Source: an optimization exercise on an open RTL-to-GDS flow (aim: small area, a short achievable clock period and few clock cycles). Production flows keep margins and buffers that such runs may drop. At most, simulation tests tie the RTL to the original design; equivalence was not proved. The series may have gaps, and a smaller design here may also do less where the tests do not look. No functional check of the RTL was part of runs 2 to 14.

run_1/util_map.png
The die is cut into 26 by 26 equal tiles; white is low, dark blue is high, 0 to 100% covered.
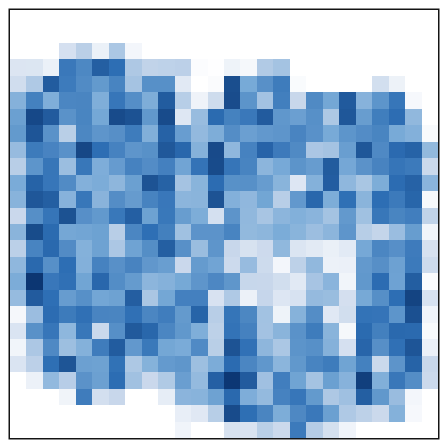
run_1/routed.png
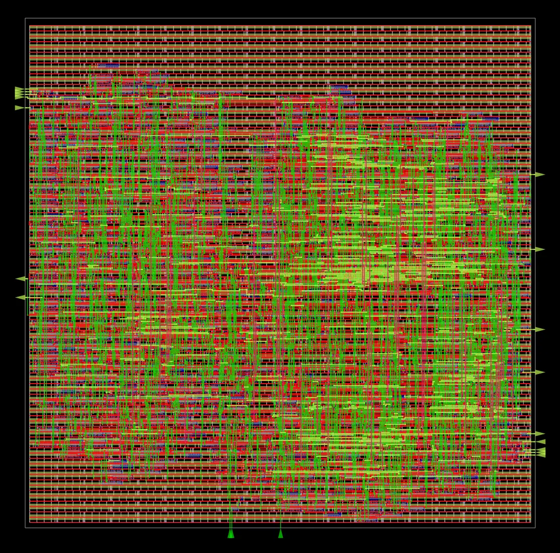
run_1/m3.png
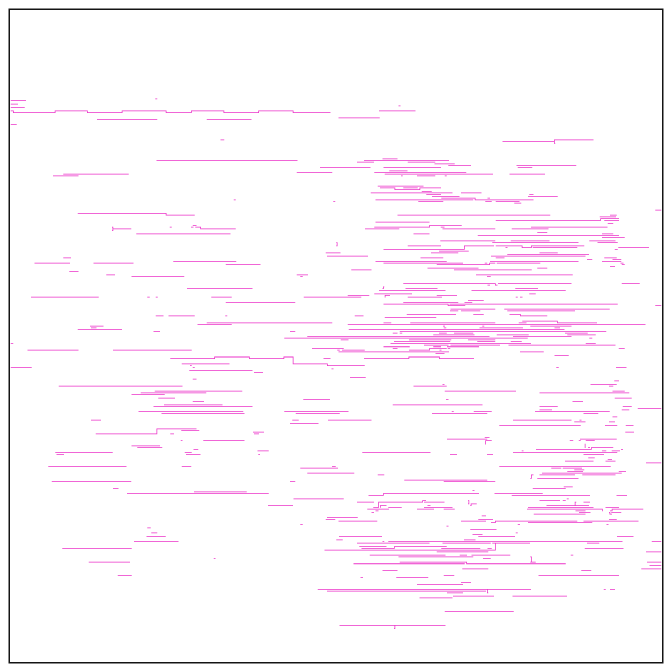
`design/flow/design.v`:
```
module SME(clk,reset,chardata,isstring,ispattern,valid,match,match_index);
input clk;
input reset;
input [7:0] chardata;
input isstring;
input ispattern;
output reg match;
output [4:0] match_index;
output  valid;
reg [3:0]cur_state,next_state;
parameter IDLE=4'd0,STRING=4'd1,PATTERN=4'd2,STR_MATCH=4'd3,PAT_MATCH=4'd4,OUT=4'd5;
parameter wbeg=8'h5E,wend=8'h24,wany=8'h2E;
reg true;
reg new_str;
reg [31:0]vec_beg;
reg [5:0]strm_counter,patm_counter;
reg [5:0]string_counter,pattern_counter;
reg [7:0]string_data[31:0];
reg [7:0]pattern_data[31:0];
reg fir_match,match_finish2;
reg [5:0]string_number;
wire is_str,is_pat;
wire match_finish1;
assign is_str=isstring;
assign is_pat=ispattern;
assign valid=(cur_state==OUT)?1:0;
assign match_finish1=((cur_state==STR_MATCH)&(strm_counter==string_number))?1:0;
assign match_index=strm_counter-1; 
always @(posedge clk) begin
    match<=true;
end
always @(*) begin
    if(cur_state==PAT_MATCH)begin
       if((patm_counter==pattern_counter-1)&(true)) 
            match_finish2=1;
        else
            match_finish2=0;
    end
    else
        match_finish2=0;
end
wire pbeg=(pattern_data[0]==wbeg);
wire [5:0]fk=pbeg?6'd1:6'd0;
wire [7:0]fpc=pattern_data[fk];
wire [6:0]fq={1'b0,strm_counter};
wire [7:0]fsc=string_data[fq[4:0]];
reg fbeg_ok,fchr_ok;
always @(*) begin
    fbeg_ok=(~pbeg)|(strm_counter==0)|(string_data[strm_counter[4:0]-5'd1]==8'h20);
    if((fpc==wend)&(fk==pattern_counter-1))
        fchr_ok=(fq=={1'b0,string_number})|((fq<{1'b0,string_number})&(fsc==8'h20));
    else
        fchr_ok=(fq<{1'b0,string_number})&((fpc==wany)|(fpc==fsc));
end
always @(*) begin
    if(cur_state==STR_MATCH)
        fir_match=fbeg_ok&fchr_ok;
    else
        fir_match=0;
end
always @(posedge clk or posedge reset) begin
    if(reset)
        cur_state<=IDLE;
    else
        cur_state<=next_state;
end
always @(*) begin
    case (cur_state)
        IDLE:next_state=(is_str)?STRING:(is_pat)?PATTERN:IDLE;
        STRING:next_state=(is_str)?STRING:PATTERN;
        PATTERN:next_state=(ispattern)?PATTERN:STR_MATCH;
        STR_MATCH:begin
            if(match_finish1)
                next_state=OUT;
            else if(fir_match)
                next_state=PAT_MATCH;
            else
                next_state=STR_MATCH;
        end
        PAT_MATCH:begin
            if((true)|(patm_counter==0))begin
                if(match_finish2)
                    next_state=OUT;
                else 
                    next_state=PAT_MATCH;
            end
            else
            next_state=STR_MATCH;
        end
        OUT:next_state=(is_str)?STRING:(is_pat)?PATTERN:IDLE;
        default: next_state=IDLE;
    endcase    
end
always @(posedge clk) begin
    if(ispattern)
        new_str<=1;
    else if(is_str)
        new_str<=0;
end
always @(posedge clk or posedge reset) begin
    if(reset)
        string_counter<=0;
    else if(is_str)
       string_counter<=string_counter+1;
    else 
        string_counter<=0;
end
always @(posedge clk or posedge reset) begin
    if(reset)
        string_number<=0;
    else if(is_str)
        string_number<=string_counter+1;
end
always @(posedge clk or posedge reset) begin
    if(reset)
        pattern_counter<=0;
    else if(ispattern)
        pattern_counter<=pattern_counter+1;
    else if(match_finish2|match_finish1)
        pattern_counter<=0;
end
always @(posedge clk) begin
    if(is_str)
        string_data[string_counter]<=chardata;
end
always @(posedge clk) begin
    if(is_pat)
        pattern_data[pattern_counter]<=chardata;
end
always @(posedge clk or posedge reset) begin
    if(reset)
        strm_counter<=0;
    else if(cur_state==STR_MATCH)
        strm_counter<=strm_counter+1;
    else if(cur_state==OUT)
        strm_counter<=0;
end
always @(posedge clk or posedge reset) begin
    if(reset)
        patm_counter<=0;
    else if(cur_state==PAT_MATCH)begin
        patm_counter<=patm_counter+1;
    end
    else
        patm_counter<=0;
end
wire [7:0]tpc=pattern_data[patm_counter[4:0]];
wire [6:0]tq={1'b0,strm_counter}+{1'b0,patm_counter}-7'd1-{6'd0,pbeg};
wire [7:0]tsc=string_data[tq[4:0]];
always @(*) begin
    if(cur_state==PAT_MATCH)begin
        if(pbeg&(patm_counter==0))
            true=1;
        else if((tpc==wend)&(patm_counter==pattern_counter-1))
            true=(tq=={1'b0,string_number})|((tq<{1'b0,string_number})&(tsc==8'h20));
        else
            true=(tq<{1'b0,string_number})&((tpc==wany)|(tpc==tsc));
    end
    else
        true=0;
end
endmodule
```
`design/flow/config.mk`:
```
export PLATFORM = sky130hd
export DESIGN_NAME = SME
export DESIGN_NICKNAME = SME
export VERILOG_FILES = /design/flow/design.v
export SDC_FILE = /design/flow/constraint.sdc
export NUM_CORES = 4
export LEC_CHECK = 0
export CAP_MARGIN = 20
export CORE_MARGIN = 2
export CORE_UTILIZATION = 40
export SLEW_MARGIN = 20
```
`design/flow/constraint.sdc`:
```
create_clock -name core_clock -period 6.5 [get_ports {clk}]
set_input_delay 1.3000 -clock core_clock [delete_from_list [all_inputs] [get_ports {clk}]]
set_output_delay 1.3000 -clock core_clock [all_outputs]
set_load 0.01 [all_outputs]
```
`design/flow/run.sh`:
```
#!/bin/bash
# synth_recipe.tcl (not shown) runs the flow's synth.tcl, then flattens the netlist and writes it again
# the make line also repeats each setting of config.mk as NAME=value (left out here)
make -C /OpenROAD-flow-scripts/flow DESIGN_CONFIG=/design/flow/config.mk WORK_HOME=/design/flow/orfs CLKGATE_MAP_FILE= SYNTH_SCRIPT=/design/flow/synth_recipe.tcl finish
```
==> flow_summary_export.csv, run 1 <==
group,metric,value,unit
sta,final_hold_viol_count,0,
logic_synthesis,synth_flop_cell,"edfxtp_1",
status,run_status,"finished clean",
setup_path,crit_path_end_kind,"register",
sta,fin_skew,0.0438,ns
setup_path,rrSetupSlack,0.51,ns
setup_path,path_max_fanout,17,
drt,wl_met1,32.1,mm
setup_path,cp_cell_sequence,"nor3_1 -> and4_1 -> clkinv_1 -> fa_2 -> ha_1 -> fa_2 -> xnor2_4 -> clkinv_1 -> buf_4 -> buf_4 -> mux4_2 -> o21ai_0 -> o211a_1 -> or3_1 -> a2111oi_0 -> a31oi_1 -> o22ai_2 -> o21ai_1 -> and3_1 -> a211o_1",
floorplan,num_rows,93,
setup_path,worst_setup_path_start_kind,"register",
sta,max_slew.worst_pin.slew,1.08,ns
logic_synthesis,ys_warn_count,1,
global_route,grt_pass1_wl,116,mm
layout,nNetsFinal,1762,
setup_path,critPathMaxStageDelay,0.49,ns
global_route,grt_pass1_vias,16300,
global_route,grt_max_degree,65,
hold_path,whs_endpoint,"strm_counter[5]$_DFFE_PP0P_",
cts,ctsHtreeMaxLevel,2,
setup_path,path_buf_inv,4,
floorplan,die_w,259,um
flow_run,maxCapViolations,0,
setup_path,cp.required,7.02,ns
setup_path,slowest_stage,"a2111oi_0",
logic_synthesis,synth_compound_area_share,4.62,%
layout,syn_to_final_growth,12.2,%
Testbench counts for the RTL of run 1, summed over its fixed seeds: cycles 64,889.
Notes on util_map.png above:
densest ninth of the die: middle left
nearly empty tiles: 19%
emptiest ninth of the die: upper right
mean over tiles: 42%
Starting Density: 40.5%
fin util: 45.5%
core area: 64500 um^2

Notes on routed.png above:
via count: 16200
met2 wire len: 37.6 mm
drt wl/cell: 30.5 um
gr usage total: 23.8%
WL met3: 6.83 mm

Notes on m3.png above:
longest straight run: 118 um
wire length on this layer: 6830 um
nets with wire on the layer: 275
met3 usage: 4.23%
Routed WL: 79.7 mm

run 1: final cells by class:
cell class                 instances  area, um^2  share of cell area [%]
tap                              855        1070                    3.65
sequential                       546       16200                    55.4
multi-input combinational       1000        9300                    31.7
clock inverter                    44         629                    2.15
timing repair buffer              56         438                    1.49
inverter                          50         188                   0.641
antenna                            1        2.50                 0.00854
clock buffer                      61        1440                    4.92
run 1: per-stage QoR:
stage / worst slack [ns] / hold WS [ns] / instances / utilization (%)
after global routing: 0.125 / 0.573 / 2612 / 45.4
after global placement: 0.632 / 0.527 / 2507 / 42.2
after CTS: 0.534 / 0.540 / 2612 / 45.4
after detailed placement: 0.565 / 0.531 / 2507 / 42.2
final: 0.509 / 0.535 / 2613 / 45.5
after floorplan: 0.440 / 0.483 / 1690 / -
run 1: state kept, by name, summed over array words and instances (netlist names):
name / count
pattern_data: 256
string_data: 256
patm_counter: 6
pattern_counter: 6
string_counter: 6
string_number: 6
strm_counter: 6
cur_state: 3
match: 1
run 1: per-layer routing:
metal | GRT usage [%] | vias up
li1 | - | 6837
met1 | 32.4 | 8345
met2 | 38.4 | 880
met3 | 4.23 | 154
met4 | 8.72 | 0
met5 | 0 | -
==> inputs of run 2 (changes only) <==
==> design/flow/design.v (replaced) <==
module SME(clk,reset,chardata,isstring,ispattern,valid,match,match_index);
input clk;
input reset;
input [7:0] chardata;
input isstring;
input ispattern;
output match;
output [4:0] match_index;
output valid;
localparam N = 33;
reg [7:0] ring [0:N-1];
reg [N-1:0] vld;
reg [N-1:0] d;
reg [5:0] p;           
reg [3:0] m;           
reg [4:0] pm;          
reg str_r, pat_r, anch;
reg valid_r, match_r;
reg [4:0] idx_r;
wire first = ~pat_r;
wire newstr = isstring & ~str_r;
wire is_beg = (chardata == 8'h5E);
wire is_end = (chardata == 8'h24);
wire is_any = (chardata == 8'h2E);
integer i;
always @(posedge clk) begin
    ring[0] <= isstring ? chardata : ring[N-1];
    for (i = 1; i < N; i = i + 1)
        ring[i] <= ring[i-1];
    vld[0] <= isstring | (vld[N-1] & ~newstr);
    for (i = 1; i < N; i = i + 1)
        vld[i] <= vld[i-1] & ~newstr;
end
reg [N-1:0] sp, eq, begok, endok, x, d_next;
always @(*) begin
    for (i = 0; i < N; i = i + 1) begin
        sp[i] = (ring[i] == 8'h20);
        eq[i] = is_any | (ring[i] == chardata);
    end
    for (i = 0; i < N; i = i + 1) begin
        begok[i] = vld[i] & (~vld[(i+1)%N] | sp[(i+1)%N]);
        endok[i] = ~vld[(i+N-1)%N] | sp[(i+N-1)%N];
        x[i] = first ? vld[i] : anch ? begok[i] : (d[(i+1)%N] & vld[i]);
    end
    for (i = 0; i < N; i = i + 1)
        d_next[(i+1)%N] = is_end ? (d[i] & endok[i]) : (eq[i] & x[i]);
end
always @(posedge clk) d <= d_next;
reg [5:0] p_next;
reg [3:0] m_next;
always @(*) begin
    p_next = newstr ? 6'd0 : (p == N-1) ? 6'd0 : p + 6'd1;
    m_next = m;
    if (ispattern) begin
        if (first)
            m_next = is_beg ? 4'd0 : 4'd1;
        else if (!is_end)
            m_next = m + 4'd1;
    end
end
always @(posedge clk) begin
    p <= p_next;
    m <= m_next;
    pm <= p_next[4:0] - {1'b0, m_next} + 5'd1;
    anch <= first & is_beg;
end
always @(posedge clk or posedge reset) begin
    if (reset) begin
        str_r <= 1'b0;
        pat_r <= 1'b0;
        valid_r <= 1'b0;
    end else begin
        str_r <= isstring;
        pat_r <= ispattern;
        valid_r <= pat_r & ~ispattern;
    end
end
reg [N-1:0] lo;
reg [4:0] jl, jd;
reg wrap;
always @(*) begin
    for (i = 0; i < N; i = i + 1)
        lo[i] = d[i] & (i <= p);
    jl = 5'd0;
    jd = 5'd0;
    for (i = 0; i < N; i = i + 1) begin
        if (lo[i]) jl = i;
        if (d[i]) jd = i;
    end
    wrap = ~|lo;
end
always @(posedge clk) begin
    match_r <= |d;
    idx_r <= pm - (wrap ? jd : jl) + {4'd0, wrap};
end
assign valid = valid_r;
assign match = match_r;
assign match_index = idx_r;
endmodule
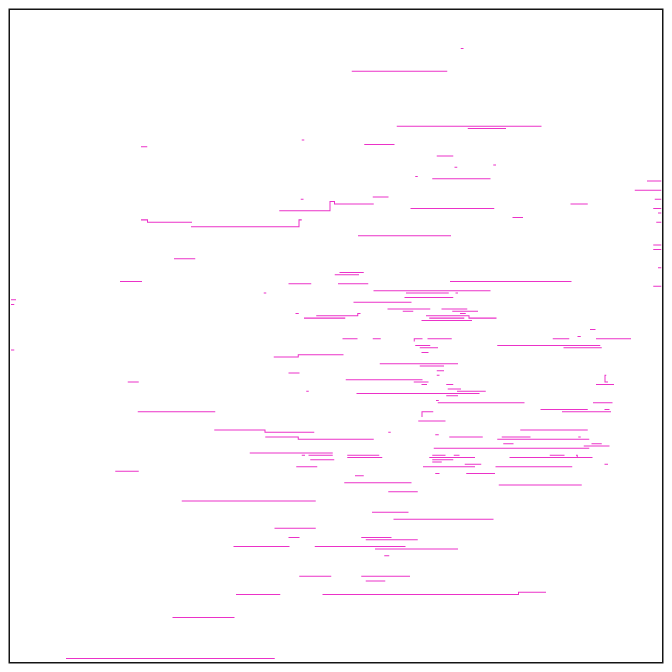
run_2/m3.png
Routed WL: 38.1 mm
via count: 10600
met3 usage: 2.38%

==> run 2 against run 1 <==
  * First-iteration DRC count is 62% lower
  * Register-to-register slack better by 1.3 ns
  * Critical path depth stayed put
  * Final area is 45% lower
  * Sequential cell count is 191 lower
  * Core utilization is 0.26 points lower
==> flow_summary_export.csv, run 2 <==
group,metric,value,unit
setup_path,rrSetupSlack,1.78,ns
logic_synthesis,synth_flop_cell,"dfxtp_1",
sta,fin_skew,0.0225,ns
flow_run,maxCapViolations,0,
floorplan,num_rows,69,
logic_synthesis,synth_compound_area_share,10.8,%
layout,insertedDiodeCount,0,
layout,finalNonFillerCells,1924,
drt,dr_wl_met2,16.9,mm
layout,top_register,"ring",
setup_path,critPathMaxStageDelay,0.66,ns
drt,wl_met3,1.67,mm
sta,timing.final.ws_setup,1.78,ns
global_route,met1_usage,29.3,%
global_route,grt.busiest_layer,"met2",
floorplan,die_w,194,um
setup_path,cp_cell_sequence,"inv_1 -> ha_1 -> or2_1 -> and3_1 -> a2111oi_0 -> nand2_1 -> or4_1 -> nand2_1 -> o2bb2ai_1 -> o31ai_1 -> ha_1 -> inv_1 -> ha_1 -> inv_1 -> fa_1 -> inv_1 -> a21o_1 -> a21oi_1 -> xnor2_1 -> xnor2_1",
sta,max_slew.worst_pin.slew,0.928,ns
placed_design,dp_cells,1861,
global_route,gr-usage-all-layers,19.9,%
sta,final_hold_viol_count,0,
setup_path,cp.required,6.90,ns
status,run_status,"finished clean",
setup_path,path_buf_inv,4,
setup_path,path_max_fanout,11,
sta,fin_hold_ws,0.362,ns
logic_synthesis,ys_warn_count,2,
layout,largest_reg_flops,264,
floorplan,initial_core_util,40.6,%
setup_path,worst_setup_path_start_kind,"register",
cts,ctsHtreeMaxLevel,2,
global_route,grt_max_degree,45,
global_route,grt_pass1_vias,10600,
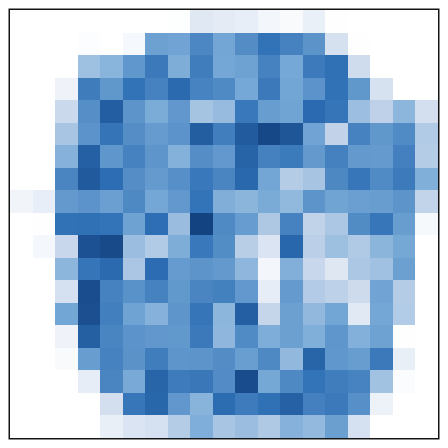
run_2/util_map.png
The die is cut into 19 by 19 equal tiles; white is low, dark blue is high, 0 to 100% covered.
fullest tile: 93%
mean over tiles: 41%
nearly empty tiles: 22%
core area: 35600 um^2
fin util: 45.2%

==> run 2: cell types whose count changed in the layout (fill, tap and decap cells not counted), moves of 31 or more <==
cell / previous run / this run
mux2i_1: 114 / 24
edfxtp_1: 512 / 0
nor2_1: 113 / 38
xnor2_1: 26 / 274
mux4_2: 147 / 0
o21ai_0: 30 / 131
dfxtp_1: 1 / 351
or4_1: 5 / 36
nand4_1: 24 / 70
==> run 2: worst reg2reg max path, cell delays in order (launching register included) <==
cell and delay (ns):
dfxtp_1 0.54, inv_1 0.12, ha_1 0.36, or2_1 0.34, and3_1 0.23, a2111oi_0 0.44
nand2_1 0.17, or4_1 0.66, nand2_1 0.12, o2bb2ai_1 0.11, o31ai_1 0.09, ha_1 0.28
inv_1 0.05, ha_1 0.15, inv_1 0.06, fa_1 0.39, inv_1 0.07, a21o_1 0.10
a21oi_1 0.07, xnor2_1 0.14, xnor2_1 0.12
==> run 2: layout make-up <==
type                            count  area (um^2)  share of cell area [%]
Clock inverter                     10         78.8                   0.490
Multi-Input combinational cell    976         6870                    42.7
Tap cell                          461          577                    3.59
Sequential cell                   355         7120                    44.3
Clock buffer                       53         1040                    6.45
Inverter                           36          135                   0.841
Timing Repair Buffer               33          253                    1.57
==> inputs of run 3 (changes only) <==
--- a/design/flow/config.mk
+++ b/design/flow/config.mk
@@ -9,3 +9,4 @@
 export CORE_MARGIN = 2
-export CORE_UTILIZATION = 40
+export CORE_UTILIZATION = 60
+export SETUP_SLACK_MARGIN = 4.0
 export SLEW_MARGIN = 20
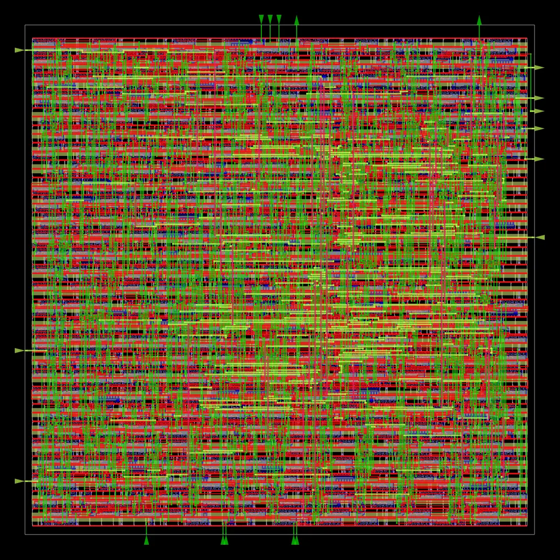
run_3/routed.png
M1 wire length: 17.2 mm
met2 wire len: 18.2 mm
Top Layer Used: met4
drt wl/cell: 21.5 um
Routed WL: 39.3 mm

==> run 3 against run 2 <==
  * Sequential share of layout area is 2.2 points lower
  * Non-clock buffer count grew 50
  * Via count up 4.4%
  * Critical path depth shrank 4
  * Count of clock-buffer cells in the layout shrank 2
  * Wire length grew 3.2%
  * Core utilization is 27 points higher
  * Still clean
  * Cell count down 4.8%
  * Clock skew fell by 0.0057 ns
  * Sequential cell count stayed put
  * Highest routed layer unchanged
  * Area after synthesis unchanged
==> flow_summary_export.csv, run 3 <==
group,metric,value,unit
logic_synthesis,synth_xor_area_share,16.7,%
setup_path,cp.required,6.90,ns
global_route,grt.busiest_layer,"met2",
global_route,met3_usage,5.76,%
sta,fin_skew,0.0168,ns
global_route,antenna_found_initial,0,
status,run_status,"finished clean",
cts,cts.sinks,355,
sta,max_slew.worst_pin.slew,0.770,ns
cts,cts_setup_buffers,27,
sta,fin_hold_ws,0.368,ns
layout,final_common_cell,"dfxtp_1",
placed_design,dp_cells,1717,
logic_synthesis,async_reset_ff_share,0.845,%
logic_synthesis,avgSynthCellArea,9.97,um^2
setup_path,worst_setup_path_start_kind,"register",
layout,top_register,"ring",
logic_synthesis,synth_compound_area_share,10.8,%
floorplan,num_rows,56,
cts,clk_pin_slew,0.06,ns
floorplan,die_w,159,um
drt,drtAntennaViolNets,0,
logic_synthesis,synth_most_common_cell,"dfxtp_1",
floorplan,initial_core_util,61.4,%
global_route,met1_usage,41.5,%
sta,finalCriticalPeriod,3.91,ns
drt,wl_met3,2.94,mm
logic_synthesis,synth_flop_cell,"dfxtp_1",
global_route,grt_pass1_wl,61.8,mm
setup_path,crit_path_end,"idx_r[4]$_DFF_P_",
sta,timing.final.ws_setup,2.59,ns
floorplan,core_area,23500,um^2
layout,finalNonFillerCells,1831,
global_route,gr-usage-all-layers,30.5,%
cts,ctsHtreeMaxLevel,2,
cts,clkLatencyLatePin,0.52,ns
hold_path,worstHoldPathCells,0,
layout,post-route-util,72.2,%
setup_path,path_max_fanout,8,
setup_path,critPathMaxStageDelay,0.55,ns
logic_synthesis,ys_warn_count,2,
drt,via_count,11000,
sta,final_hold_viol_count,0,
setup_path,cp_cell_sequence,"or3_4 -> o31ai_4 -> a31oi_4 -> a2111o_1 -> or4_4 -> buf_6 -> o21ai_2 -> a21oi_2 -> ha_1 -> inv_2 -> fa_2 -> inv_1 -> a21o_1 -> a21oi_2 -> xnor2_1 -> xnor2_1",
setup_path,rrSetupSlack,2.59,ns
layout,insertedDiodeCount,0,
setup_path,crit_path_end_kind,"register",
global_route,grt_max_degree,44,
flow_run,maxCapViolations,0,
layout,largest_reg_flops,264,
sta,tns,0,ns
layout,register_area,7150,um^2
global_route,grt_pass1_vias,11100,
layout,multiInputGateArea,7240,um^2
logic_synthesis,synthesis.nets,1482,
setup_path,path_buf_inv,3,
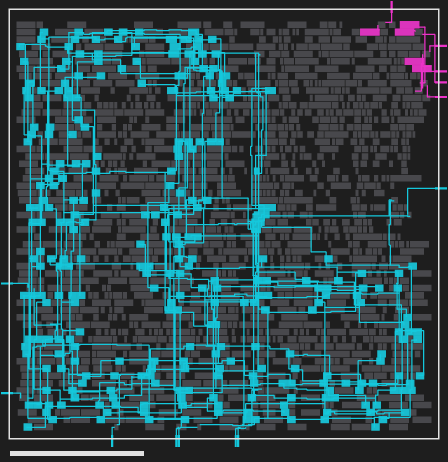
run_3/port_trees.png
The bar under the picture is 50 um long.
[magenta] match_index | bits: 5 | direction: output | edge: 4 right, 1 top | end cells: 5 | buffers: 5 | wire: 103 um
[cyan] chardata | bits: 8 | direction: input | edge: 5 bottom, 2 left, 1 right | end cells: 283 | buffers: 16 | wire: 6200 um
number of top-level pins: 19
Port Buffers: 18

==> run 3: cell count changes in the layout (fill, tap and decap cells not counted), moves of 8 or more <==
cell | before | now
ha_4 | 0 | 8
inv_1 | 36 | 28
clkdlybuf4s50_1 | 10 | 2
ha_1 | 19 | 10
clkbuf_8 | 3 | 11
buf_4 | 15 | 34
buf_6 | 0 | 22
clkbuf_1 | 12 | 4
o21ai_0 | 131 | 103
o21ai_1 | 2 | 22
==> run 3: layout make-up <==
cell class	instances	area share [%]
multi-input cells	977	42.6
inverters	36	0.840
flip-flops and latches	355	42.1
clock buffers	51	6.28
well taps	319	2.35
clock inverters	10	0.670
repair buffers	83	5.18
==> run 3: stage by stage <==
stage          instance area (um^2)
6_report                      17000
5_1_grt                       17000
3_5_place_dp                  14900
3_3_place_gp                  14900
4_1_cts                       16600
2_1_floorplan                 14600
==> inputs of run 4 (changes only) <==
--- a/design/flow/design.v
+++ b/design/flow/design.v
@@ -16,3 +16,3 @@
 reg [4:0] pm;          
-reg str_r, pat_r, anch;
+reg str_r, pat_r;
 reg valid_r, match_r;
@@ -24,2 +24,3 @@
 wire is_any = (chardata == 8'h2E);
+wire [7:0] cc = (is_beg | is_end) ? 8'h20 : chardata;
 integer i;
@@ -33,15 +34,12 @@
 end
-reg [N-1:0] sp, eq, begok, endok, x, d_next;
+reg [N-1:0] eq, vb, ve, d_next;
 always @(*) begin
     for (i = 0; i < N; i = i + 1) begin
-        sp[i] = (ring[i] == 8'h20);
-        eq[i] = is_any | (ring[i] == chardata);
-    end
-    for (i = 0; i < N; i = i + 1) begin
-        begok[i] = vld[i] & (~vld[(i+1)%N] | sp[(i+1)%N]);
-        endok[i] = ~vld[(i+N-1)%N] | sp[(i+N-1)%N];
-        x[i] = first ? vld[i] : anch ? begok[i] : (d[(i+1)%N] & vld[i]);
+        eq[i] = is_any | (ring[i] == cc);
+        vb[i] = ~vld[i] & vld[(i+N-1)%N];    
+        ve[i] = ~vld[i] & vld[(i+1)%N];      
     end
     for (i = 0; i < N; i = i + 1)
-        d_next[(i+1)%N] = is_end ? (d[i] & endok[i]) : (eq[i] & x[i]);
+        d_next[(i+1)%N] = ((eq[i] & vld[i]) | (first & is_beg & vb[i]) | (is_end & ve[i]))
+                          & (first | d[(i+1)%N]);
 end
@@ -53,8 +51,4 @@
     m_next = m;
-    if (ispattern) begin
-        if (first)
-            m_next = is_beg ? 4'd0 : 4'd1;
-        else if (!is_end)
-            m_next = m + 4'd1;
-    end
+    if (ispattern)
+        m_next = first ? {3'd0, ~is_beg} : m + 4'd1;
 end
@@ -64,3 +58,2 @@
     pm <= p_next[4:0] - {1'b0, m_next} + 5'd1;
-    anch <= first & is_beg;
 end
@@ -78,4 +71,3 @@
 reg [N-1:0] lo;
-reg [4:0] jl, jd;
-reg wrap;
+reg [5:0] jl, jd;
 always @(*) begin
@@ -83,4 +75,4 @@
         lo[i] = d[i] & (i <= p);
-    jl = 5'd0;
-    jd = 5'd0;
+    jl = 6'd0;
+    jd = 6'd0;
     for (i = 0; i < N; i = i + 1) begin
@@ -89,7 +81,8 @@
     end
-    wrap = ~|lo;
 end
+wire [4:0] idx_lo = pm - jl[4:0];
+wire [4:0] idx_wr = pm - jd[4:0] + 5'd1;
 always @(posedge clk) begin
     match_r <= |d;
-    idx_r <= pm - (wrap ? jd : jl) + {4'd0, wrap};
+    idx_r <= (|lo) ? idx_lo : idx_wr;
 end
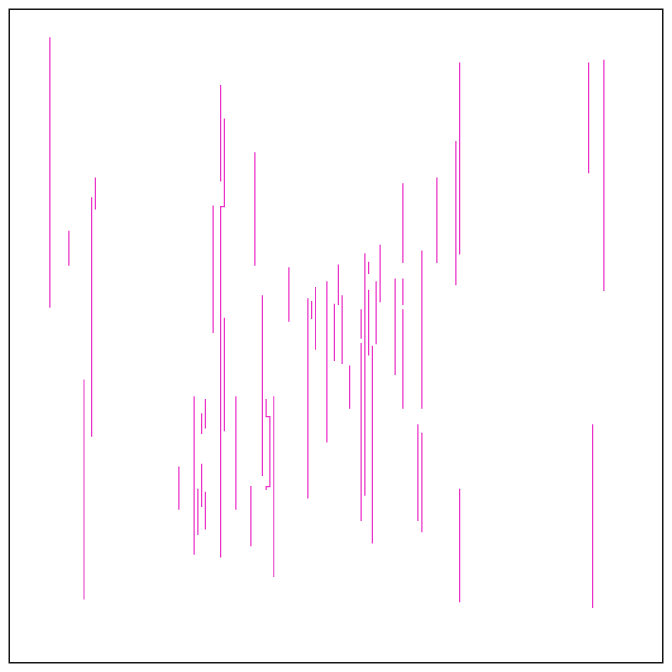
run_4/m4.png
nets with wire on the layer: 45
wire length on this layer: 1430 um
share of all routed wire: 3.5%
longest straight run: 84.9 um
main direction: vertical
via count: 11200
Routed WL: 41.3 mm

==> run 4 against run 3 <==
  * Via count is 1.3% higher
  * Setup slack better by 0.48 ns
  * Non-clock buffer count is 26 higher
  * First-iteration DRC count is 6.6% lower
  * Sequential share of layout area is 1.8 points lower
  * Global-route usage is 2.7 points higher
  * Critical endpoint unchanged
  * Still clean on timing, DRC and antenna
  * Synthesized cell count is 0.21% lower
  * Core utilization is 3.4 points higher
  * Largest cell class unchanged
  * Highest routed layer unchanged
==> flow_summary_export.csv, run 4 <==
group,metric,value,unit
setup_path,crit_type,"reg2reg",
flow_run,maxCapViolations,0,
cts,cts_setup_buffers,44,
floorplan,core_area,23400,um^2
sta,fin_hold_ws,0.351,ns
status,run_status,"finished clean",
logic_synthesis,synth_compound_area_share,16.0,%
placed_design,port_buffers,18,
cts,cts.sinks,354,
global_route,met3_usage,6.76,%
hold_path,worstHoldPathCells,0,
floorplan,ios,19,
layout,final_common_cell,"dfxtp_1",
setup_path,worst_setup_path_start_kind,"register",
logic_synthesis,ys_warn_count,2,
global_route,grt_pass1_wl,62.2,mm
layout,top_register,"ring",
global_route,grt.busiest_layer,"met2",
sta,fin_skew,0.0218,ns
logic_synthesis,avgSynthCellArea,9.85,um^2
logic_synthesis,synthesis.nets,1484,
setup_path,crit_path_end,"idx_r[4]$_DFF_P_",
cts,clk_pin_slew,0.06,ns
global_route,grt_pass1_vias,10700,
global_route,antenna_found_initial,0,
layout,largest_reg_flops,264,
global_route,met1_usage,43.1,%
cts,ctsHtreeMaxLevel,2,
floorplan,num_rows,56,
sta,tns,0,ns
floorplan,die_h,158,um
floorplan,die_w,158,um
setup_path,cp_cell_sequence,"ha_4 -> or4_4 -> o21ai_2 -> nand2b_1 -> a21oi_2 -> o311ai_2 -> a21oi_2 -> ha_2 -> inv_1 -> fa_2 -> a21o_1 -> a21oi_2 -> xor2_2 -> xor2_1 -> nor2_1 -> a21oi_1",
logic_synthesis,synth_flop_cell,"dfxtp_1",
placed_design,gp_congestion,0.915,
logic_synthesis,async_reset_ff_share,0.847,%
setup_path,path_buf_inv,1,
logic_synthesis,synth_most_common_cell,"dfxtp_1",
layout,multiInputGateArea,7380,um^2
setup_path,cp.required,6.95,ns
drt,drtAntennaViolNets,0,
setup_path,path_max_fanout,7,
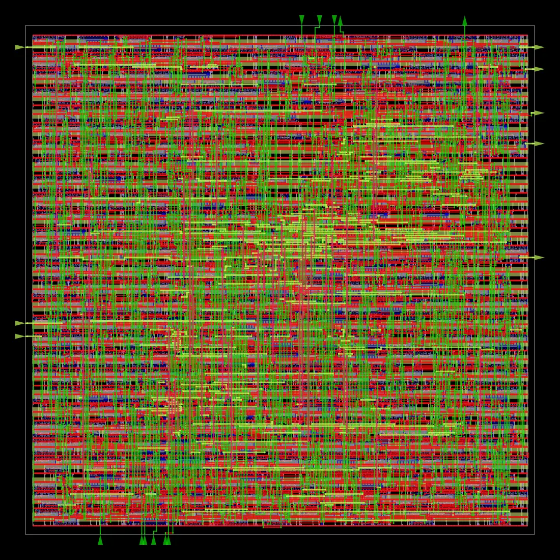
run_4/routed.png
gr usage total: 33.1%
WL met3: 2.67 mm
M1 wire length: 17.6 mm
drt wl/cell: 22.2 um
met2 wire len: 19.5 mm

run 4: cell types whose count changed after synthesis, sizes merged, moves of 30 or more:
cell / change
o21ai: -99
or4b: -33
a31oi: +30
nand4: -35
o22ai: +34
nor2: +73
a21oi: +87
xnor2: -167
or4: -35
nand3: -65
o22a: +31
nor4: +30
a21o: +35
xor2: +138
run 4: metrics by stage:
stage	worst slack (ns)	cells	instance area, um^2	util [%]
finish	3.07	1860	17700	75.6
global route	2.90	1860	17700	75.6
CTS	3.09	1841	17300	74.1
detailed placement	2.17	1717	14800	63.4
global placement	2.23	1717	14800	63.4
floorplan	3.14	1446	14600	-
run 4: area by class of cell:
type	count	area share [%]
clock buffers	49	5.65
flip-flops and latches	354	40.3
well taps	319	2.26
multi-input cells	983	41.7
repair buffers	109	8.47
inverters	32	0.693
clock inverters	14	0.898
run 4: cells by family (layout without fill, tap and decap cells):
family | count (synthesis) | count (layout)
AOI/OAI and AO/OA | 356 | 356
xor gates and xnor gates | 246 | 246
adders and majority gates | 26 | 26
buffers and inverters | 111 | 204
DFF | 354 | 354
muxes | 13 | 13
and+or+nand+nor | 340 | 342
==> inputs of run 5 (changes only) <==
--- a/design/flow/config.mk
+++ b/design/flow/config.mk
@@ -7,2 +7,3 @@
 export LEC_CHECK = 0
+export ABC_AREA = 1
 export CAP_MARGIN = 20
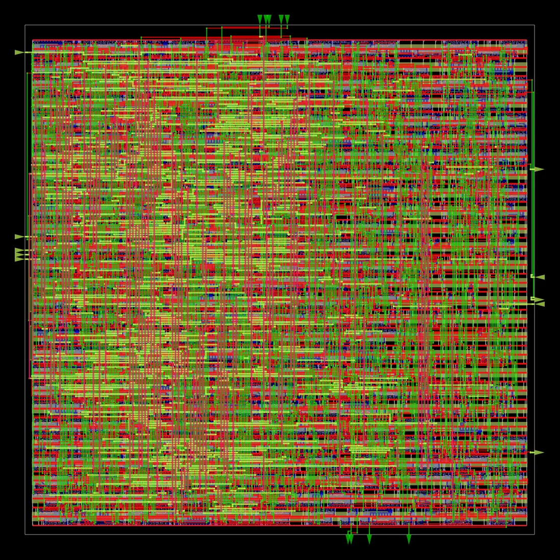
run_5/routed.png
WL met3: 6.05 mm
drt wl/cell: 26.9 um
via count: 12600
M1 wire length: 18.2 mm
Routed WL: 53.2 mm

==> run 5 against run 4 <==
  * Register-to-register slack worse by 0.26 ns
  * Clock skew is 0.0080 ns higher
  * Still clean
  * Critical path depth is 27 higher
==> flow_summary_export.csv, run 5 <==
group,metric,value,unit
placed_design,dp_cells,1765,
placed_design,port_buffers,18,
drt,drtAntennaViolNets,0,
layout,final_common_cell,"dfxtp_1",
logic_synthesis,async_reset_ff_share,0.847,%
setup_path,worst_setup_path_start_kind,"register",
layout,top_register,"ring",
cts,cts.sinks,354,
sta,timing.final.ws_setup,2.81,ns
setup_path,critPathMaxStageDelay,0.39,ns
logic_synthesis,avgSynthCellArea,8.97,um^2
layout,finalNonFillerCells,1982,
floorplan,die_h,154,um
floorplan,num_rows,54,
placed_design,dp_slack,1.62,ns
logic_synthesis,synth_most_common_cell,"dfxtp_1",
sta,tns,0,ns
logic_synthesis,synthesis.nets,1546,
placed_design,dpl-instance-area,14100,um^2
floorplan,core_area,22000,um^2
setup_path,crit_type,"reg2reg",
drt,dr_wl_met2,24.0,mm
global_route,grt_pass1_vias,11800,
global_route,antenna_found_initial,0,
logic_synthesis,synth_flop_cell,"dfxtp_1",
sta,fin_hold_ws,0.357,ns
setup_path,crit_path_end,"idx_r[4]$_DFF_P_",
global_route,gr-usage-all-layers,38.5,%
layout,fin_area,17900,um^2
cts,ctsHtreeMaxLevel,2,
layout,largest_reg_flops,264,
global_route,grt_pass1_wl,69.3,mm
layout,post-route-util,81.4,%
sta,fin_skew,0.0298,ns
drt,vias_per_cell,6.33,
floorplan,ios,19,
setup_path,path_max_fanout,4,
setup_path,cp_top_family,"simple AND/OR/NAND/NOR gates",
cts,cts_setup_buffers,94,
status,run_status,"finished clean",
logic_synthesis,ys_warn_count,2,
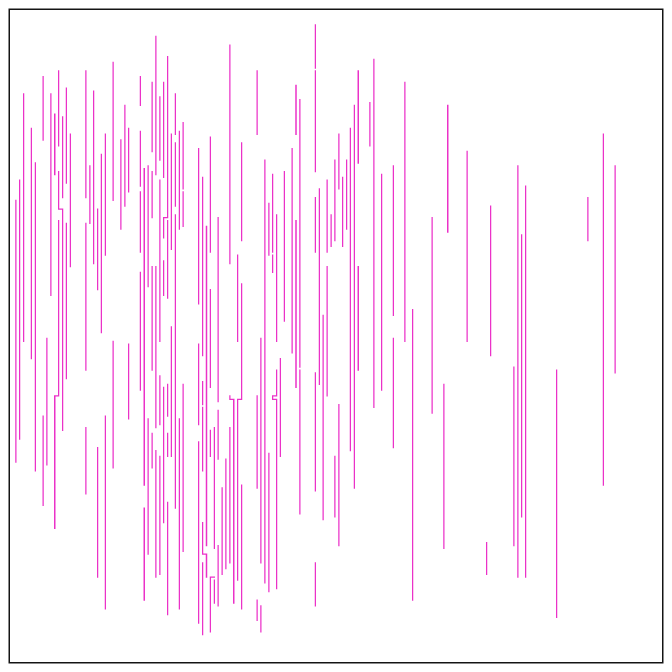
run_5/m4.png
main direction: vertical
share of all routed wire: 9.4%
wire length on this layer: 5030 um

[run 5: cell families after synthesis]
logic type                 after synthesis
muxes                                    2
DFF                                    354
adders and majority gates               26
buffers and inverters                  196
xor gates and xnor gates               187
AOI/OAI and AO/OA                      195
and+or+nand+nor                        548
[run 5: how the worst min path moves through the flow]
stage | end | slack (ns) | cells past startpoint
3_3_place_gp | ring[5][6]$_DFF_P_ | 0.35 | 0
6_report | ring[17][6]$_DFF_P_ | 0.36 | 0
5_1_grt | ring[10][4]$_DFF_P_ | 0.36 | 0
4_1_cts | ring[10][5]$_DFF_P_ | 0.36 | 0
3_5_place_dp | ring[21][0]$_DFF_P_ | 0.35 | 0
2_1_floorplan | ring[29][0]$_DFF_P_ | 0.34 | 0
[run 5: cell type report]
cell class                 instances  area, um^2
clock inverter                     8         120
timing repair buffer             170        1910
timing repair inverter            11         146
multi-input combinational        960        6560
clock buffer                      57        1070
fill                            1189        4090
inverter                         142         603
tap                              280         350
sequential                       354        7110
[run 5: per-layer routing]
layer,track usage [%],vias up
met5,0,-
met4,21.3,0
met3,7.19,342
met2,64.5,965
met1,46.8,5944
li1,-,5302
==> inputs of run 6 (changes only) <==
--- a/design/flow/config.mk
+++ b/design/flow/config.mk
@@ -7,7 +7,5 @@
 export LEC_CHECK = 0
-export ABC_AREA = 1
 export CAP_MARGIN = 20
 export CORE_MARGIN = 2
-export CORE_UTILIZATION = 60
-export SETUP_SLACK_MARGIN = 4.0
+export CORE_UTILIZATION = 40
 export SLEW_MARGIN = 20
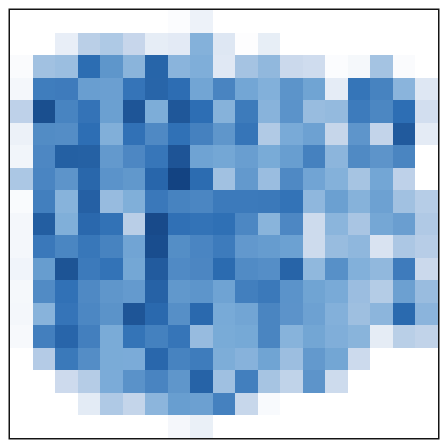
run_6/util_map.png
The die is cut into 19 by 19 equal tiles; white is low, dark blue is high, 0 to 100% covered.
mean over tiles: 42%
emptiest ninth of the die: lower right
densest ninth of the die: center
fullest tile: 92%
core area: 35300 um^2
Starting Density: 40.3%
fin util: 45.4%

==> run 6 against run 5 <==
  * Still clean on timing, DRC and antenna
  * Worst hold slack worse by 0.0093 ns
  * Core utilization down 36 points
  * Global-route usage down 20 points
  * Synthesized cell count down 4.1%
  * Non-clock buffer count down 136
  * Maximum frequency down 11%
  * First-iteration DRC count down 65%
  * Clock skew down 0.011 ns
  * Critical path depth down 26
  * Final area down 10%
  * Setup slack worse by 0.46 ns
  * Sequential share of layout area up 4.5 points
  * Largest cell class unchanged
  * Highest routed layer unchanged
==> flow_summary_export.csv, run 6 <==
group,metric,value,unit
layout,final_common_cell,"dfxtp_1",
status,run_status,"finished clean",
floorplan,num_rows,69,
logic_synthesis,async_reset_ff_share,0.847,%
cts,cts_setup_buffers,0,
global_route,gr-usage-all-layers,18.1,%
sta,fin_hold_ws,0.347,ns
setup_path,critPathMaxStageDelay,0.56,ns
hold_path,whs_endpoint,"ring[30][1]$_DFF_P_",
cts,ctsHtreeMaxLevel,2,
logic_synthesis,synthesis.nets,1484,
setup_path,worst_setup_path_start_kind,"register",
logic_synthesis,avgSynthCellArea,9.85,um^2
sta,timing.final.ws_setup,2.35,ns
drt,via_count,10100,
drt,wl_met3,1.47,mm
layout,finalNonFillerCells,1929,
cts,cts.sinks,354,
drt,wirelength,32.7,mm
placed_design,dpl-instance-area,14700,um^2
logic_synthesis,ys_warn_count,2,
global_route,grt_pass1_vias,9949,
logic_synthesis,synth_most_common_cell,"dfxtp_1",
logic_synthesis,synth_flop_cell,"dfxtp_1",
layout,fin_area,16000,um^2
drt,dr_wl_met2,14.8,mm
sta,fin_skew,0.0184,ns
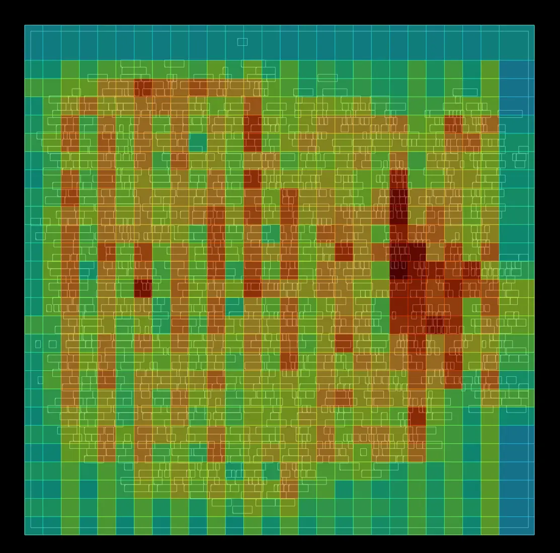
run_6/congestion_map.png
drt wl/cell: 16.9 um
routing usage on met2: 29.4%
met3 usage: 2.53%

==> run 6: changes by cell type after synthesis, moves of 20 or more <==
cell	before	now
xnor2_1	76	107
a21oi_1	24	128
nand2_1	230	70
a21o_1	0	40
xor2_1	111	139
inv_1	138	32
nor2_1	150	110
nor3_1	28	8
o22ai_1	68	38
o22a_1	0	33
clkbuf_1	25	49
or2_2	36	4
and2_1	0	34
nand3_1	37	11
==> run 6: layout make-up <==
class	instances	area [um^2]
clock buffer	53	1070
timing repair buffer	34	280
tap	461	577
clock inverter	14	204
multi-input combinational	981	6670
sequential	354	7100
fill	3259	19300
inverter	32	120
==> run 6: worst max path at each step <==
stage | endpoint | slack, ns | cells after the start
after global routing | idx_r[4]$_DFF_P_ | 2.09 | 17
final | idx_r[4]$_DFF_P_ | 2.35 | 17
after global placement | pm[2]$_DFF_P_ | 2.02 | 14
after detailed placement | pm[3]$_DFF_P_ | 1.98 | 14
after floorplan | idx_r[4]$_DFF_P_ | 2.89 | 18
after CTS | idx_r[4]$_DFF_P_ | 2.37 | 17
==> inputs of run 7 (changes only) <==
--- a/design/flow/design.v
+++ b/design/flow/design.v
@@ -16,2 +16,4 @@
 reg [4:0] pm;          
+reg [4:0] pm1;         
+reg [N-1:0] le;        
 reg str_r, pat_r;
@@ -58,2 +60,5 @@
     pm <= p_next[4:0] - {1'b0, m_next} + 5'd1;
+    pm1 <= p_next[4:0] - {1'b0, m_next} + 5'd2;
+    for (i = 0; i < N; i = i + 1)
+        le[i] <= (i <= p_next);
 end
@@ -74,3 +79,3 @@
     for (i = 0; i < N; i = i + 1)
-        lo[i] = d[i] & (i <= p);
+        lo[i] = d[i] & le[i];
     jl = 6'd0;
@@ -83,3 +88,3 @@
 wire [4:0] idx_lo = pm - jl[4:0];
-wire [4:0] idx_wr = pm - jd[4:0] + 5'd1;
+wire [4:0] idx_wr = pm1 - jd[4:0];
 always @(posedge clk) begin
--- a/design/flow/config.mk
+++ b/design/flow/config.mk
@@ -7,5 +7,7 @@
 export LEC_CHECK = 0
+export ABC_AREA = 1
 export CAP_MARGIN = 20
 export CORE_MARGIN = 2
-export CORE_UTILIZATION = 40
+export CORE_UTILIZATION = 60
+export SETUP_SLACK_MARGIN = 4.0
 export SLEW_MARGIN = 20
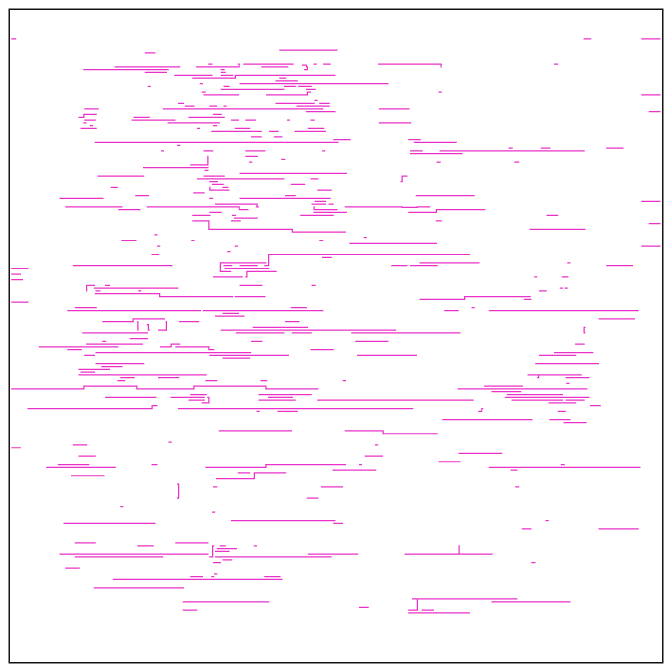
run_7/m3.png
wire length on this layer: 2810 um
longest straight run: 58.9 um
main direction: horizontal
share of all routed wire: 6.2%
Routed WL: 45.2 mm
met3 usage: 6.45%
via count: 11700

==> run 7 against run 6 <==
  * Cell count increased by 6.2%
  * Register-to-register slack better by 0.75 ns
  * Maximum frequency is 22% higher
==> flow_summary_export.csv, run 7 <==
group,metric,value,unit
status,run_status,"finished clean",
placed_design,dp_cells,1829,
logic_synthesis,async_reset_ff_share,0.765,%
sta,fin_skew,0.0155,ns
floorplan,core_area,23400,um^2
layout,register_area,7870,um^2
global_route,use_met2,58.3,%
logic_synthesis,synth_most_common_cell,"dfxtp_1",
drt,wl_per_cell,22.1,um
floorplan,num_rows,56,
logic_synthesis,synthesis.nets,1561,
logic_synthesis,ys_warn_count,2,
logic_synthesis,avgSynthCellArea,9.34,um^2
logic_synthesis,synth_flop_cell,"dfxtp_1",
global_route,gr-usage-all-layers,34.4,%
floorplan,initial_core_util,61.0,%
layout,multiInputGateArea,6580,um^2
setup_path,crit_path_end,"idx_r[4]$_DFF_P_",
setup_path,crit_cells,36,
hold_path,whs_endpoint,"ring[31][5]$_DFF_P_",
sta,timing.final.ws_setup,3.10,ns
global_route,grt_pass1_vias,11400,
cts,cts.sinks,392,
drt,dr_wl_met2,22.0,mm
setup_path,worst_setup_path_start_kind,"register",
layout,finalNonFillerCells,2048,
hold_path,worstHoldPathCells,0,
setup_path,critPathMaxStageDelay,0.43,ns
drt,wl_met3,2.81,mm
cts,ctsHtreeMaxLevel,2,
layout,fillCellCount,1468,
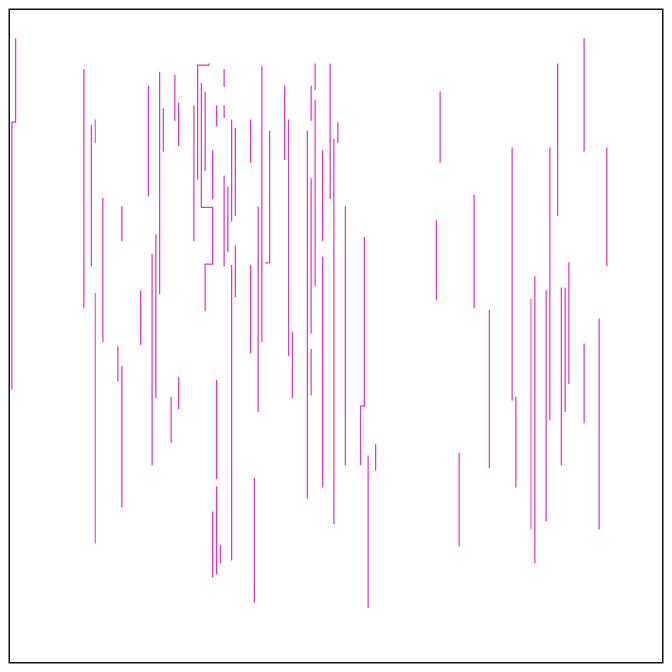
run_7/m4.png
share of all routed wire: 5.6%
wire length on this layer: 2540 um

==> run 7: cell count changes in the layout (fill, tap and decap cells not counted), sizes merged, moves of 31 or more <==
cell	before	now
or2	5	38
inv	33	128
nand2	72	255
buf	20	151
a21oi	128	32
xor2	139	108
o22a	33	0
dfxtp	351	389
a21o	40	3
o221ai	0	33
o22ai	38	4
and2	34	0
o21ai	34	68
==> run 7: area by class of cell <==
type	instances	area share, %
Clock buffer	52	6.10
Timing Repair Buffer	163	9.41
Timing Repair inverter	6	0.369
Inverter	130	2.97
Tap cell	319	2.14
Multi-Input combinational cell	964	35.3
Sequential cell	392	42.2
Clock inverter	22	1.48
==> run 7: timing repair <==
item / in CTS / in global routing
setup buffers: 103 / 25
gates cloned: 14 / 2
resized for setup: 216 / 81
pin swaps: 88 / 87
endpoints found under the setup margin: 91 / 55
==> run 7: through the flow <==
step / instance area [um^2] / utilization, % / hold WS (ns)
2_1_floorplan: 14400 / - / 0.331
6_report: 18600 / 79.6 / 0.357
3_5_place_dp: 14800 / 63.2 / 0.344
4_1_cts: 18000 / 76.8 / 0.356
3_3_place_gp: 14800 / 63.2 / 0.336
5_1_grt: 18600 / 79.6 / 0.364
==> inputs of run 8 (changes only) <==
==> design/flow/design.v (replaced) <==
module SME(clk,reset,chardata,isstring,ispattern,valid,match,match_index);
input clk;
input reset;
input [7:0] chardata;
input isstring;
input ispattern;
output match;
output [4:0] match_index;
output valid;
reg [7:0] str [0:31];
reg [32:0] d;          
reg dn;                
reg [4:0] len_m1;      
reg [3:0] m;           
reg [4:0] base;        
reg str_r, pat_r;
reg valid_r, match_r;
reg [4:0] idx_r;
wire first = ~pat_r;
wire is_beg = (chardata == 8'h5E);
wire is_end = (chardata == 8'h24);
wire is_any = (chardata == 8'h2E);
wire [7:0] cc = (is_beg | is_end) ? 8'h20 : chardata;
integer i;
always @(posedge clk) begin
    if (isstring) begin
        str[0] <= chardata;
        for (i = 1; i < 32; i = i + 1)
            str[i] <= str[i-1];
    end
end
reg [31:0] mask, pos0;
reg [32:0] d_next;
wire [31:0] eq;
genvar g;
generate
    for (g = 0; g < 32; g = g + 1) begin : cmp
        SME_eq8 u_eq (.a(str[g]), .b(cc), .eq(eq[g]));
    end
endgenerate
always @(*) begin
    for (i = 0; i < 32; i = i + 1) begin
        mask[i] = (i <= len_m1);
        pos0[i] = (i == 0) ? 1'b0 : (mask[i-1] & ~mask[i]);    
    end
    for (i = 0; i < 32; i = i + 1)
        d_next[i] = ((first | d[i+1]) & (is_any | eq[i]) & mask[i]) | (first & is_beg & pos0[i]);
    d_next[32] = first & is_beg & mask[31];
end
reg [3:0] m_next;
always @(*) begin
    m_next = m;
    if (ispattern)
        m_next = first ? {3'd0, ~is_beg} : m + 4'd1;
end
always @(posedge clk) begin
    d <= d_next;
    dn <= is_end & d[0];
    m <= m_next;
    base <= len_m1 + 5'd1 - {1'b0, m_next};
    if (isstring)
        len_m1 <= str_r ? len_m1 + 5'd1 : 5'd0;
end
always @(posedge clk or posedge reset) begin
    if (reset) begin
        str_r <= 1'b0;
        pat_r <= 1'b0;
        valid_r <= 1'b0;
    end else begin
        str_r <= isstring;
        pat_r <= ispattern;
        valid_r <= pat_r & ~ispattern;
    end
end
function [4:0] pe32;
    input [31:0] x;
    reg [15:0] a1; reg [15:0] i1;
    reg [7:0] a2; reg [15:0] i2;
    reg [3:0] a3; reg [11:0] i3;
    reg [1:0] a4; reg [7:0] i4;
    integer k;
    begin
        for (k = 0; k < 16; k = k + 1) begin
            a1[k] = x[2*k+1] | x[2*k];
            i1[k] = x[2*k+1] | ~x[2*k];
        end
        for (k = 0; k < 8; k = k + 1) begin
            a2[k] = a1[2*k+1] | a1[2*k];
            i2[2*k+:2] = (a1[2*k+1] | ~a1[2*k]) ? {1'b1, i1[2*k+1]} : {1'b0, i1[2*k]};
        end
        for (k = 0; k < 4; k = k + 1) begin
            a3[k] = a2[2*k+1] | a2[2*k];
            i3[3*k+:3] = (a2[2*k+1] | ~a2[2*k]) ? {1'b1, i2[4*k+2+:2]} : {1'b0, i2[4*k+:2]};
        end
        for (k = 0; k < 2; k = k + 1) begin
            a4[k] = a3[2*k+1] | a3[2*k];
            i4[4*k+:4] = (a3[2*k+1] | ~a3[2*k]) ? {1'b1, i3[6*k+3+:3]} : {1'b0, i3[6*k+:3]};
        end
        pe32 = (a4[1] | ~a4[0]) ? {1'b1, i4[7:4]} : {1'b0, i4[3:0]};
    end
endfunction
always @(posedge clk) begin
    match_r <= (|d[31:0]) | dn;
    idx_r <= base - pe32(d[31:0]);
end
assign valid = valid_r;
assign match = match_r;
assign match_index = idx_r;
endmodule
module SME_eq8(a, b, eq);
input [7:0] a;
input [7:0] b;
output eq;
assign eq = (a == b);
endmodule
--- a/design/flow/config.mk
+++ b/design/flow/config.mk
@@ -7,3 +7,2 @@
 export LEC_CHECK = 0
-export ABC_AREA = 1
 export CAP_MARGIN = 20
@@ -11,3 +10,4 @@
 export CORE_UTILIZATION = 60
-export SETUP_SLACK_MARGIN = 4.0
+export SETUP_SLACK_MARGIN = 3.5
 export SLEW_MARGIN = 20
+export SYNTH_HIERARCHICAL = 1
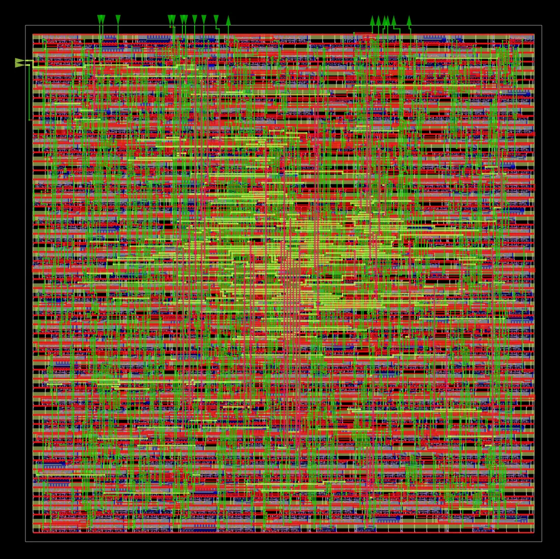
run_8/routed.png
WL met3: 3.00 mm
met2 wire len: 16.5 mm
M1 wire length: 14.6 mm
Routed WL: 35.7 mm
gr usage total: 29.9%

==> run 8 against run 7 <==
  * Critical path depth down 23
  * Worst hold slack better by 0.10 ns
  * Critical endpoint is now d[13]$_DFF_P_
  * Clock skew down 0.00073 ns
  * Area after synthesis down 4.1%
  * Setup slack better by 0.22 ns
==> flow_summary_export.csv, run 8 <==
group,metric,value,unit
setup_path,critPathMaxStageDelay,0.41,ns
cts,ctsHtreeMaxLevel,2,
sta,slew_headroom,40.1,%
global_route,use_met2,46.1,%
placed_design,dpl-instance-area,14300,um^2
logic_synthesis,async_reset_ff_share,0.958,%
flow_run,maxCapViolations,0,
logic_synthesis,synth_most_common_cell,"xnor2_1",
logic_synthesis,synthesis.nets,1021,
sta,timing.final.ws_setup,3.31,ns
logic_synthesis,synth_flop_cell,"edfxtp_1",
hold_path,whs_endpoint,"str[11][4]$_DFFE_PP_",
floorplan,num_rows,55,
setup_path,crit_path_end,"d[13]$_DFF_P_",
setup_path,crit_cells,13,
sta,fin_skew,0.0148,ns
cts,cts.sinks,313,
drt,via_count,8654,
status,run_status,"finished clean",
placed_design,dp_cells,1282,
logic_synthesis,avgSynthCellArea,13.8,um^2
setup_path,worst_setup_path_start_kind,"input pin",
setup_path,crit_arrival,3.58,ns
cts,cts_tree,"built",
sta,fin_hold_ws,0.462,ns
hold_path,worstHoldPathCells,0,
layout,fin_area,16900,um^2
layout,finalNonFillerCells,1397,
global_route,met3_usage,7.27,%
logic_synthesis,ys_warn_count,9,
setup_path,r2r-end,"idx_r[4]$_DFF_P_",
sta,max_slew.worst_pin.slew,0.898,ns
layout,reg_top3,"str x256, d x33",
sta,final_hold_viol_count,0,
drt,wl_per_cell,25.6,um
global_route,grt_pass1_vias,8644,
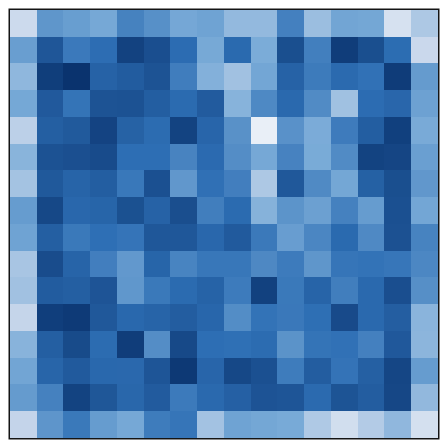
run_8/util_map.png
The die is cut into 16 by 16 equal tiles; white is low, dark blue is high, 0 to 100% covered.
fin util: 75.2%
core area: 22500 um^2
Starting Density: 60.9%

-- run 8: Yosys stat by module, one instance, submodules excluded --
module   cells  flip-flops and latches  cell area [um^2]  times used
SME        642                     313             10900           1
SME_eq8     11                       0              86.3          32
-- run 8: logic make-up after synthesis --
logic type	after synthesis	synth area share [%]
simple gates	236	9.32
compound gates	113	5.55
buf+inv	46	1.32
mux	5	0.375
xor+xnor	266	17.0
flops	313	64.9
fa+ha+maj	15	1.48
-- run 8: repair_timing --
action / CTS / global route
hold buffers: 0 / 0
pin swaps: 61 / 103
cloned: 15 / 1
buffers inserted: 32 / 9
setup endpoints to repair: 38 / 36
gates resized for setup: 117 / 112
-- run 8: layout make-up --
type	instances	area (um^2)
sequential	313	8910
timing repair buffer	70	881
clock inverter	10	97.6
tap	285	357
inverter	24	90.1
multi-input combinational	647	5640
clock buffer	48	945
fill	1392	5590
==> inputs of run 9 (changes only) <==
--- a/design/flow/config.mk
+++ b/design/flow/config.mk
@@ -10,3 +10,3 @@
 export CORE_UTILIZATION = 60
-export SETUP_SLACK_MARGIN = 3.5
+export SETUP_SLACK_MARGIN = 4.0
 export SLEW_MARGIN = 20
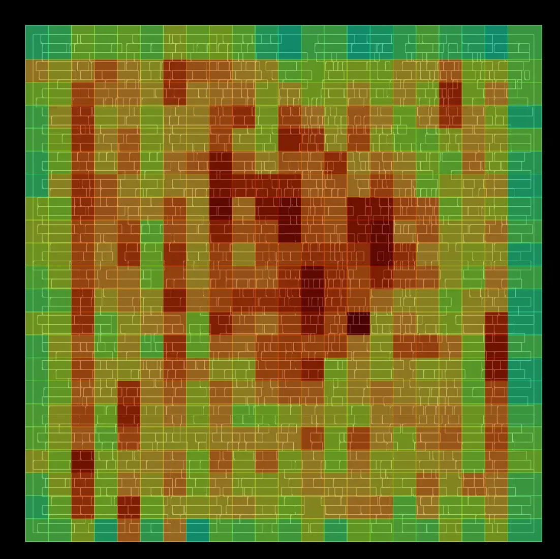
run_9/congestion_map.png
gr usage total: 29.4%
drt wl/cell: 24.7 um
met3 usage: 5.40%
global-route track usage on met1: 39.2%
fin util: 78.0%

==> run 9 against run 8 <==
  * Global-route usage decreased by 0.46 points
  * Count of clock-buffer cells in the layout rose by 1
  * Cell count is 3.7% higher
  * First-iteration DRC count rose by 29%
  * Sequential share of layout area fell by 1.9 points
  * Final area up 3.8%
  * Maximum frequency is 0.88% higher
  * Area after synthesis unchanged
==> flow_summary_export.csv, run 9 <==
group,metric,value,unit
drt,via_count,8857,
logic_synthesis,synth_flop_cell,"edfxtp_1",
floorplan,num_rows,55,
flow_run,maxCapViolations,0,
drt,dr_wl_met2,16.8,mm
sta,fin_skew,0.0129,ns
floorplan,initial_core_util,60.9,%
floorplan,core_area,22500,um^2
logic_synthesis,synthesis.nets,1021,
sta,fin_hold_ws,0.471,ns
sta,slew_headroom,41.6,%
global_route,use_met2,47.2,%
placed_design,dp_cells,1282,
logic_synthesis,synth_most_common_cell,"xnor2_1",
logic_synthesis,avgSynthCellArea,13.8,um^2
drt,wirelength,35.8,mm
logic_synthesis,async_reset_ff_share,0.958,%
cts,cts_hold_buf,0,
status,run_status,"finished clean",
setup_path,crit_cells,13,
sta,timing.final.ws_setup,3.34,ns
setup_path,r2r-end,"idx_r[4]$_DFF_P_",
sta,max_slew.worst_pin.slew,0.876,ns
sta,final_hold_viol_count,0,
drt,wl_met3,2.25,mm
setup_path,critPathMaxStageDelay,0.41,ns
layout,fin_area,17600,um^2
setup_path,crit_arrival,3.61,ns
layout,reg_top3,"str x256, d x33",
hold_path,whs_endpoint,"str[20][7]$_DFFE_PP_",
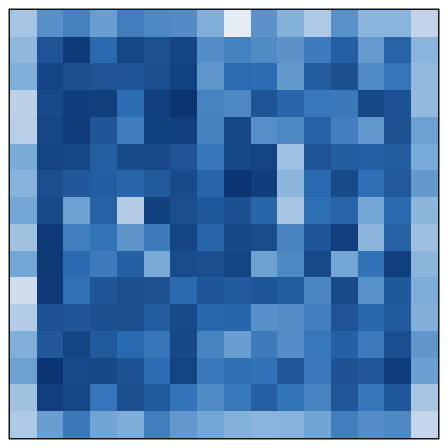
run_9/util_map.png
The die is cut into 16 by 16 equal tiles; white is low, dark blue is high, 0 to 100% covered.
tiles over 75% full: 51%
fullest tile: 98%
mean over tiles: 72%
densest ninth of the die: center

run 9: cell counts after synthesis:
Identical to the previous run, type by type.
run 9: cell type report:
type,count,area [um^2]
clock buffer,49,948
multi-input combinational,647,5770
inverter,24,90.1
timing repair buffer,119,1410
tap,285,357
sequential,313,8910
clock inverter,11,81.3
fill,1287,4940
run 9: kinds of logic (layout without fill, tap and decap cells):
logic type               Yosys count  in the layout  synth area share (%)
flip-flops                       313            313                  64.9
XOR/XNOR                         266            266                  17.0
AND/OR/NAND/NOR                  236            248                  9.32
AO/OA/AOI/OAI                    113            113                  5.55
buffers and inverters             46            203                  1.32
adder cells (fa/ha/maj)           15             15                  1.48
multiplexers                       5              5                 0.375
run 9: timing repair:
action / in CTS / in global routing
cloned: 15 / 1
buffers inserted: 59 / 31
gates resized for setup: 208 / 66
pin swaps: 144 / 91
endpoints found under the setup margin: 170 / 93
run 9: per-module statistics from Yosys, one instance, submodules excluded:
module,times used,cell area (um^2)
SME,1,10900
SME_eq8,32,86.3
==> inputs of run 10 (changes only) <==
--- a/design/flow/design.v
+++ b/design/flow/design.v
@@ -10,8 +10,7 @@
 reg [7:0] str [0:31];
-reg [32:0] d;          
+reg [31:0] d;
 reg dn;                
 reg [4:0] len_m1;      
-reg [3:0] m;           
 reg [4:0] base;        
-reg str_r, pat_r;
+reg str_r, pat_r, anch;
 reg valid_r, match_r;
@@ -22,3 +21,3 @@
 wire is_any = (chardata == 8'h2E);
-wire [7:0] cc = (is_beg | is_end) ? 8'h20 : chardata;
+wire [7:0] cc = {chardata[7:3], chardata[2] & ~is_end, chardata[1:0]};
 integer i;
@@ -31,31 +30,25 @@
 end
-reg [31:0] mask, pos0;
-reg [32:0] d_next;
-wire [31:0] eq;
+wire [31:0] eq, sp;
 genvar g;
 generate
-    for (g = 0; g < 32; g = g + 1) begin : cmp
+    for (g = 0; g < 32; g = g + 1) begin : stage
         SME_eq8 u_eq (.a(str[g]), .b(cc), .eq(eq[g]));
+        SME_sp u_sp (.a(str[g]), .sp(sp[g]));
     end
 endgenerate
+reg [31:0] mask, begok, x;
 always @(*) begin
+    for (i = 0; i < 32; i = i + 1)
+        mask[i] = (i <= len_m1);
     for (i = 0; i < 32; i = i + 1) begin
-        mask[i] = (i <= len_m1);
-        pos0[i] = (i == 0) ? 1'b0 : (mask[i-1] & ~mask[i]);    
+        begok[i] = mask[i] & ((i == 31) ? 1'b1 : (~mask[i+1] | sp[i+1]));
+        x[i] = first ? mask[i] : anch ? begok[i] : ((i == 31) ? 1'b0 : d[i+1]);
     end
-    for (i = 0; i < 32; i = i + 1)
-        d_next[i] = ((first | d[i+1]) & (is_any | eq[i]) & mask[i]) | (first & is_beg & pos0[i]);
-    d_next[32] = first & is_beg & mask[31];
-end
-reg [3:0] m_next;
-always @(*) begin
-    m_next = m;
-    if (ispattern)
-        m_next = first ? {3'd0, ~is_beg} : m + 4'd1;
 end
 always @(posedge clk) begin
-    d <= d_next;
+    d <= x & (eq | {32{is_any}});
     dn <= is_end & d[0];
-    m <= m_next;
-    base <= len_m1 + 5'd1 - {1'b0, m_next};
+    anch <= first & is_beg;
+    if (ispattern)
+        base <= first ? (is_beg ? len_m1 + 5'd1 : len_m1) : base - 5'd1;
     if (isstring)
@@ -75,3 +68,3 @@
 function [4:0] pe32;
-    input [31:0] x;
+    input [31:0] v;
     reg [15:0] a1; reg [15:0] i1;
@@ -83,4 +76,4 @@
         for (k = 0; k < 16; k = k + 1) begin
-            a1[k] = x[2*k+1] | x[2*k];
-            i1[k] = x[2*k+1] | ~x[2*k];
+            a1[k] = v[2*k+1] | v[2*k];
+            i1[k] = v[2*k+1] | ~v[2*k];
         end
@@ -102,4 +95,4 @@
 always @(posedge clk) begin
-    match_r <= (|d[31:0]) | dn;
-    idx_r <= base - pe32(d[31:0]);
+    match_r <= (|d) | dn;
+    idx_r <= base - pe32(d);
 end
@@ -115 +108,6 @@
 endmodule
+module SME_sp(a, sp);
+input [7:0] a;
+output sp;
+assign sp = (a == 8'h20);
+endmodule
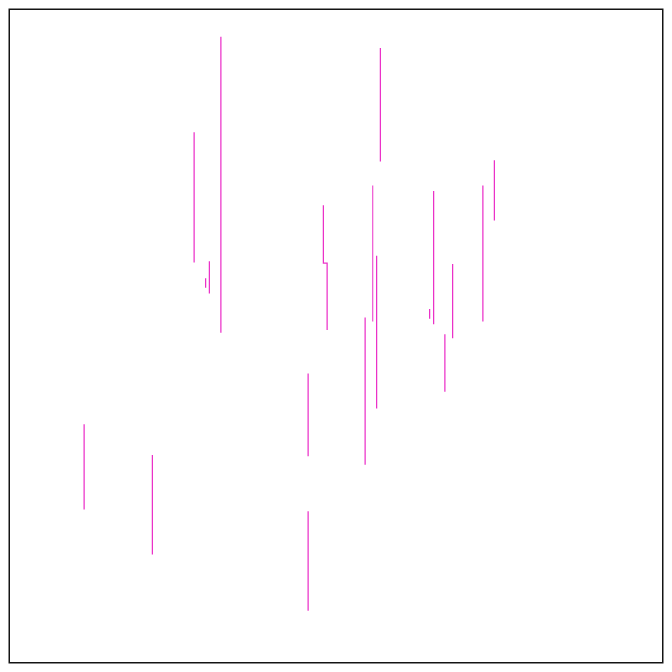
run_10/m4.png
longest straight run: 71.4 um
main direction: vertical
via count: 9097
Routed WL: 33.6 mm

==> run 10 against run 9 <==
  * Still clean on timing, DRC and antenna
  * Sequential cell count down 4
  * Via count up 2.7%
  * Area after synthesis up 3.8%
  * Cell count up 2.4%
  * Die area up 3.7%
  * Critical endpoint is now d[7]$_DFF_P_
==> flow_summary_export.csv, run 10 <==
group,metric,value,unit
sta,slew_headroom,38.0,%
logic_synthesis,synthesis.nets,1096,
sta,final_hold_viol_count,0,
setup_path,r2r-end,"idx_r[4]$_DFF_P_",
logic_synthesis,synth_most_common_cell,"edfxtp_1",
placed_design,dp_cells,1400,
hold_path,whs_endpoint,"str[1][5]$_DFFE_PP_",
floorplan,core_area,23300,um^2
logic_synthesis,yosys.area_share.simple,13.1,%
layout,reg_top3,"str x256, d x32",
cts,cts.sinks,309,
logic_synthesis,synth_fa_ha_area_share,0.933,%
sta,fin_skew,0.00810,ns
setup_path,crit_path_end,"d[7]$_DFF_P_",
setup_path,rrSetupSlack,3.74,ns
layout,fillCellCount,1661,
global_route,gr-usage-all-layers,26.8,%
logic_synthesis,synthMuxAreaShare,0.150,%
flow_run,maxCapViolations,0,
floorplan,initial_core_util,60.9,%
setup_path,crit_arrival,3.34,ns
setup_path,critPathMaxStageDelay,0.57,ns
sta,fin_hold_ws,0.470,ns
logic_synthesis,avgSynthCellArea,13.2,um^2
cts,cts_hold_buf,0,
logic_synthesis,async_reset_ff_share,0.971,%
sta,max_slew.worst_pin.slew,0.930,ns
logic_synthesis,synth_xor_area_share,16.5,%
logic_synthesis,synth_flop_cell,"edfxtp_1",
status,run_status,"finished clean",
sta,timing.final.ws_setup,3.64,ns
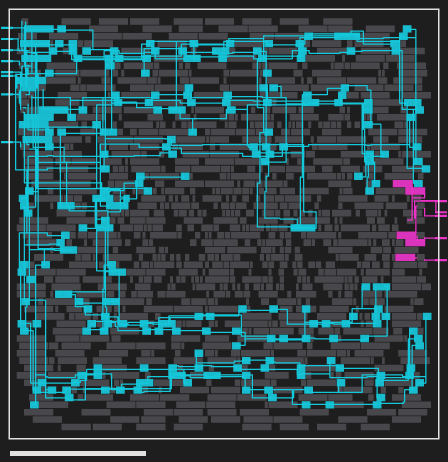
run_10/port_trees.png
The bar under the picture is 50 um long.
[magenta] match_index | bits: 5 | direction: output | edge: right | end cells: 5 | buffers: 5 | wire: 78.0 um
[cyan] chardata | bits: 8 | direction: input | edge: left | end cells: 238 | buffers: 15 | wire: 4760 um

-- run 10: metrics by stage --
stage               utilization (%)  area, um^2
floorplan                         -       14300
global placement               63.5       14800
detailed placement             63.6       14800
CTS                            69.8       16300
global route                   70.8       16500
finish                         70.8       16500
-- run 10: cell type report --
| class | count | area (um^2) | area share (%) |
|---|---|---|---|
| clock buffer | 48 | 890 | 5.39 |
| clock inverter | 9 | 63.8 | 0.386 |
| inverter | 21 | 78.8 | 0.477 |
| multi-input combinational | 722 | 5570 | 33.7 |
| sequential | 309 | 8870 | 53.7 |
| tap | 319 | 399 | 2.42 |
| timing repair buffer | 55 | 646 | 3.91 |
-- run 10: metal layers --
metal  GRT usage, %  part of all wire, %  up-vias
met1           39.2                   44     4560
met5              0                    0        -
met4           6.02                  1.4        0
li1               -                    -     4184
met2           43.1                   48      311
met3           3.72                  7.1       42
-- run 10: repair_timing --
item / 4_1_cts / 5_1_grt
gates resized for setup: 56 / 35
gates cloned: 4 / 1
setup buffers: 17 / 4
endpoints found under the setup margin: 45 / 178
pin swaps: 70 / 63
==> inputs of run 11 (changes only) <==
--- a/design/flow/config.mk
+++ b/design/flow/config.mk
@@ -7,2 +7,3 @@
 export LEC_CHECK = 0
+export ABC_CLOCK_PERIOD_IN_PS = 2500
 export CAP_MARGIN = 20
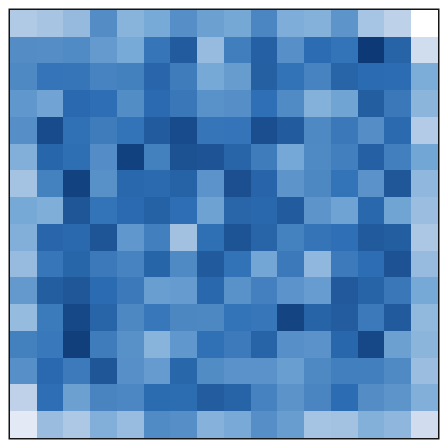
run_11/util_map.png
The die is cut into 16 by 16 equal tiles; white is low, dark blue is high, 0 to 100% covered.
mean over tiles: 65%
tiles over 75% full: 30%
nearly empty tiles: 0.40%
fullest tile: 96%
fin util: 70.8%
core area: 23300 um^2
Starting Density: 60.9%

==> run 11 against run 10 <==
  * Critical path type unchanged
  * Largest cell class unchanged
  * Sequential share of layout area unchanged
  * Via count unchanged
  * Non-clock buffer count did not move
  * Maximum frequency unchanged
  * Register-to-register slack about the same
  * Area after synthesis unchanged
  * Core utilization did not move
  * Synthesized cell count stayed put
  * Still clean
  * First-iteration DRC count stayed put
==> flow_summary_export.csv, run 11 <==
group,metric,value,unit
sta,max_slew.worst_pin.slew,0.930,ns
cts,post_cts_resized,56,
sta,fin_skew,0.00810,ns
setup_path,worst_setup_path_start_kind,"input pin",
layout,syn_to_final_growth,16.2,%
sta,slew_headroom,38.0,%
global_route,met3_usage,3.72,%
logic_synthesis,synthesis.nets,1096,
setup_path,critPathMaxStageDelay,0.57,ns
layout,insertedDiodeCount,0,
placed_design,hpwlAfterDp,20.3,mm
placed_design,dpl-instance-area,14800,um^2
sta,fin_hold_ws,0.470,ns
logic_synthesis,async_reset_ff_share,0.971,%
setup_path,crit_arrival,3.34,ns
drt,wirelength,33.6,mm
logic_synthesis,synth.area.top_cells,"edfxtp_1, xnor2_1, dfxtp_1, nand4_1, nor2_1",
cts,cts_setup_buffers,17,
layout,reg_top3,"str x256, d x32",
global_route,met1_usage,39.2,%
cts,cts.sinks,309,
drt,routed.top_layer,"met4",
layout,register_area,8870,um^2
placed_design,dp_cells,1400,
logic_synthesis,synth_flop_cell,"edfxtp_1",
sta,slew_viol_final,0,
cts,cts_hold_buf,0,
logic_synthesis,synth_most_common_cell,"edfxtp_1",
sta,rsz0062_at_grt,"true",
global_route,grt_max_degree,157,
layout,nNetsFinal,1162,
sta,final_hold_viol_count,0,
layout,fin_area,16500,um^2
logic_synthesis,avgSynthCellArea,13.2,um^2
floorplan,die_h,158,um
sta,timing.final.ws_setup,3.64,ns
layout,fillCellCount,1661,
flow_run,maxCapViolations,0,
global_route,grt.busiest_layer,"met2",
layout,multiInputGateArea,5570,um^2
drt,vias_per_cell,6.13,
drt,via_count,9097,
status,run_status,"finished clean",
setup_path,cp_top_family,"simple AND/OR/NAND/NOR gates",
global_route,use_met2,43.1,%
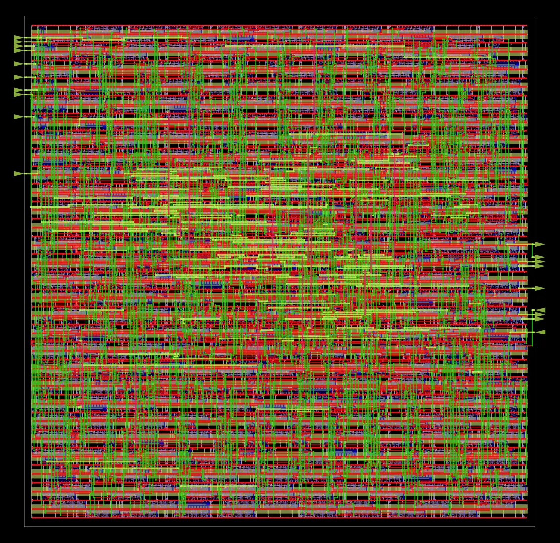
run_11/routed.png
WL met3: 2.39 mm
drt wl/cell: 22.7 um
gr usage total: 26.8%
M1 wire length: 14.6 mm
met2 wire len: 16.1 mm

## run 11: area by class of cell
class | count | area share (%)
Sequential cell | 309 | 53.7
Multi-Input combinational cell | 722 | 33.7
Timing Repair Buffer | 55 | 3.91
Clock buffer | 48 | 5.39
Inverter | 21 | 0.477
Tap cell | 319 | 2.42
Clock inverter | 9 | 0.386
## run 11: final timing paths
path	to	start	slack (ns)
min reg2reg	str[1][5]$_DFFE_PP_	str[0][5]$_DFFE_PP_	0.47
min in group asynchronous	pat_r$_DFF_PP0_	reset	0.92
max	d[7]$_DFF_P_	chardata[4]	3.64
min	str[1][5]$_DFFE_PP_	str[0][5]$_DFFE_PP_	0.47
max in group asynchronous	valid_r$_DFF_PP0_	reset	5.45
max reg2reg	idx_r[4]$_DFF_P_	d[11]$_DFF_P_	3.74
## run 11: logic make-up after synthesis
kind of cell | synth area share [%]
buffers and inverters | 1.25
AO/OA/AOI/OAI | 5.73
multiplexers | 0.150
AND/OR/NAND/NOR | 13.1
flip-flops | 62.4
adder cells (fa/ha/maj) | 0.933
XOR/XNOR | 16.5
==> inputs of run 12 (changes only) <==
--- a/design/flow/config.mk
+++ b/design/flow/config.mk
@@ -7,3 +7,2 @@
 export LEC_CHECK = 0
-export ABC_CLOCK_PERIOD_IN_PS = 2500
 export CAP_MARGIN = 20
@@ -11,3 +10,3 @@
 export CORE_UTILIZATION = 60
-export SETUP_SLACK_MARGIN = 4.0
+export SETUP_SLACK_MARGIN = 3.5
 export SLEW_MARGIN = 20
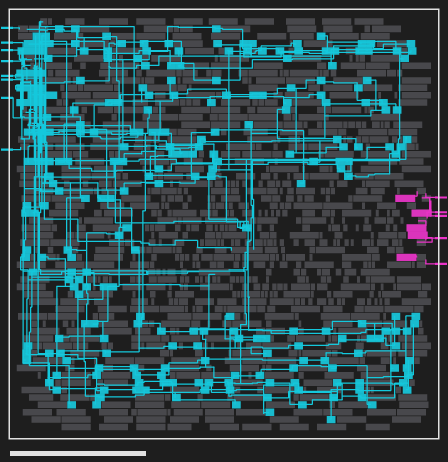
run_12/port_trees.png
The bar under the picture is 50 um long.
[cyan] chardata | bits: 8 | direction: input | edge: left | end cells: 238 | buffers: 21 | wire: 6210 um
[magenta] match_index | bits: 5 | direction: output | edge: right | end cells: 5 | buffers: 5 | wire: 55.2 um

==> run 12 against run 11 <==
  * Critical endpoint is now d[25]$_DFF_P_
  * Sequential share of layout area grew 0.53 points
  * Critical path type unchanged
  * Core utilization is 0.74 points lower
  * Worst hold slack better by 0.0018 ns
  * First-iteration DRC count down 14%
  * Setup slack lost 0.094 ns
  * Die area unchanged
==> flow_summary_export.csv, run 12 <==
group,metric,value,unit
status,run_status,"finished clean",
placed_design,dpl-instance-area,14800,um^2
sta,timing.final.ws_setup,3.55,ns
sta,slew_viol_final,0,
cts,post_cts_resized,38,
cts,cts_setup_buffers,8,
setup_path,crit_path_start,"chardata[4]",
global_route,use_met2,45.2,%
cts,cts_hold_buf,0,
floorplan,core_area,23300,um^2
cts,cts.sinks,309,
setup_path,crit_path_end,"d[25]$_DFF_P_",
drt,routed.top_layer,"met4",
layout,nNetsFinal,1155,
floorplan,initial_core_util,60.9,%
setup_path,crit_arrival,3.37,ns
setup_path,r2r_start,"d[30]$_DFF_P_",
sta,fin_skew,0.0195,ns
hold_path,whs_endpoint,"str[1][0]$_DFFE_PP_",
setup_path,r2r-end,"idx_r[4]$_DFF_P_",
setup_path,critPathMaxStageDelay,0.53,ns
global_route,met1_usage,40.0,%
setup_path,worst_setup_path_start_kind,"input pin",
floorplan,die_h,158,um
logic_synthesis,synth.area.top_cells,"edfxtp_1, xnor2_1, dfxtp_1, nand4_1, nor2_1",
sta,final_hold_viol_count,0,
hold_path,hp-start,"str[0][0]$_DFFE_PP_",
sta,rsz0062_at_grt,"true",
cts,clock-root-buffer,"clkbuf_16",
placed_design,gp_congestion,0.852,
setup_path,slowest_stage,"or4b_4",
logic_synthesis,synth_most_common_cell,"edfxtp_1",
layout,post-route-util,70.1,%
global_route,grt.busiest_layer,"met2",
placed_design,hpwlAfterDp,20.2,mm
logic_synthesis,async_reset_ff_share,0.971,%
global_route,grt_max_degree,143,
layout,reg_top3,"str x256, d x32",
sta,max_slew.worst_pin.slew,1.02,ns
layout,syn_to_final_growth,15.0,%
setup_path,rrSetupSlack,3.65,ns
floorplan,dieArea,24900,um^2
layout,fin_area,16300,um^2
placed_design,dp_cells,1398,
logic_synthesis,syn_area,14200,um^2
layout,insertedDiodeCount,0,
drt,wl_per_cell,23.4,um
drt,vias_per_cell,6.20,
sta,slew_headroom,31.7,%
logic_synthesis,synthesis.nets,1096,
global_route,met3_usage,5.45,%
flow_run,maxCapViolations,0,
drt,wl_met3,2.84,mm
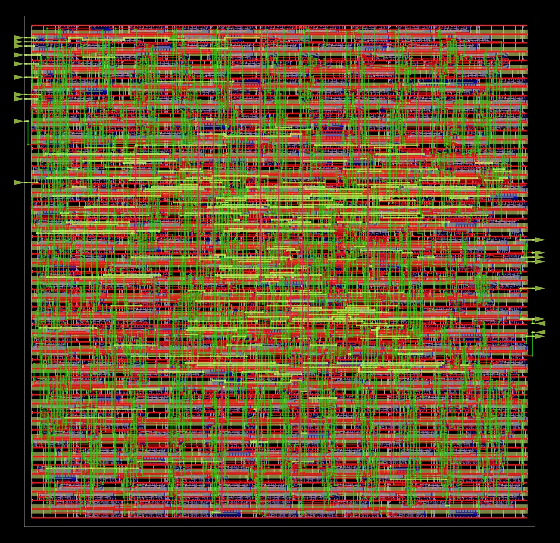
run_12/routed.png
M1 wire length: 14.6 mm
via count: 9158
gr usage total: 28.1%
Routed WL: 34.6 mm

## run 12: cell counts after synthesis
No cell type changed its count.
## run 12: kinds of logic after synthesis
| family | Yosys count | share of synthesized area [%] |
|---|---|---|
| multiplexers | 2 | 0.150 |
| XOR/XNOR | 268 | 16.5 |
| buffers and inverters | 44 | 1.25 |
| adder cells (fa/ha/maj) | 10 | 0.933 |
| AND/OR/NAND/NOR | 320 | 13.1 |
| AO/OA/AOI/OAI | 121 | 5.73 |
| flip-flops | 309 | 62.4 |
## run 12: area by class of cell
cell class | count | area, um^2
timing repair buffer | 45 | 563
inverter | 21 | 78.8
clock inverter | 8 | 42.5
tap | 319 | 399
multi-input combinational | 722 | 5420
fill | 1618 | 6990
clock buffer | 53 | 983
sequential | 309 | 8860
## run 12: per-module statistics from Yosys (local to each module, per instance)
module,cells,area [um^2],times used,flip-flops and latches
SME_eq8,11,86.3,32,0
SME_sp,3,20.0,31,0
SME,629,10800,1,309
==> inputs of run 13 (changes only) <==
==> design/flow/design.v (replaced) <==
module SME(clk,reset,chardata,isstring,ispattern,valid,match,match_index);
input clk;
input reset;
input [7:0] chardata;
input isstring;
input ispattern;
output match;
output [4:0] match_index;
output valid;
reg [7:0] str [0:31];
reg [31:0] d;
reg dn;                
reg [4:0] len_m1;      
reg [4:0] base;        
reg str_r, pat_r, anch;
reg valid_r, match_r;
reg [4:0] idx_r;
wire first = ~pat_r;
wire is_beg = (chardata == 8'h5E);
wire is_end = (chardata == 8'h24);
wire is_any = (chardata == 8'h2E);
integer i;
always @(posedge clk) begin
    if (isstring) begin
        str[0] <= chardata;
        for (i = 1; i < 32; i = i + 1)
            str[i] <= str[i-1];
    end
end
reg [31:0] mask, begok, x;
wire [31:0] sp, d_next;
genvar g;
generate
    for (g = 0; g < 32; g = g + 1) begin : stage
        SME_stage u_st (.s(str[g]), .c(chardata), .is_any(is_any), .is_end(is_end),
                        .x(x[g]), .d(d_next[g]), .sp(sp[g]));
    end
endgenerate
always @(*) begin
    for (i = 0; i < 32; i = i + 1)
        mask[i] = (i <= len_m1);
    for (i = 0; i < 32; i = i + 1) begin
        begok[i] = mask[i] & ((i == 31) ? 1'b1 : (~mask[i+1] | sp[i+1]));
        x[i] = first ? mask[i] : anch ? begok[i] : ((i == 31) ? 1'b0 : d[i+1]);
    end
end
always @(posedge clk) begin
    d <= d_next;
    dn <= is_end & d[0];
    anch <= first & is_beg;
    if (ispattern)
        base <= first ? (is_beg ? len_m1 + 5'd1 : len_m1) : base - 5'd1;
    if (isstring)
        len_m1 <= str_r ? len_m1 + 5'd1 : 5'd0;
end
always @(posedge clk or posedge reset) begin
    if (reset) begin
        str_r <= 1'b0;
        pat_r <= 1'b0;
        valid_r <= 1'b0;
    end else begin
        str_r <= isstring;
        pat_r <= ispattern;
        valid_r <= pat_r & ~ispattern;
    end
end
function [2:0] pe8;
    input [7:0] v;
    begin
        pe8[2] = |v[7:4];
        pe8[1] = (|v[7:6]) | (~|v[7:4] & |v[3:2]);
        pe8[0] = v[7] | (~v[6] & v[5]) | (~|v[6:4] & v[3]) | (~|v[6:2] & v[1]);
    end
endfunction
wire [3:0] grp;
wire [4:0] cand [0:3];
generate
    for (g = 0; g < 4; g = g + 1) begin : grp_pe
        assign grp[g] = |d[8*g+:8];
        assign cand[g] = base - {g[1:0], pe8(d[8*g+:8])};
    end
endgenerate
always @(posedge clk) begin
    match_r <= (|grp) | dn;
    idx_r <= grp[3] ? cand[3] : grp[2] ? cand[2] : grp[1] ? cand[1] : grp[0] ? cand[0] : base + 5'd1;
end
assign valid = valid_r;
assign match = match_r;
assign match_index = idx_r;
endmodule
module SME_stage(s, c, is_any, is_end, x, d, sp);
input [7:0] s;
input [7:0] c;
input is_any;
input is_end;
input x;
output d;
output sp;
assign sp = (s == 8'h20);
assign d = x & (is_end ? sp : (is_any | (s == c)));
endmodule
--- a/design/flow/config.mk
+++ b/design/flow/config.mk
@@ -10,3 +10,5 @@
 export CORE_UTILIZATION = 60
-export SETUP_SLACK_MARGIN = 3.5
+export CTS_BUF_LIST = sky130_fd_sc_hd__clkbuf_8
+export CTS_CLUSTER_SIZE = 24
+export SETUP_SLACK_MARGIN = 4.2
 export SLEW_MARGIN = 20
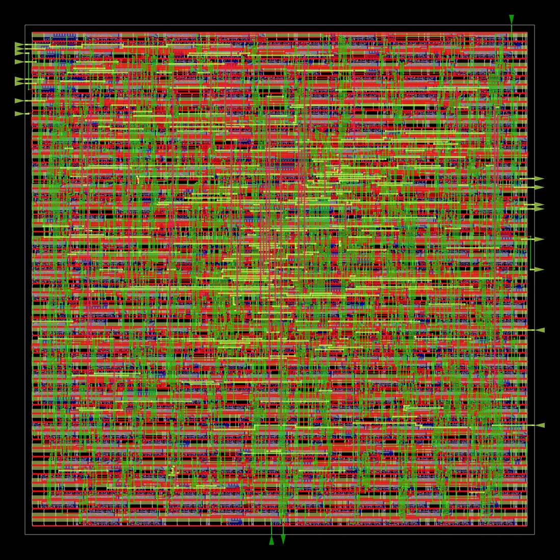
run_13/routed.png
M1 wire length: 16.3 mm
Routed WL: 38.2 mm
met2 wire len: 17.8 mm
drt wl/cell: 23.4 um
gr usage total: 29.9%

==> run 13 against run 12 <==
  * Cell count grew 11%
  * Clock skew shrank 0.0011 ns
  * Core utilization grew 2.4 points
  * Still clean on timing, DRC and antenna
  * Synthesized cell count grew 7.4%
  * Die area grew 2.9%
  * Register-to-register slack is essentially flat
  * Via count grew 8.0%
  * Highest routed layer unchanged
  * Critical path depth is the same
  * Sequential share of layout area shrank 3.4 points
  * Setup slack gained 0.096 ns
==> flow_summary_export.csv, run 13 <==
group,metric,value,unit
status,run_status,"finished clean",
logic_synthesis,syn_area,14600,um^2
global_route,met1_usage,41.5,%
drt,routed.top_layer,"met4",
flow_run,maxCapViolations,0,
sta,timing.final.ws_setup,3.64,ns
floorplan,dieArea,25700,um^2
drt,drc_errors,0,
global_route,met3_usage,6.39,%
setup_path,crit_path_start,"d[1]$_DFF_P_",
sta,rsz0062_at_grt,"true",
logic_synthesis,synth.area.top_cells,"edfxtp_1, xnor2_1, dfxtp_1, nand4_1, nor2_1",
drt,wl_met3,2.93,mm
global_route,grt_max_degree,140,
sta,max_slew.worst_pin.slew,0.887,ns
hold_path,whs_endpoint,"str[21][5]$_DFFE_PP_",
layout,finalNonFillerCells,1636,
setup_path,slowest_stage,"or4_4",
hold_path,hp-start,"str[20][5]$_DFFE_PP_",
layout,fin_area,17500,um^2
sta,slew_headroom,40.8,%
setup_path,critPathMaxStageDelay,0.53,ns
setup_path,worst_setup_path_start_kind,"register",
layout,insertedDiodeCount,0,
drt,via_count,9892,
sta,slew_viol_final,0,
global_route,grt.busiest_layer,"met2",
global_route,use_met2,47.0,%
logic_synthesis,synth_most_common_cell,"edfxtp_1",
layout,reg_top3,"str x256, d x32",
cts,cts_hold_buf,0,
setup_path,rrSetupSlack,3.64,ns
sta,final_hold_viol_count,0,
sta,fin_skew,0.0184,ns
layout,nNetsFinal,1295,
setup_path,crit_arrival,3.33,ns
global_route,overflow,0,
floorplan,die_h,160,um
placed_design,gp_congestion,0.855,
setup_path,r2r_start,"d[1]$_DFF_P_",
placed_design,hpwlAfterDp,20.6,mm
drt,vias_per_cell,6.05,
setup_path,crit_path_end,"idx_r[4]$_DFF_P_",
placed_design,dpl-instance-area,15300,um^2
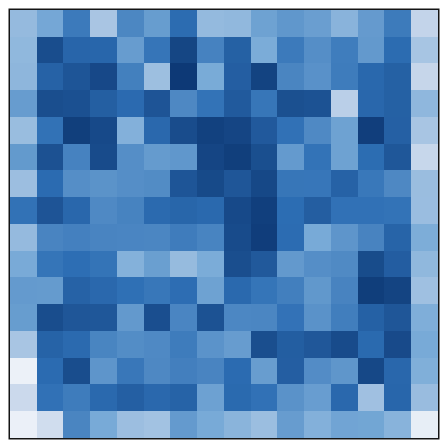
run_13/util_map.png
The die is cut into 16 by 16 equal tiles; white is low, dark blue is high, 0 to 100% covered.
tiles over 75% full: 39%
mean over tiles: 67%
fullest tile: 96%
core area: 24100 um^2
fin util: 72.4%
Starting Density: 60.7%

## run 13: cell types whose count changed after synthesis, sizes merged, moves of 4 or more
cell    change
o21ai      +36
a211oi      -5
o211a      +33
o32ai       -8
and3        -5
o32a        -4
inv        +30
a21oi      -13
o22ai      -12
a21o        +7
nand2       +6
nor2        +5
## run 13: final cells by class
type / count / area [um^2] / share of cell area, %
Timing Repair Buffer: 87 / 1210 / 6.91
Inverter: 52 / 208 / 1.19
Clock buffer: 60 / 826 / 4.73
Tap cell: 324 / 405 / 2.32
Clock inverter: 31 / 183 / 1.05
Multi-Input combinational cell: 773 / 5760 / 33.0
Sequential cell: 309 / 8880 / 50.8
## run 13: cell families (layout without fill, tap and decap cells)
group | after synthesis | in the layout | share of synthesized area [%]
flops | 309 | 309 | 60.6
buf+inv | 71 | 230 | 1.85
simple gates | 330 | 330 | 12.8
xor+xnor | 268 | 268 | 16.0
fa+ha+maj | 10 | 10 | 0.906
mux | 2 | 2 | 0.145
compound gates | 163 | 163 | 7.66
## run 13: what timing repair did
action | 4_1_cts | 5_1_grt
gates cloned | 13 | 1
setup endpoints to repair | 188 | 174
buffers inserted | 32 | 10
gates resized for setup | 132 | 76
pin swaps | 24 | 24
==> inputs of run 14 (changes only) <==
--- a/design/flow/config.mk
+++ b/design/flow/config.mk
@@ -10,5 +10,3 @@
 export CORE_UTILIZATION = 60
-export CTS_BUF_LIST = sky130_fd_sc_hd__clkbuf_8
-export CTS_CLUSTER_SIZE = 24
-export SETUP_SLACK_MARGIN = 4.2
+export SETUP_SLACK_MARGIN = 4.0
 export SLEW_MARGIN = 20
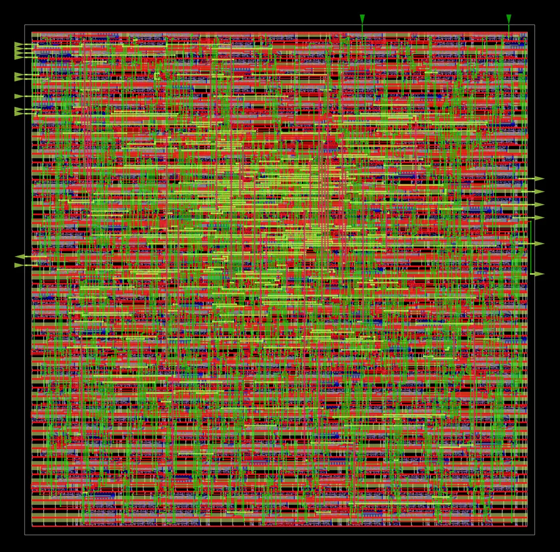
run_14/routed.png
met2 wire len: 17.7 mm
Routed WL: 38.7 mm
M1 wire length: 16.4 mm
via count: 9996

==> run 14 against run 13 <==
  * Wire length up 1.3%
  * Critical path depth unchanged
  * First-iteration DRC count up 7.7%
  * Area after synthesis unchanged
  * Global-route usage down 0.59 points
  * Register-to-register slack better by 0.07 ns
  * Non-clock buffer count down 2
  * Largest cell class unchanged
  * Highest routed layer unchanged
==> flow_summary_export.csv, run 14 <==
group,metric,value,unit
cts,post_cts_resized,87,
drt,wl_per_cell,24.1,um
cts,cts_setup_buffers,26,
sta,slew_headroom,46.8,%
cts,cts_hold_buf,0,
global_route,grt_max_degree,134,
sta,rsz0062_at_grt,"true",
sta,final_hold_viol_count,0,
logic_synthesis,synth_xor_area_share,16.0,%
floorplan,die_h,160,um
flow_run,maxCapViolations,0,
layout,fin_area,17500,um^2
drt,wl_met3,3.49,mm
layout,reg_top3,"str x256, d x32",
setup_path,crit_arrival,3.21,ns
logic_synthesis,synthMuxAreaShare,0.145,%
global_route,overflow,0,
floorplan,dieArea,25700,um^2
drt,routed.top_layer,"met4",
sta,timing.final.ws_setup,3.71,ns
drt,vias_per_cell,6.23,
sta,slew_viol_final,0,
placed_design,dp_cells,1490,
logic_synthesis,syn_area,14600,um^2
placed_design,hpwlAfterDp,20.7,mm
placed_design,dpl-instance-area,15300,um^2
logic_synthesis,yosys.area_share.simple,12.8,%
logic_synthesis,yosys_register_bits,309,
drt,drc_errors,0,
global_route,use_met2,46.2,%
layout,finalNonFillerCells,1604,
setup_path,critPathMaxStageDelay,0.56,ns
status,run_status,"finished clean",
layout,insertedDiodeCount,0,
logic_synthesis,synth_top_family_by_area,"XOR/XNOR gates",
floorplan,initial_core_util,60.7,%
logic_synthesis,synth_most_common_cell,"edfxtp_1",
logic_synthesis,synth.area.top_cells,"edfxtp_1, xnor2_1, dfxtp_1, nand4_1, nor2_1",
global_route,met1_usage,42.3,%
floorplan,core_area,24100,um^2
logic_synthesis,synth_fa_ha_area_share,0.906,%
setup_path,worst_setup_path_start_kind,"register",
sta,max_slew.worst_pin.slew,0.797,ns
setup_path,cp_top_family,"simple AND/OR/NAND/NOR gates",
sta,fin_skew,0.0181,ns
global_route,grt.busiest_layer,"met2",
setup_path,slowest_stage,"or4_4",
logic_synthesis,synth-edff-count,266,
global_route,gr-usage-all-layers,29.3,%
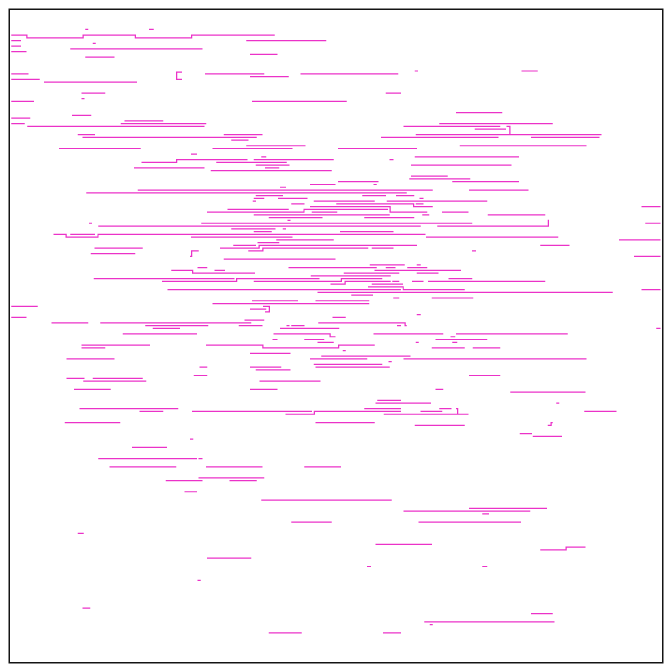
run_14/m3.png
longest straight run: 80.3 um
share of all routed wire: 9.0%
nets with wire on the layer: 155
main direction: horizontal
met3 usage: 4.83%

[run 14: cell counts after synthesis]
No cell type changed its count.
[run 14: final cells by class]
cell class                 instances  area (um^2)  area share [%]
sequential                       309         8870            50.6
multi-input combinational        773         5790            33.0
timing repair buffer              85         1200            6.86
clock buffer                      52         1000            5.71
tap                              324          405            2.31
inverter                          52          200            1.14
clock inverter                     9         72.6           0.414
[run 14: final timing paths]
kind | startpoint | depth (start not counted) | end | slack (ns)
setup / recovery | d[2]$_DFF_P_ | 12 | idx_r[4]$_DFF_P_ | 3.71
hold / removal | str[25][6]$_DFFE_PP_ | 0 | str[26][6]$_DFFE_PP_ | 0.49
setup reg to reg | d[2]$_DFF_P_ | 12 | idx_r[4]$_DFF_P_ | 3.71
hold reg to reg | str[25][6]$_DFFE_PP_ | 0 | str[26][6]$_DFFE_PP_ | 0.49
max in group asynchronous | reset | 2 | valid_r$_DFF_PP0_ | 5.36
min in group asynchronous | reset | 2 | str_r$_DFF_PP0_ | 0.97
==> inputs of run 15 (changes only) <==
==> design/flow/design.v (replaced) <==
module SME(clk,reset,chardata,isstring,ispattern,valid,match,match_index);
input clk;
input reset;
input [7:0] chardata;
input isstring;
input ispattern;
output match;
output [4:0] match_index;
output valid;
reg [7:0] str [0:31];
reg [31:0] d;
reg [4:0] len_m1;      
reg [4:0] base;        
reg str_r, pat_r, anch;
reg valid_r, match_r;
reg [4:0] idx_r;
wire first = ~pat_r;
wire is_beg = (chardata == 8'h5E);
wire is_end = (chardata == 8'h24);
wire is_any = (chardata == 8'h2E);
integer i;
always @(posedge clk) begin
    if (isstring) begin
        str[0] <= chardata;
        for (i = 1; i < 32; i = i + 1)
            str[i] <= str[i-1];
    end
end
reg [31:0] mask, sp, eq, begok, endok;
always @(*) begin
    for (i = 0; i < 32; i = i + 1) begin
        mask[i] = (i <= len_m1);
        sp[i]   = (str[i] == 8'h20);
        eq[i]   = is_any | (str[i] == chardata);
    end
    for (i = 0; i < 32; i = i + 1) begin
        begok[i] = mask[i] & ((i == 31) ? 1'b1 : (~mask[i+1] | sp[i+1]));
        endok[i] = (i == 0) ? 1'b1 : sp[i-1];
    end
end
reg [31:0] x, d_next;
always @(*) begin
    for (i = 0; i < 32; i = i + 1)
        x[i] = first ? mask[i] : anch ? begok[i] : ((i == 31) ? 1'b0 : d[i+1]);
    if (is_end)
        d_next = d & endok;
    else
        d_next = eq & x;
end
always @(posedge clk) d <= d_next;
always @(posedge clk or posedge reset) begin
    if (reset) begin
        str_r <= 1'b0;
        pat_r <= 1'b0;
        valid_r <= 1'b0;
    end else begin
        str_r <= isstring;
        pat_r <= ispattern;
        valid_r <= pat_r & ~ispattern;
    end
end
always @(posedge clk) begin
    anch <= first & is_beg;
    if (isstring)
        len_m1 <= str_r ? len_m1 + 5'd1 : 5'd0;
    if (ispattern) begin
        if (first)
            base <= is_beg ? len_m1 + 5'd1 : len_m1;
        else if (!is_end)
            base <= base - 5'd1;
    end
end
reg [4:0] hi;
always @(*) begin
    hi = 5'd0;
    for (i = 0; i < 32; i = i + 1)
        if (d[i]) hi = i;
end
always @(posedge clk) begin
    match_r <= |d;
    idx_r <= base - hi;
end
assign valid = valid_r;
assign match = match_r;
assign match_index = idx_r;
endmodule
--- a/design/flow/config.mk
+++ b/design/flow/config.mk
@@ -9,5 +9,3 @@
 export CORE_MARGIN = 2
-export CORE_UTILIZATION = 60
-export SETUP_SLACK_MARGIN = 4.0
+export CORE_UTILIZATION = 40
 export SLEW_MARGIN = 20
-export SYNTH_HIERARCHICAL = 1
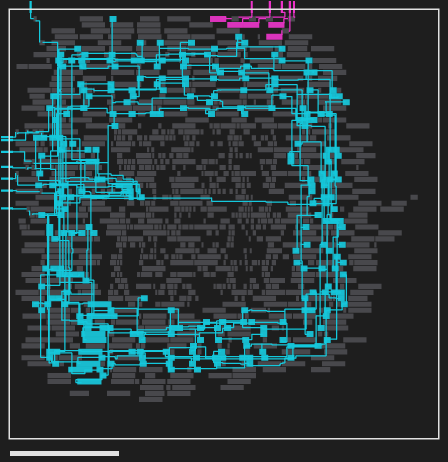
run_15/port_trees.png
The bar under the picture is 50 um long.

==> run 15 against run 14 <==
  * Still clean on timing, DRC and antenna
  * Synthesized cell count grew 0.43%
  * Die area grew 50%
  * Global-route usage shrank 11 points
  * Cell count grew 3.5%
  * First-iteration DRC count shrank 30%
  * Final area shrank 6.1%
  * Setup slack lost 0.47 ns
  * Critical path depth shrank 5
  * Non-clock buffer count shrank 53
  * Critical path type is now in2reg
  * Critical endpoint is now d[20]$_DFF_P_
==> flow_summary_export.csv, run 15 <==
group,metric,value,unit
sta,rsz0062_at_grt,"false",
setup_path,crit_path_end,"d[20]$_DFF_P_",
logic_synthesis,synthMuxAreaShare,0.493,%
setup_path,crit_arrival,3.69,ns
layout,finalNonFillerCells,1660,
setup_path,slowest_stage,"nor2_4",
global_route,grt_max_degree,148,
global_route,gr-usage-all-layers,18.0,%
logic_synthesis,yosys_register_bits,308,
setup_path,r2r_start,"len_m1[0]$_SDFFCE_PN0P_",
setup_path,crit_cells,7,
drt,drc_errors,0,
logic_synthesis,yosys.area_share.simple,11.9,%
floorplan,initial_core_util,40.4,%
logic_synthesis,synth_xor_area_share,15.9,%
setup_path,cp_top_family,"simple AND/OR/NAND/NOR gates",
placed_design,dpl-instance-area,15300,um^2
layout,reg_top3,"str x256, d x32",
cts,cts_setup_buffers,0,
sta,final_hold_viol_count,0,
global_route,overflow,0,
sta,slew_viol_final,0,
setup_path,crit_path_start,"chardata[4]",
drt,wl_per_cell,20.9,um
logic_synthesis,synth-edff-count,267,
hold_path,hp-start,"str[19][4]$_DFFE_PP_",
status,run_status,"finished clean",
layout,fin_area,16500,um^2
floorplan,dieArea,38400,um^2
logic_synthesis,synth_fa_ha_area_share,0.901,%
setup_path,critPathMaxStageDelay,0.70,ns
setup_path,rrSetupSlack,3.58,ns
floorplan,die_h,196,um
logic_synthesis,synth.area.top_cells,"edfxtp_1, xor2_1, dfxtp_1, nor4_1, xnor2_1",
placed_design,hpwlAfterDp,22.4,mm
sta,fin_skew,0.0291,ns
setup_path,r2r-end,"d[25]$_DFF_P_",
logic_synthesis,synth_top_family_by_area,"XOR/XNOR gates",
setup_path,worst_setup_path_start_kind,"input pin",
layout,insertedDiodeCount,0,
logic_synthesis,syn_area,14700,um^2
placed_design,dp_cells,1596,
hold_path,worstHoldPathCells,0,
cts,cts_hold_buf,0,
floorplan,core_area,36400,um^2
sta,max_slew.worst_pin.slew,1.06,ns
Testbench counts for the RTL of run 15, summed over its fixed seeds: cycles 24,912.
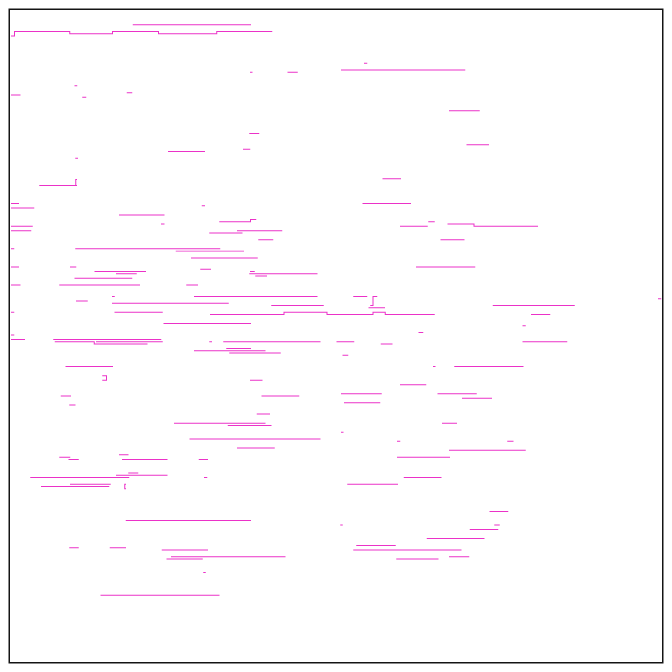
run_15/m3.png
via count: 9400
met3 usage: 2.41%
Routed WL: 34.8 mm

## run 15: per-layer routing
metal	GRT usage [%]	vias up	wire length (um)
met2	29.9	224	16300
met1	24.9	4728	16100
li1	-	4386	-
met5	0	-	0
met4	5.13	0	769
met3	2.41	62	1580
## run 15: cell type report
cell class / instances / area, um^2 / share of cell area, %
clock inverter: 20 / 214 / 1.30
inverter: 22 / 82.6 / 0.502
sequential: 308 / 8850 / 53.8
tap: 468 / 586 / 3.56
multi-input combinational: 766 / 5490 / 33.3
clock buffer: 44 / 981 / 5.96
timing repair buffer: 32 / 263 / 1.60
## run 15: stage by stage
step / setup WS (ns) / utilization (%)
after floorplan: 3.35 / -
after global placement: 2.81 / 41.9
after detailed placement: 2.72 / 41.9
after CTS: 3.23 / 45.2
after global routing: 3.09 / 45.2
final: 3.24 / 45.2
==> inputs of run 16 (changes only) <==
==> design/flow/design.v (replaced) <==
module SME(clk,reset,chardata,isstring,ispattern,valid,match,match_index);
input clk;
input reset;
input [7:0] chardata;
input isstring;
input ispattern;
output match;
output [4:0] match_index;
output valid;
reg [7:0] str [0:31];
reg [31:0] d;
reg dn;                
reg [4:0] len_m1;      
reg [4:0] base;        
reg str_r, pat_r, anch;
reg valid_r, match_r;
reg [4:0] idx_r;
wire first = ~pat_r;
wire is_beg = (chardata == 8'h5E);
wire is_end = (chardata == 8'h24);
integer i;
always @(posedge clk) begin
    if (isstring) begin
        str[0] <= chardata;
        for (i = 1; i < 32; i = i + 1)
            str[i] <= str[i-1];
    end
end
reg [31:0] mask, begok, x;
wire [31:0] sp, d_next;
genvar g;
generate
    for (g = 0; g < 4; g = g + 1) begin : grp
        SME_grp u_grp (.s({str[8*g+7], str[8*g+6], str[8*g+5], str[8*g+4],
                           str[8*g+3], str[8*g+2], str[8*g+1], str[8*g]}),
                       .c(chardata), .x(x[8*g+:8]), .d(d_next[8*g+:8]), .sp(sp[8*g+:8]));
    end
endgenerate
always @(*) begin
    for (i = 0; i < 32; i = i + 1)
        mask[i] = (i <= len_m1);
    for (i = 0; i < 32; i = i + 1) begin
        begok[i] = mask[i] & ((i == 31) ? 1'b1 : (~mask[i+1] | sp[i+1]));
        x[i] = first ? mask[i] : anch ? begok[i] : ((i == 31) ? 1'b0 : d[i+1]);
    end
end
always @(posedge clk) begin
    d <= d_next;
    dn <= is_end & d[0];
    anch <= first & is_beg;
    if (ispattern)
        base <= first ? (is_beg ? len_m1 + 5'd1 : len_m1) : base - 5'd1;
    if (isstring)
        len_m1 <= str_r ? len_m1 + 5'd1 : 5'd0;
end
always @(posedge clk or posedge reset) begin
    if (reset) begin
        str_r <= 1'b0;
        pat_r <= 1'b0;
        valid_r <= 1'b0;
    end else begin
        str_r <= isstring;
        pat_r <= ispattern;
        valid_r <= pat_r & ~ispattern;
    end
end
wire [3:0] gany;
wire [4:0] cand [0:3];
generate
    for (g = 0; g < 4; g = g + 1) begin : gidx
        wire [1:0] hi0 = base[4:3] - g;
        wire [1:0] hi1 = base[4:3] - g - 1;
        SME_gidx u_gidx (.d(d[8*g+:8]), .lo(base[2:0]), .hi0(hi0), .hi1(hi1),
                         .any(gany[g]), .cand(cand[g]));
    end
endgenerate
always @(posedge clk) begin
    match_r <= (|gany) | dn;
    idx_r <= gany[3] ? cand[3] : gany[2] ? cand[2] : gany[1] ? cand[1] : gany[0] ? cand[0] : base + 5'd1;
end
assign valid = valid_r;
assign match = match_r;
assign match_index = idx_r;
endmodule
module SME_grp(s, c, x, d, sp);
input [63:0] s;
input [7:0] c;
input [7:0] x;
output [7:0] d;
output [7:0] sp;
wire is_any = (c == 8'h2E);
wire is_end = (c == 8'h24);
genvar j;
generate
    for (j = 0; j < 8; j = j + 1) begin : st
        assign sp[j] = (s[8*j+:8] == 8'h20);
        assign d[j] = x[j] & (is_end ? sp[j] : (is_any | (s[8*j+:8] == c)));
    end
endgenerate
endmodule
module SME_gidx(d, lo, hi0, hi1, any, cand);
input [7:0] d;
input [2:0] lo;
input [1:0] hi0;
input [1:0] hi1;
output any;
output [4:0] cand;
wire [2:0] l;
assign l[2] = |d[7:4];
assign l[1] = (|d[7:6]) | (~|d[7:4] & |d[3:2]);
assign l[0] = d[7] | (~d[6] & d[5]) | (~|d[6:4] & d[3]) | (~|d[6:2] & d[1]);
wire [3:0] diff = {1'b0, lo} - {1'b0, l};
assign any = |d;
assign cand = {diff[3] ? hi1 : hi0, diff[2:0]};
endmodule
--- a/design/flow/config.mk
+++ b/design/flow/config.mk
@@ -9,3 +9,5 @@
 export CORE_MARGIN = 2
-export CORE_UTILIZATION = 40
+export CORE_UTILIZATION = 60
+export SETUP_SLACK_MARGIN = 4.0
 export SLEW_MARGIN = 20
+export SYNTH_HIERARCHICAL = 1
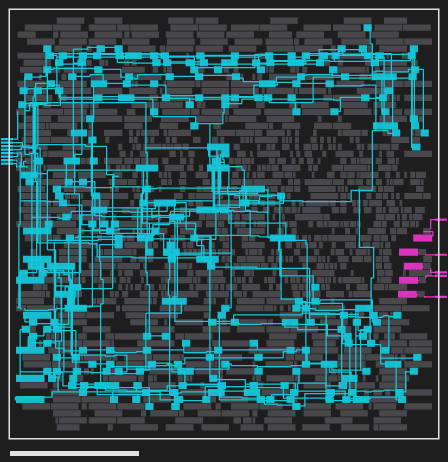
run_16/port_trees.png
The bar under the picture is 50 um long.
[cyan] chardata | bits: 8 | direction: input | edge: left | end cells: 287 | buffers: 16 | wire: 6870 um
[magenta] match_index | bits: 5 | direction: output | edge: right | end cells: 5 | buffers: 5 | wire: 33.8 um

==> run 16 against run 15 <==
  * Still clean
  * Synthesized cell count increased by 9.6%
  * Count of clock-buffer cells in the layout increased by 4
  * Critical path type unchanged
==> flow_summary_export.csv, run 16 <==
group,metric,value,unit
sta,max_slew.worst_pin.slew,1.11,ns
sta,rsz0062_at_grt,"true",
layout,register_area,8870,um^2
layout,dominant_cells,"flip-flops and latches",
layout,clockNetworkAreaShare,6.35,%
sta,final_hold_viol_count,0,
placed_design,dp_cells,1566,
layout,seq-cell-share,50.7,%
setup_path,crit_path_end,"base[3]$_DFFE_PP_",
placed_design,dp_slack,2.81,ns
global_route,use_met2,41.6,%
layout,nonClkBufAreaFrac,2.89,%
layout,nFlopsAndLatches,309,
hold_path,hp-start,"dn$_DFF_P_",
layout,post-route-util,67.4,%
setup_path,slowest_stage,"o31a_1",
layout,finalNonFillerCells,1657,
layout,multi_input_area_share,36.7,%
layout,fin_area,17500,um^2
drt,routed.top_layer,"met4",
global_route,grt.busiest_layer,"met2",
sta,timing.final.ws_setup,3.96,ns
placed_design,dpl-instance-area,16000,um^2
logic_synthesis,synth-edff-count,266,
setup_path,rrSetupSlack,4.07,ns
floorplan,die_h,166,um
setup_path,r2r-end,"idx_r[3]$_DFF_P_",
setup_path,crit_cells,5,
floorplan,core_area,25900,um^2
layout,clkbuf_count,48,
global_route,overflow,0,
status,run_status,"finished clean",
layout,multi_input_gates,849,
hold_path,worstHoldPathCells,2,
layout,nNonClkInverters,43,
setup_path,crit_arrival,2.80,ns
logic_synthesis,syn_area,15700,um^2
drt,wl_per_cell,22.4,um
drt,drc_errors,0,
Testbench counts for the RTL of run 16, summed over its fixed seeds: cycles 24,912.
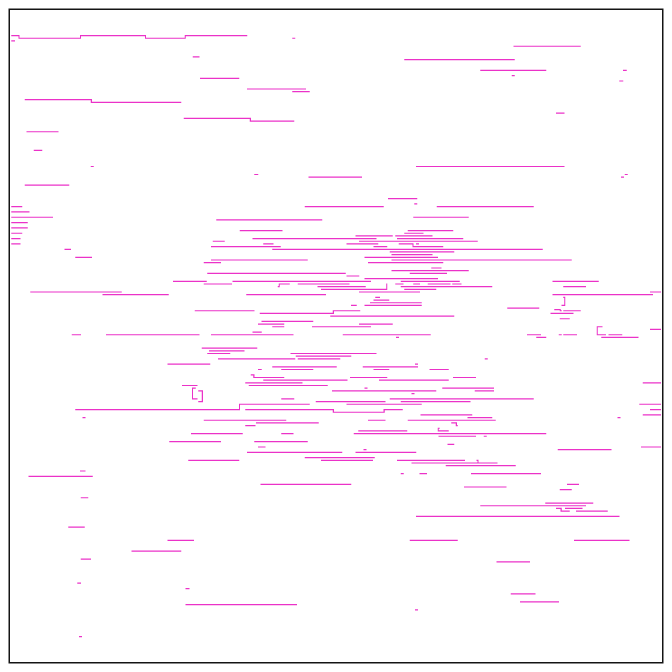
run_16/m3.png
main direction: horizontal
longest straight run: 68.5 um
nets with wire on the layer: 138
Routed WL: 37.1 mm
via count: 10500

==> run 16: cell types whose count changed in the layout (fill, tap and decap cells not counted), moves of 10 or more <==
| cell | previous run | this run |
|---|---|---|
| nor4b_1 | 19 | 6 |
| o21ai_1 | 2 | 33 |
| nand2_1 | 36 | 63 |
| xnor2_1 | 64 | 8 |
| buf_4 | 13 | 33 |
| inv_1 | 20 | 43 |
| nor4_1 | 91 | 101 |
| nand4_1 | 28 | 4 |
| nand3_1 | 20 | 7 |
| o21ai_0 | 31 | 15 |
| xor2_1 | 204 | 262 |
| and4b_1 | 12 | 33 |
==> run 16: cell families after synthesis <==
family / Yosys count / synth area share (%)
xor gates and xnor gates: 270 / 15.0
buffers and inverters: 112 / 3.90
adders and majority gates: 22 / 1.94
DFF: 309 / 56.3
AOI/OAI and AO/OA: 199 / 8.50
and+or+nand+nor: 348 / 13.7
muxes: 9 / 0.644
==> run 16: repair_timing <==
action | in CTS | in global routing
hold endpoints to repair | 0 | 0
setup buffers | 2 | 23
resized for setup | 22 | 26
setup endpoints to repair | 110 | 160
cloned | 0 | 1
pin swaps | 0 | 6

## Gallery

The routed nets.
image #1
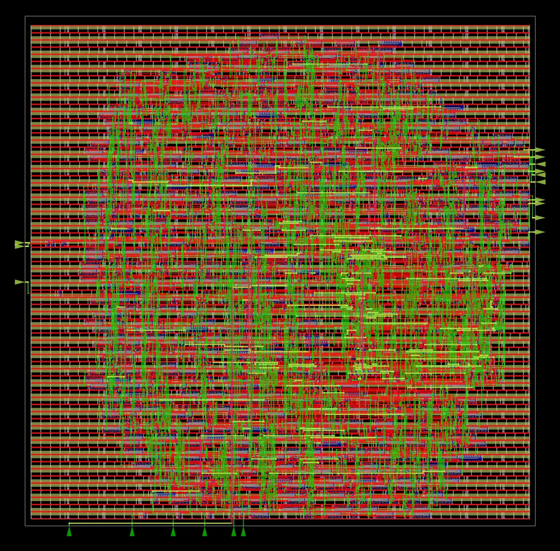
image #2
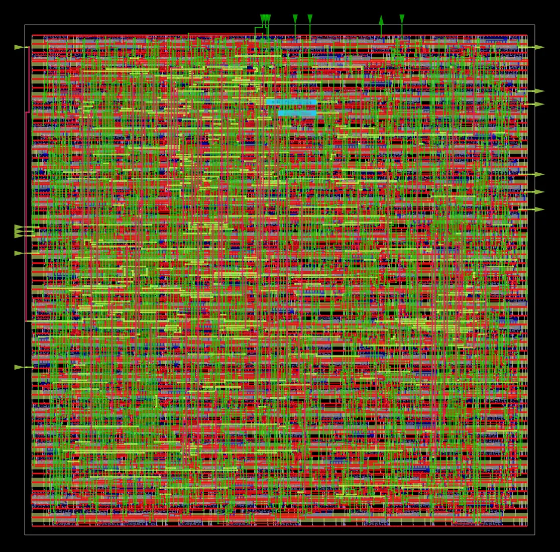
image #3
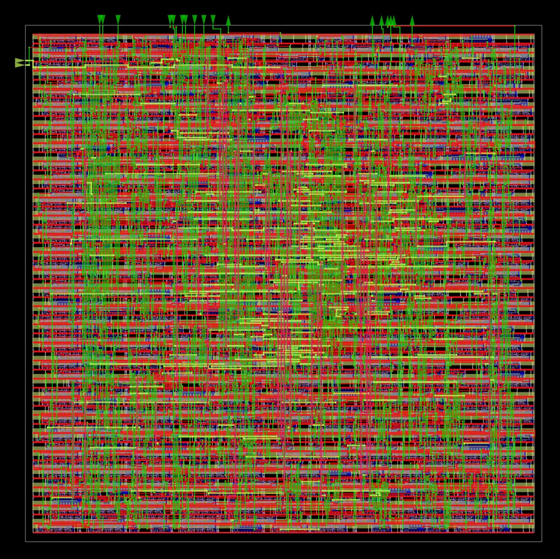
image #4
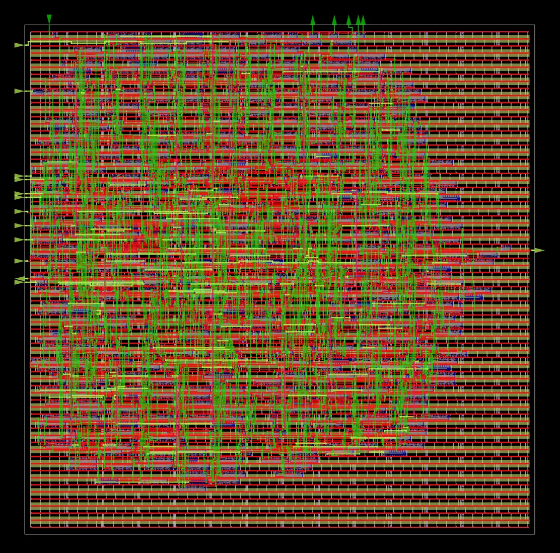
image #5
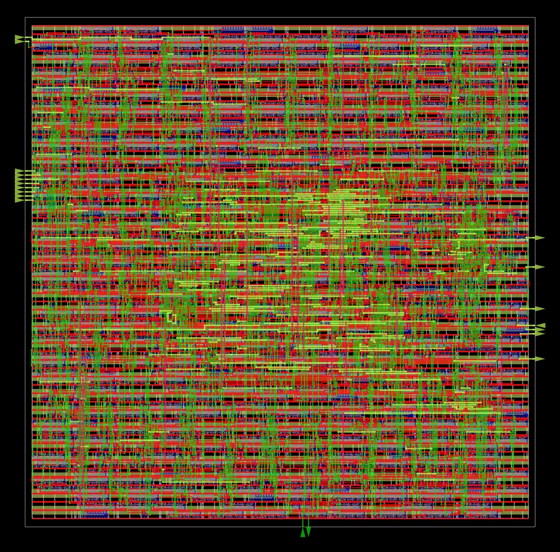
image #6
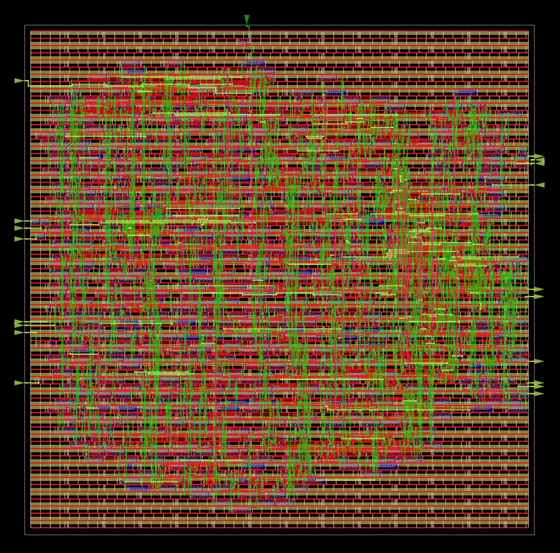
| picture | from |
|---|---|
| image #5 | run 16 |
| image #3 | run 9 |
| image #6 | run 6 |
| image #1 | run 2 |
| image #2 | run 7 |
| image #4 | run 15 |
Of these, highest track usage: image #2
Of these, most wire: image #2


==> layout pictures side by side <==
I/O nets highlighted.
The bar under the picture is 50 um long.
Plate I
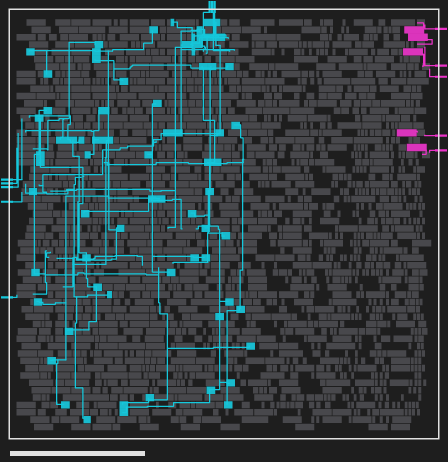
Plate II
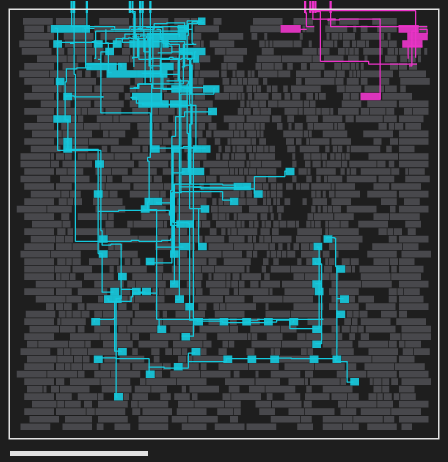
Plate III
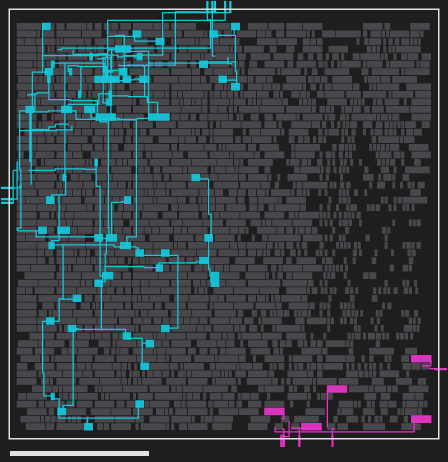
Plate IV
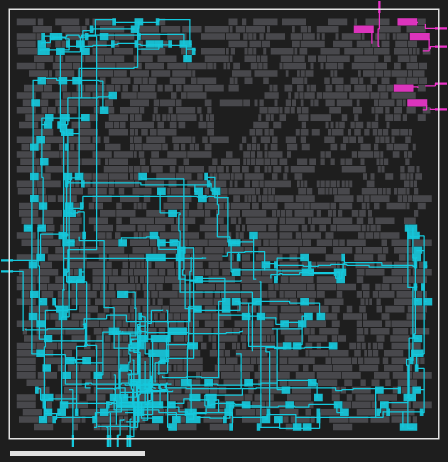
Plate V
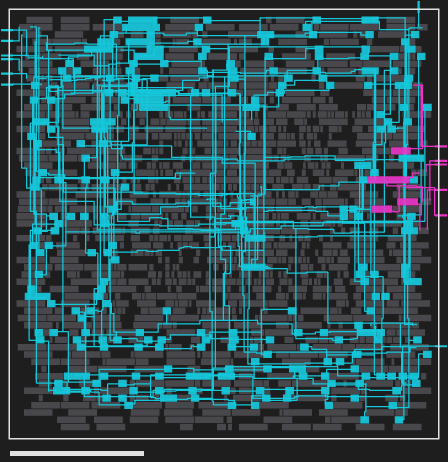
Plate VI
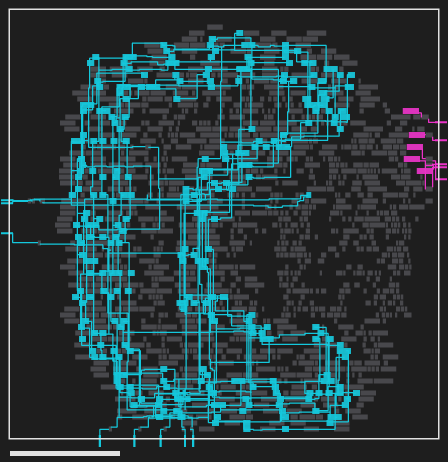
Run 4 is Plate IV.
Run 5 is Plate III.
Run 9 is Plate II.
Run 13 is Plate V.
Run 7 is Plate I.
Run 2 is Plate VI.
The one with the largest die is Plate VI.

==> static timing again, ports no longer ideal <==
No port has a modelled driver above. Below, the same layouts with a new extraction and two added sets of constraints.
Step 1 sets driving cells, clkbuf_16 on the clock port and buf_2 on the other inputs (assumed; they add their load-dependent delay and slew).
Step 2 also shifts input and output timing later by t, the mid clock arrival at the registers, as if the neighbouring blocks saw the same clock.
a / b / c = ideal / step 1 / step 2; a / b = the first two.
run	shift t [ns]	setup WS [ns]	latest minus earliest clock arrival (ns)
run 1	0.687	0.509 / 0.509 / 0.509	0.056 / 0.056
run 2	0.559	1.780 / 1.780 / 1.675	0.023 / 0.024
run 3	0.565	2.587 / 2.587 / 2.091	0.017 / 0.018
run 4	0.571	3.066 / 3.066 / 2.961	0.022 / 0.023
run 5	0.581	2.805 / 2.805 / 2.578	0.038 / 0.038
run 6	0.572	2.347 / 2.347 / 1.955	0.025 / 0.025
run 7	0.580	3.099 / 3.099 / 2.840	0.017 / 0.016
run 8	0.556	3.314 / 3.307 / 2.750	0.015 / 0.015
run 9	0.555	3.342 / 3.327 / 2.772	0.014 / 0.014
run 10	0.597	3.640 / 3.660 / 3.063	0.010 / 0.010
run 11	0.597	3.640 / 3.660 / 3.063	0.010 / 0.010
run 12	0.554	3.546 / 3.549 / 2.994	0.023 / 0.023
run 13	0.607	3.642 / 3.642 / 3.306	0.024 / 0.025
run 14	0.558	3.711 / 3.711 / 3.187	0.019 / 0.018
run 15	0.561	3.237 / 3.265 / 2.704	0.033 / 0.032
run 16	0.560	3.963 / 3.973 / 3.413	0.027 / 0.027
After both steps every run listed still meets setup and hold.
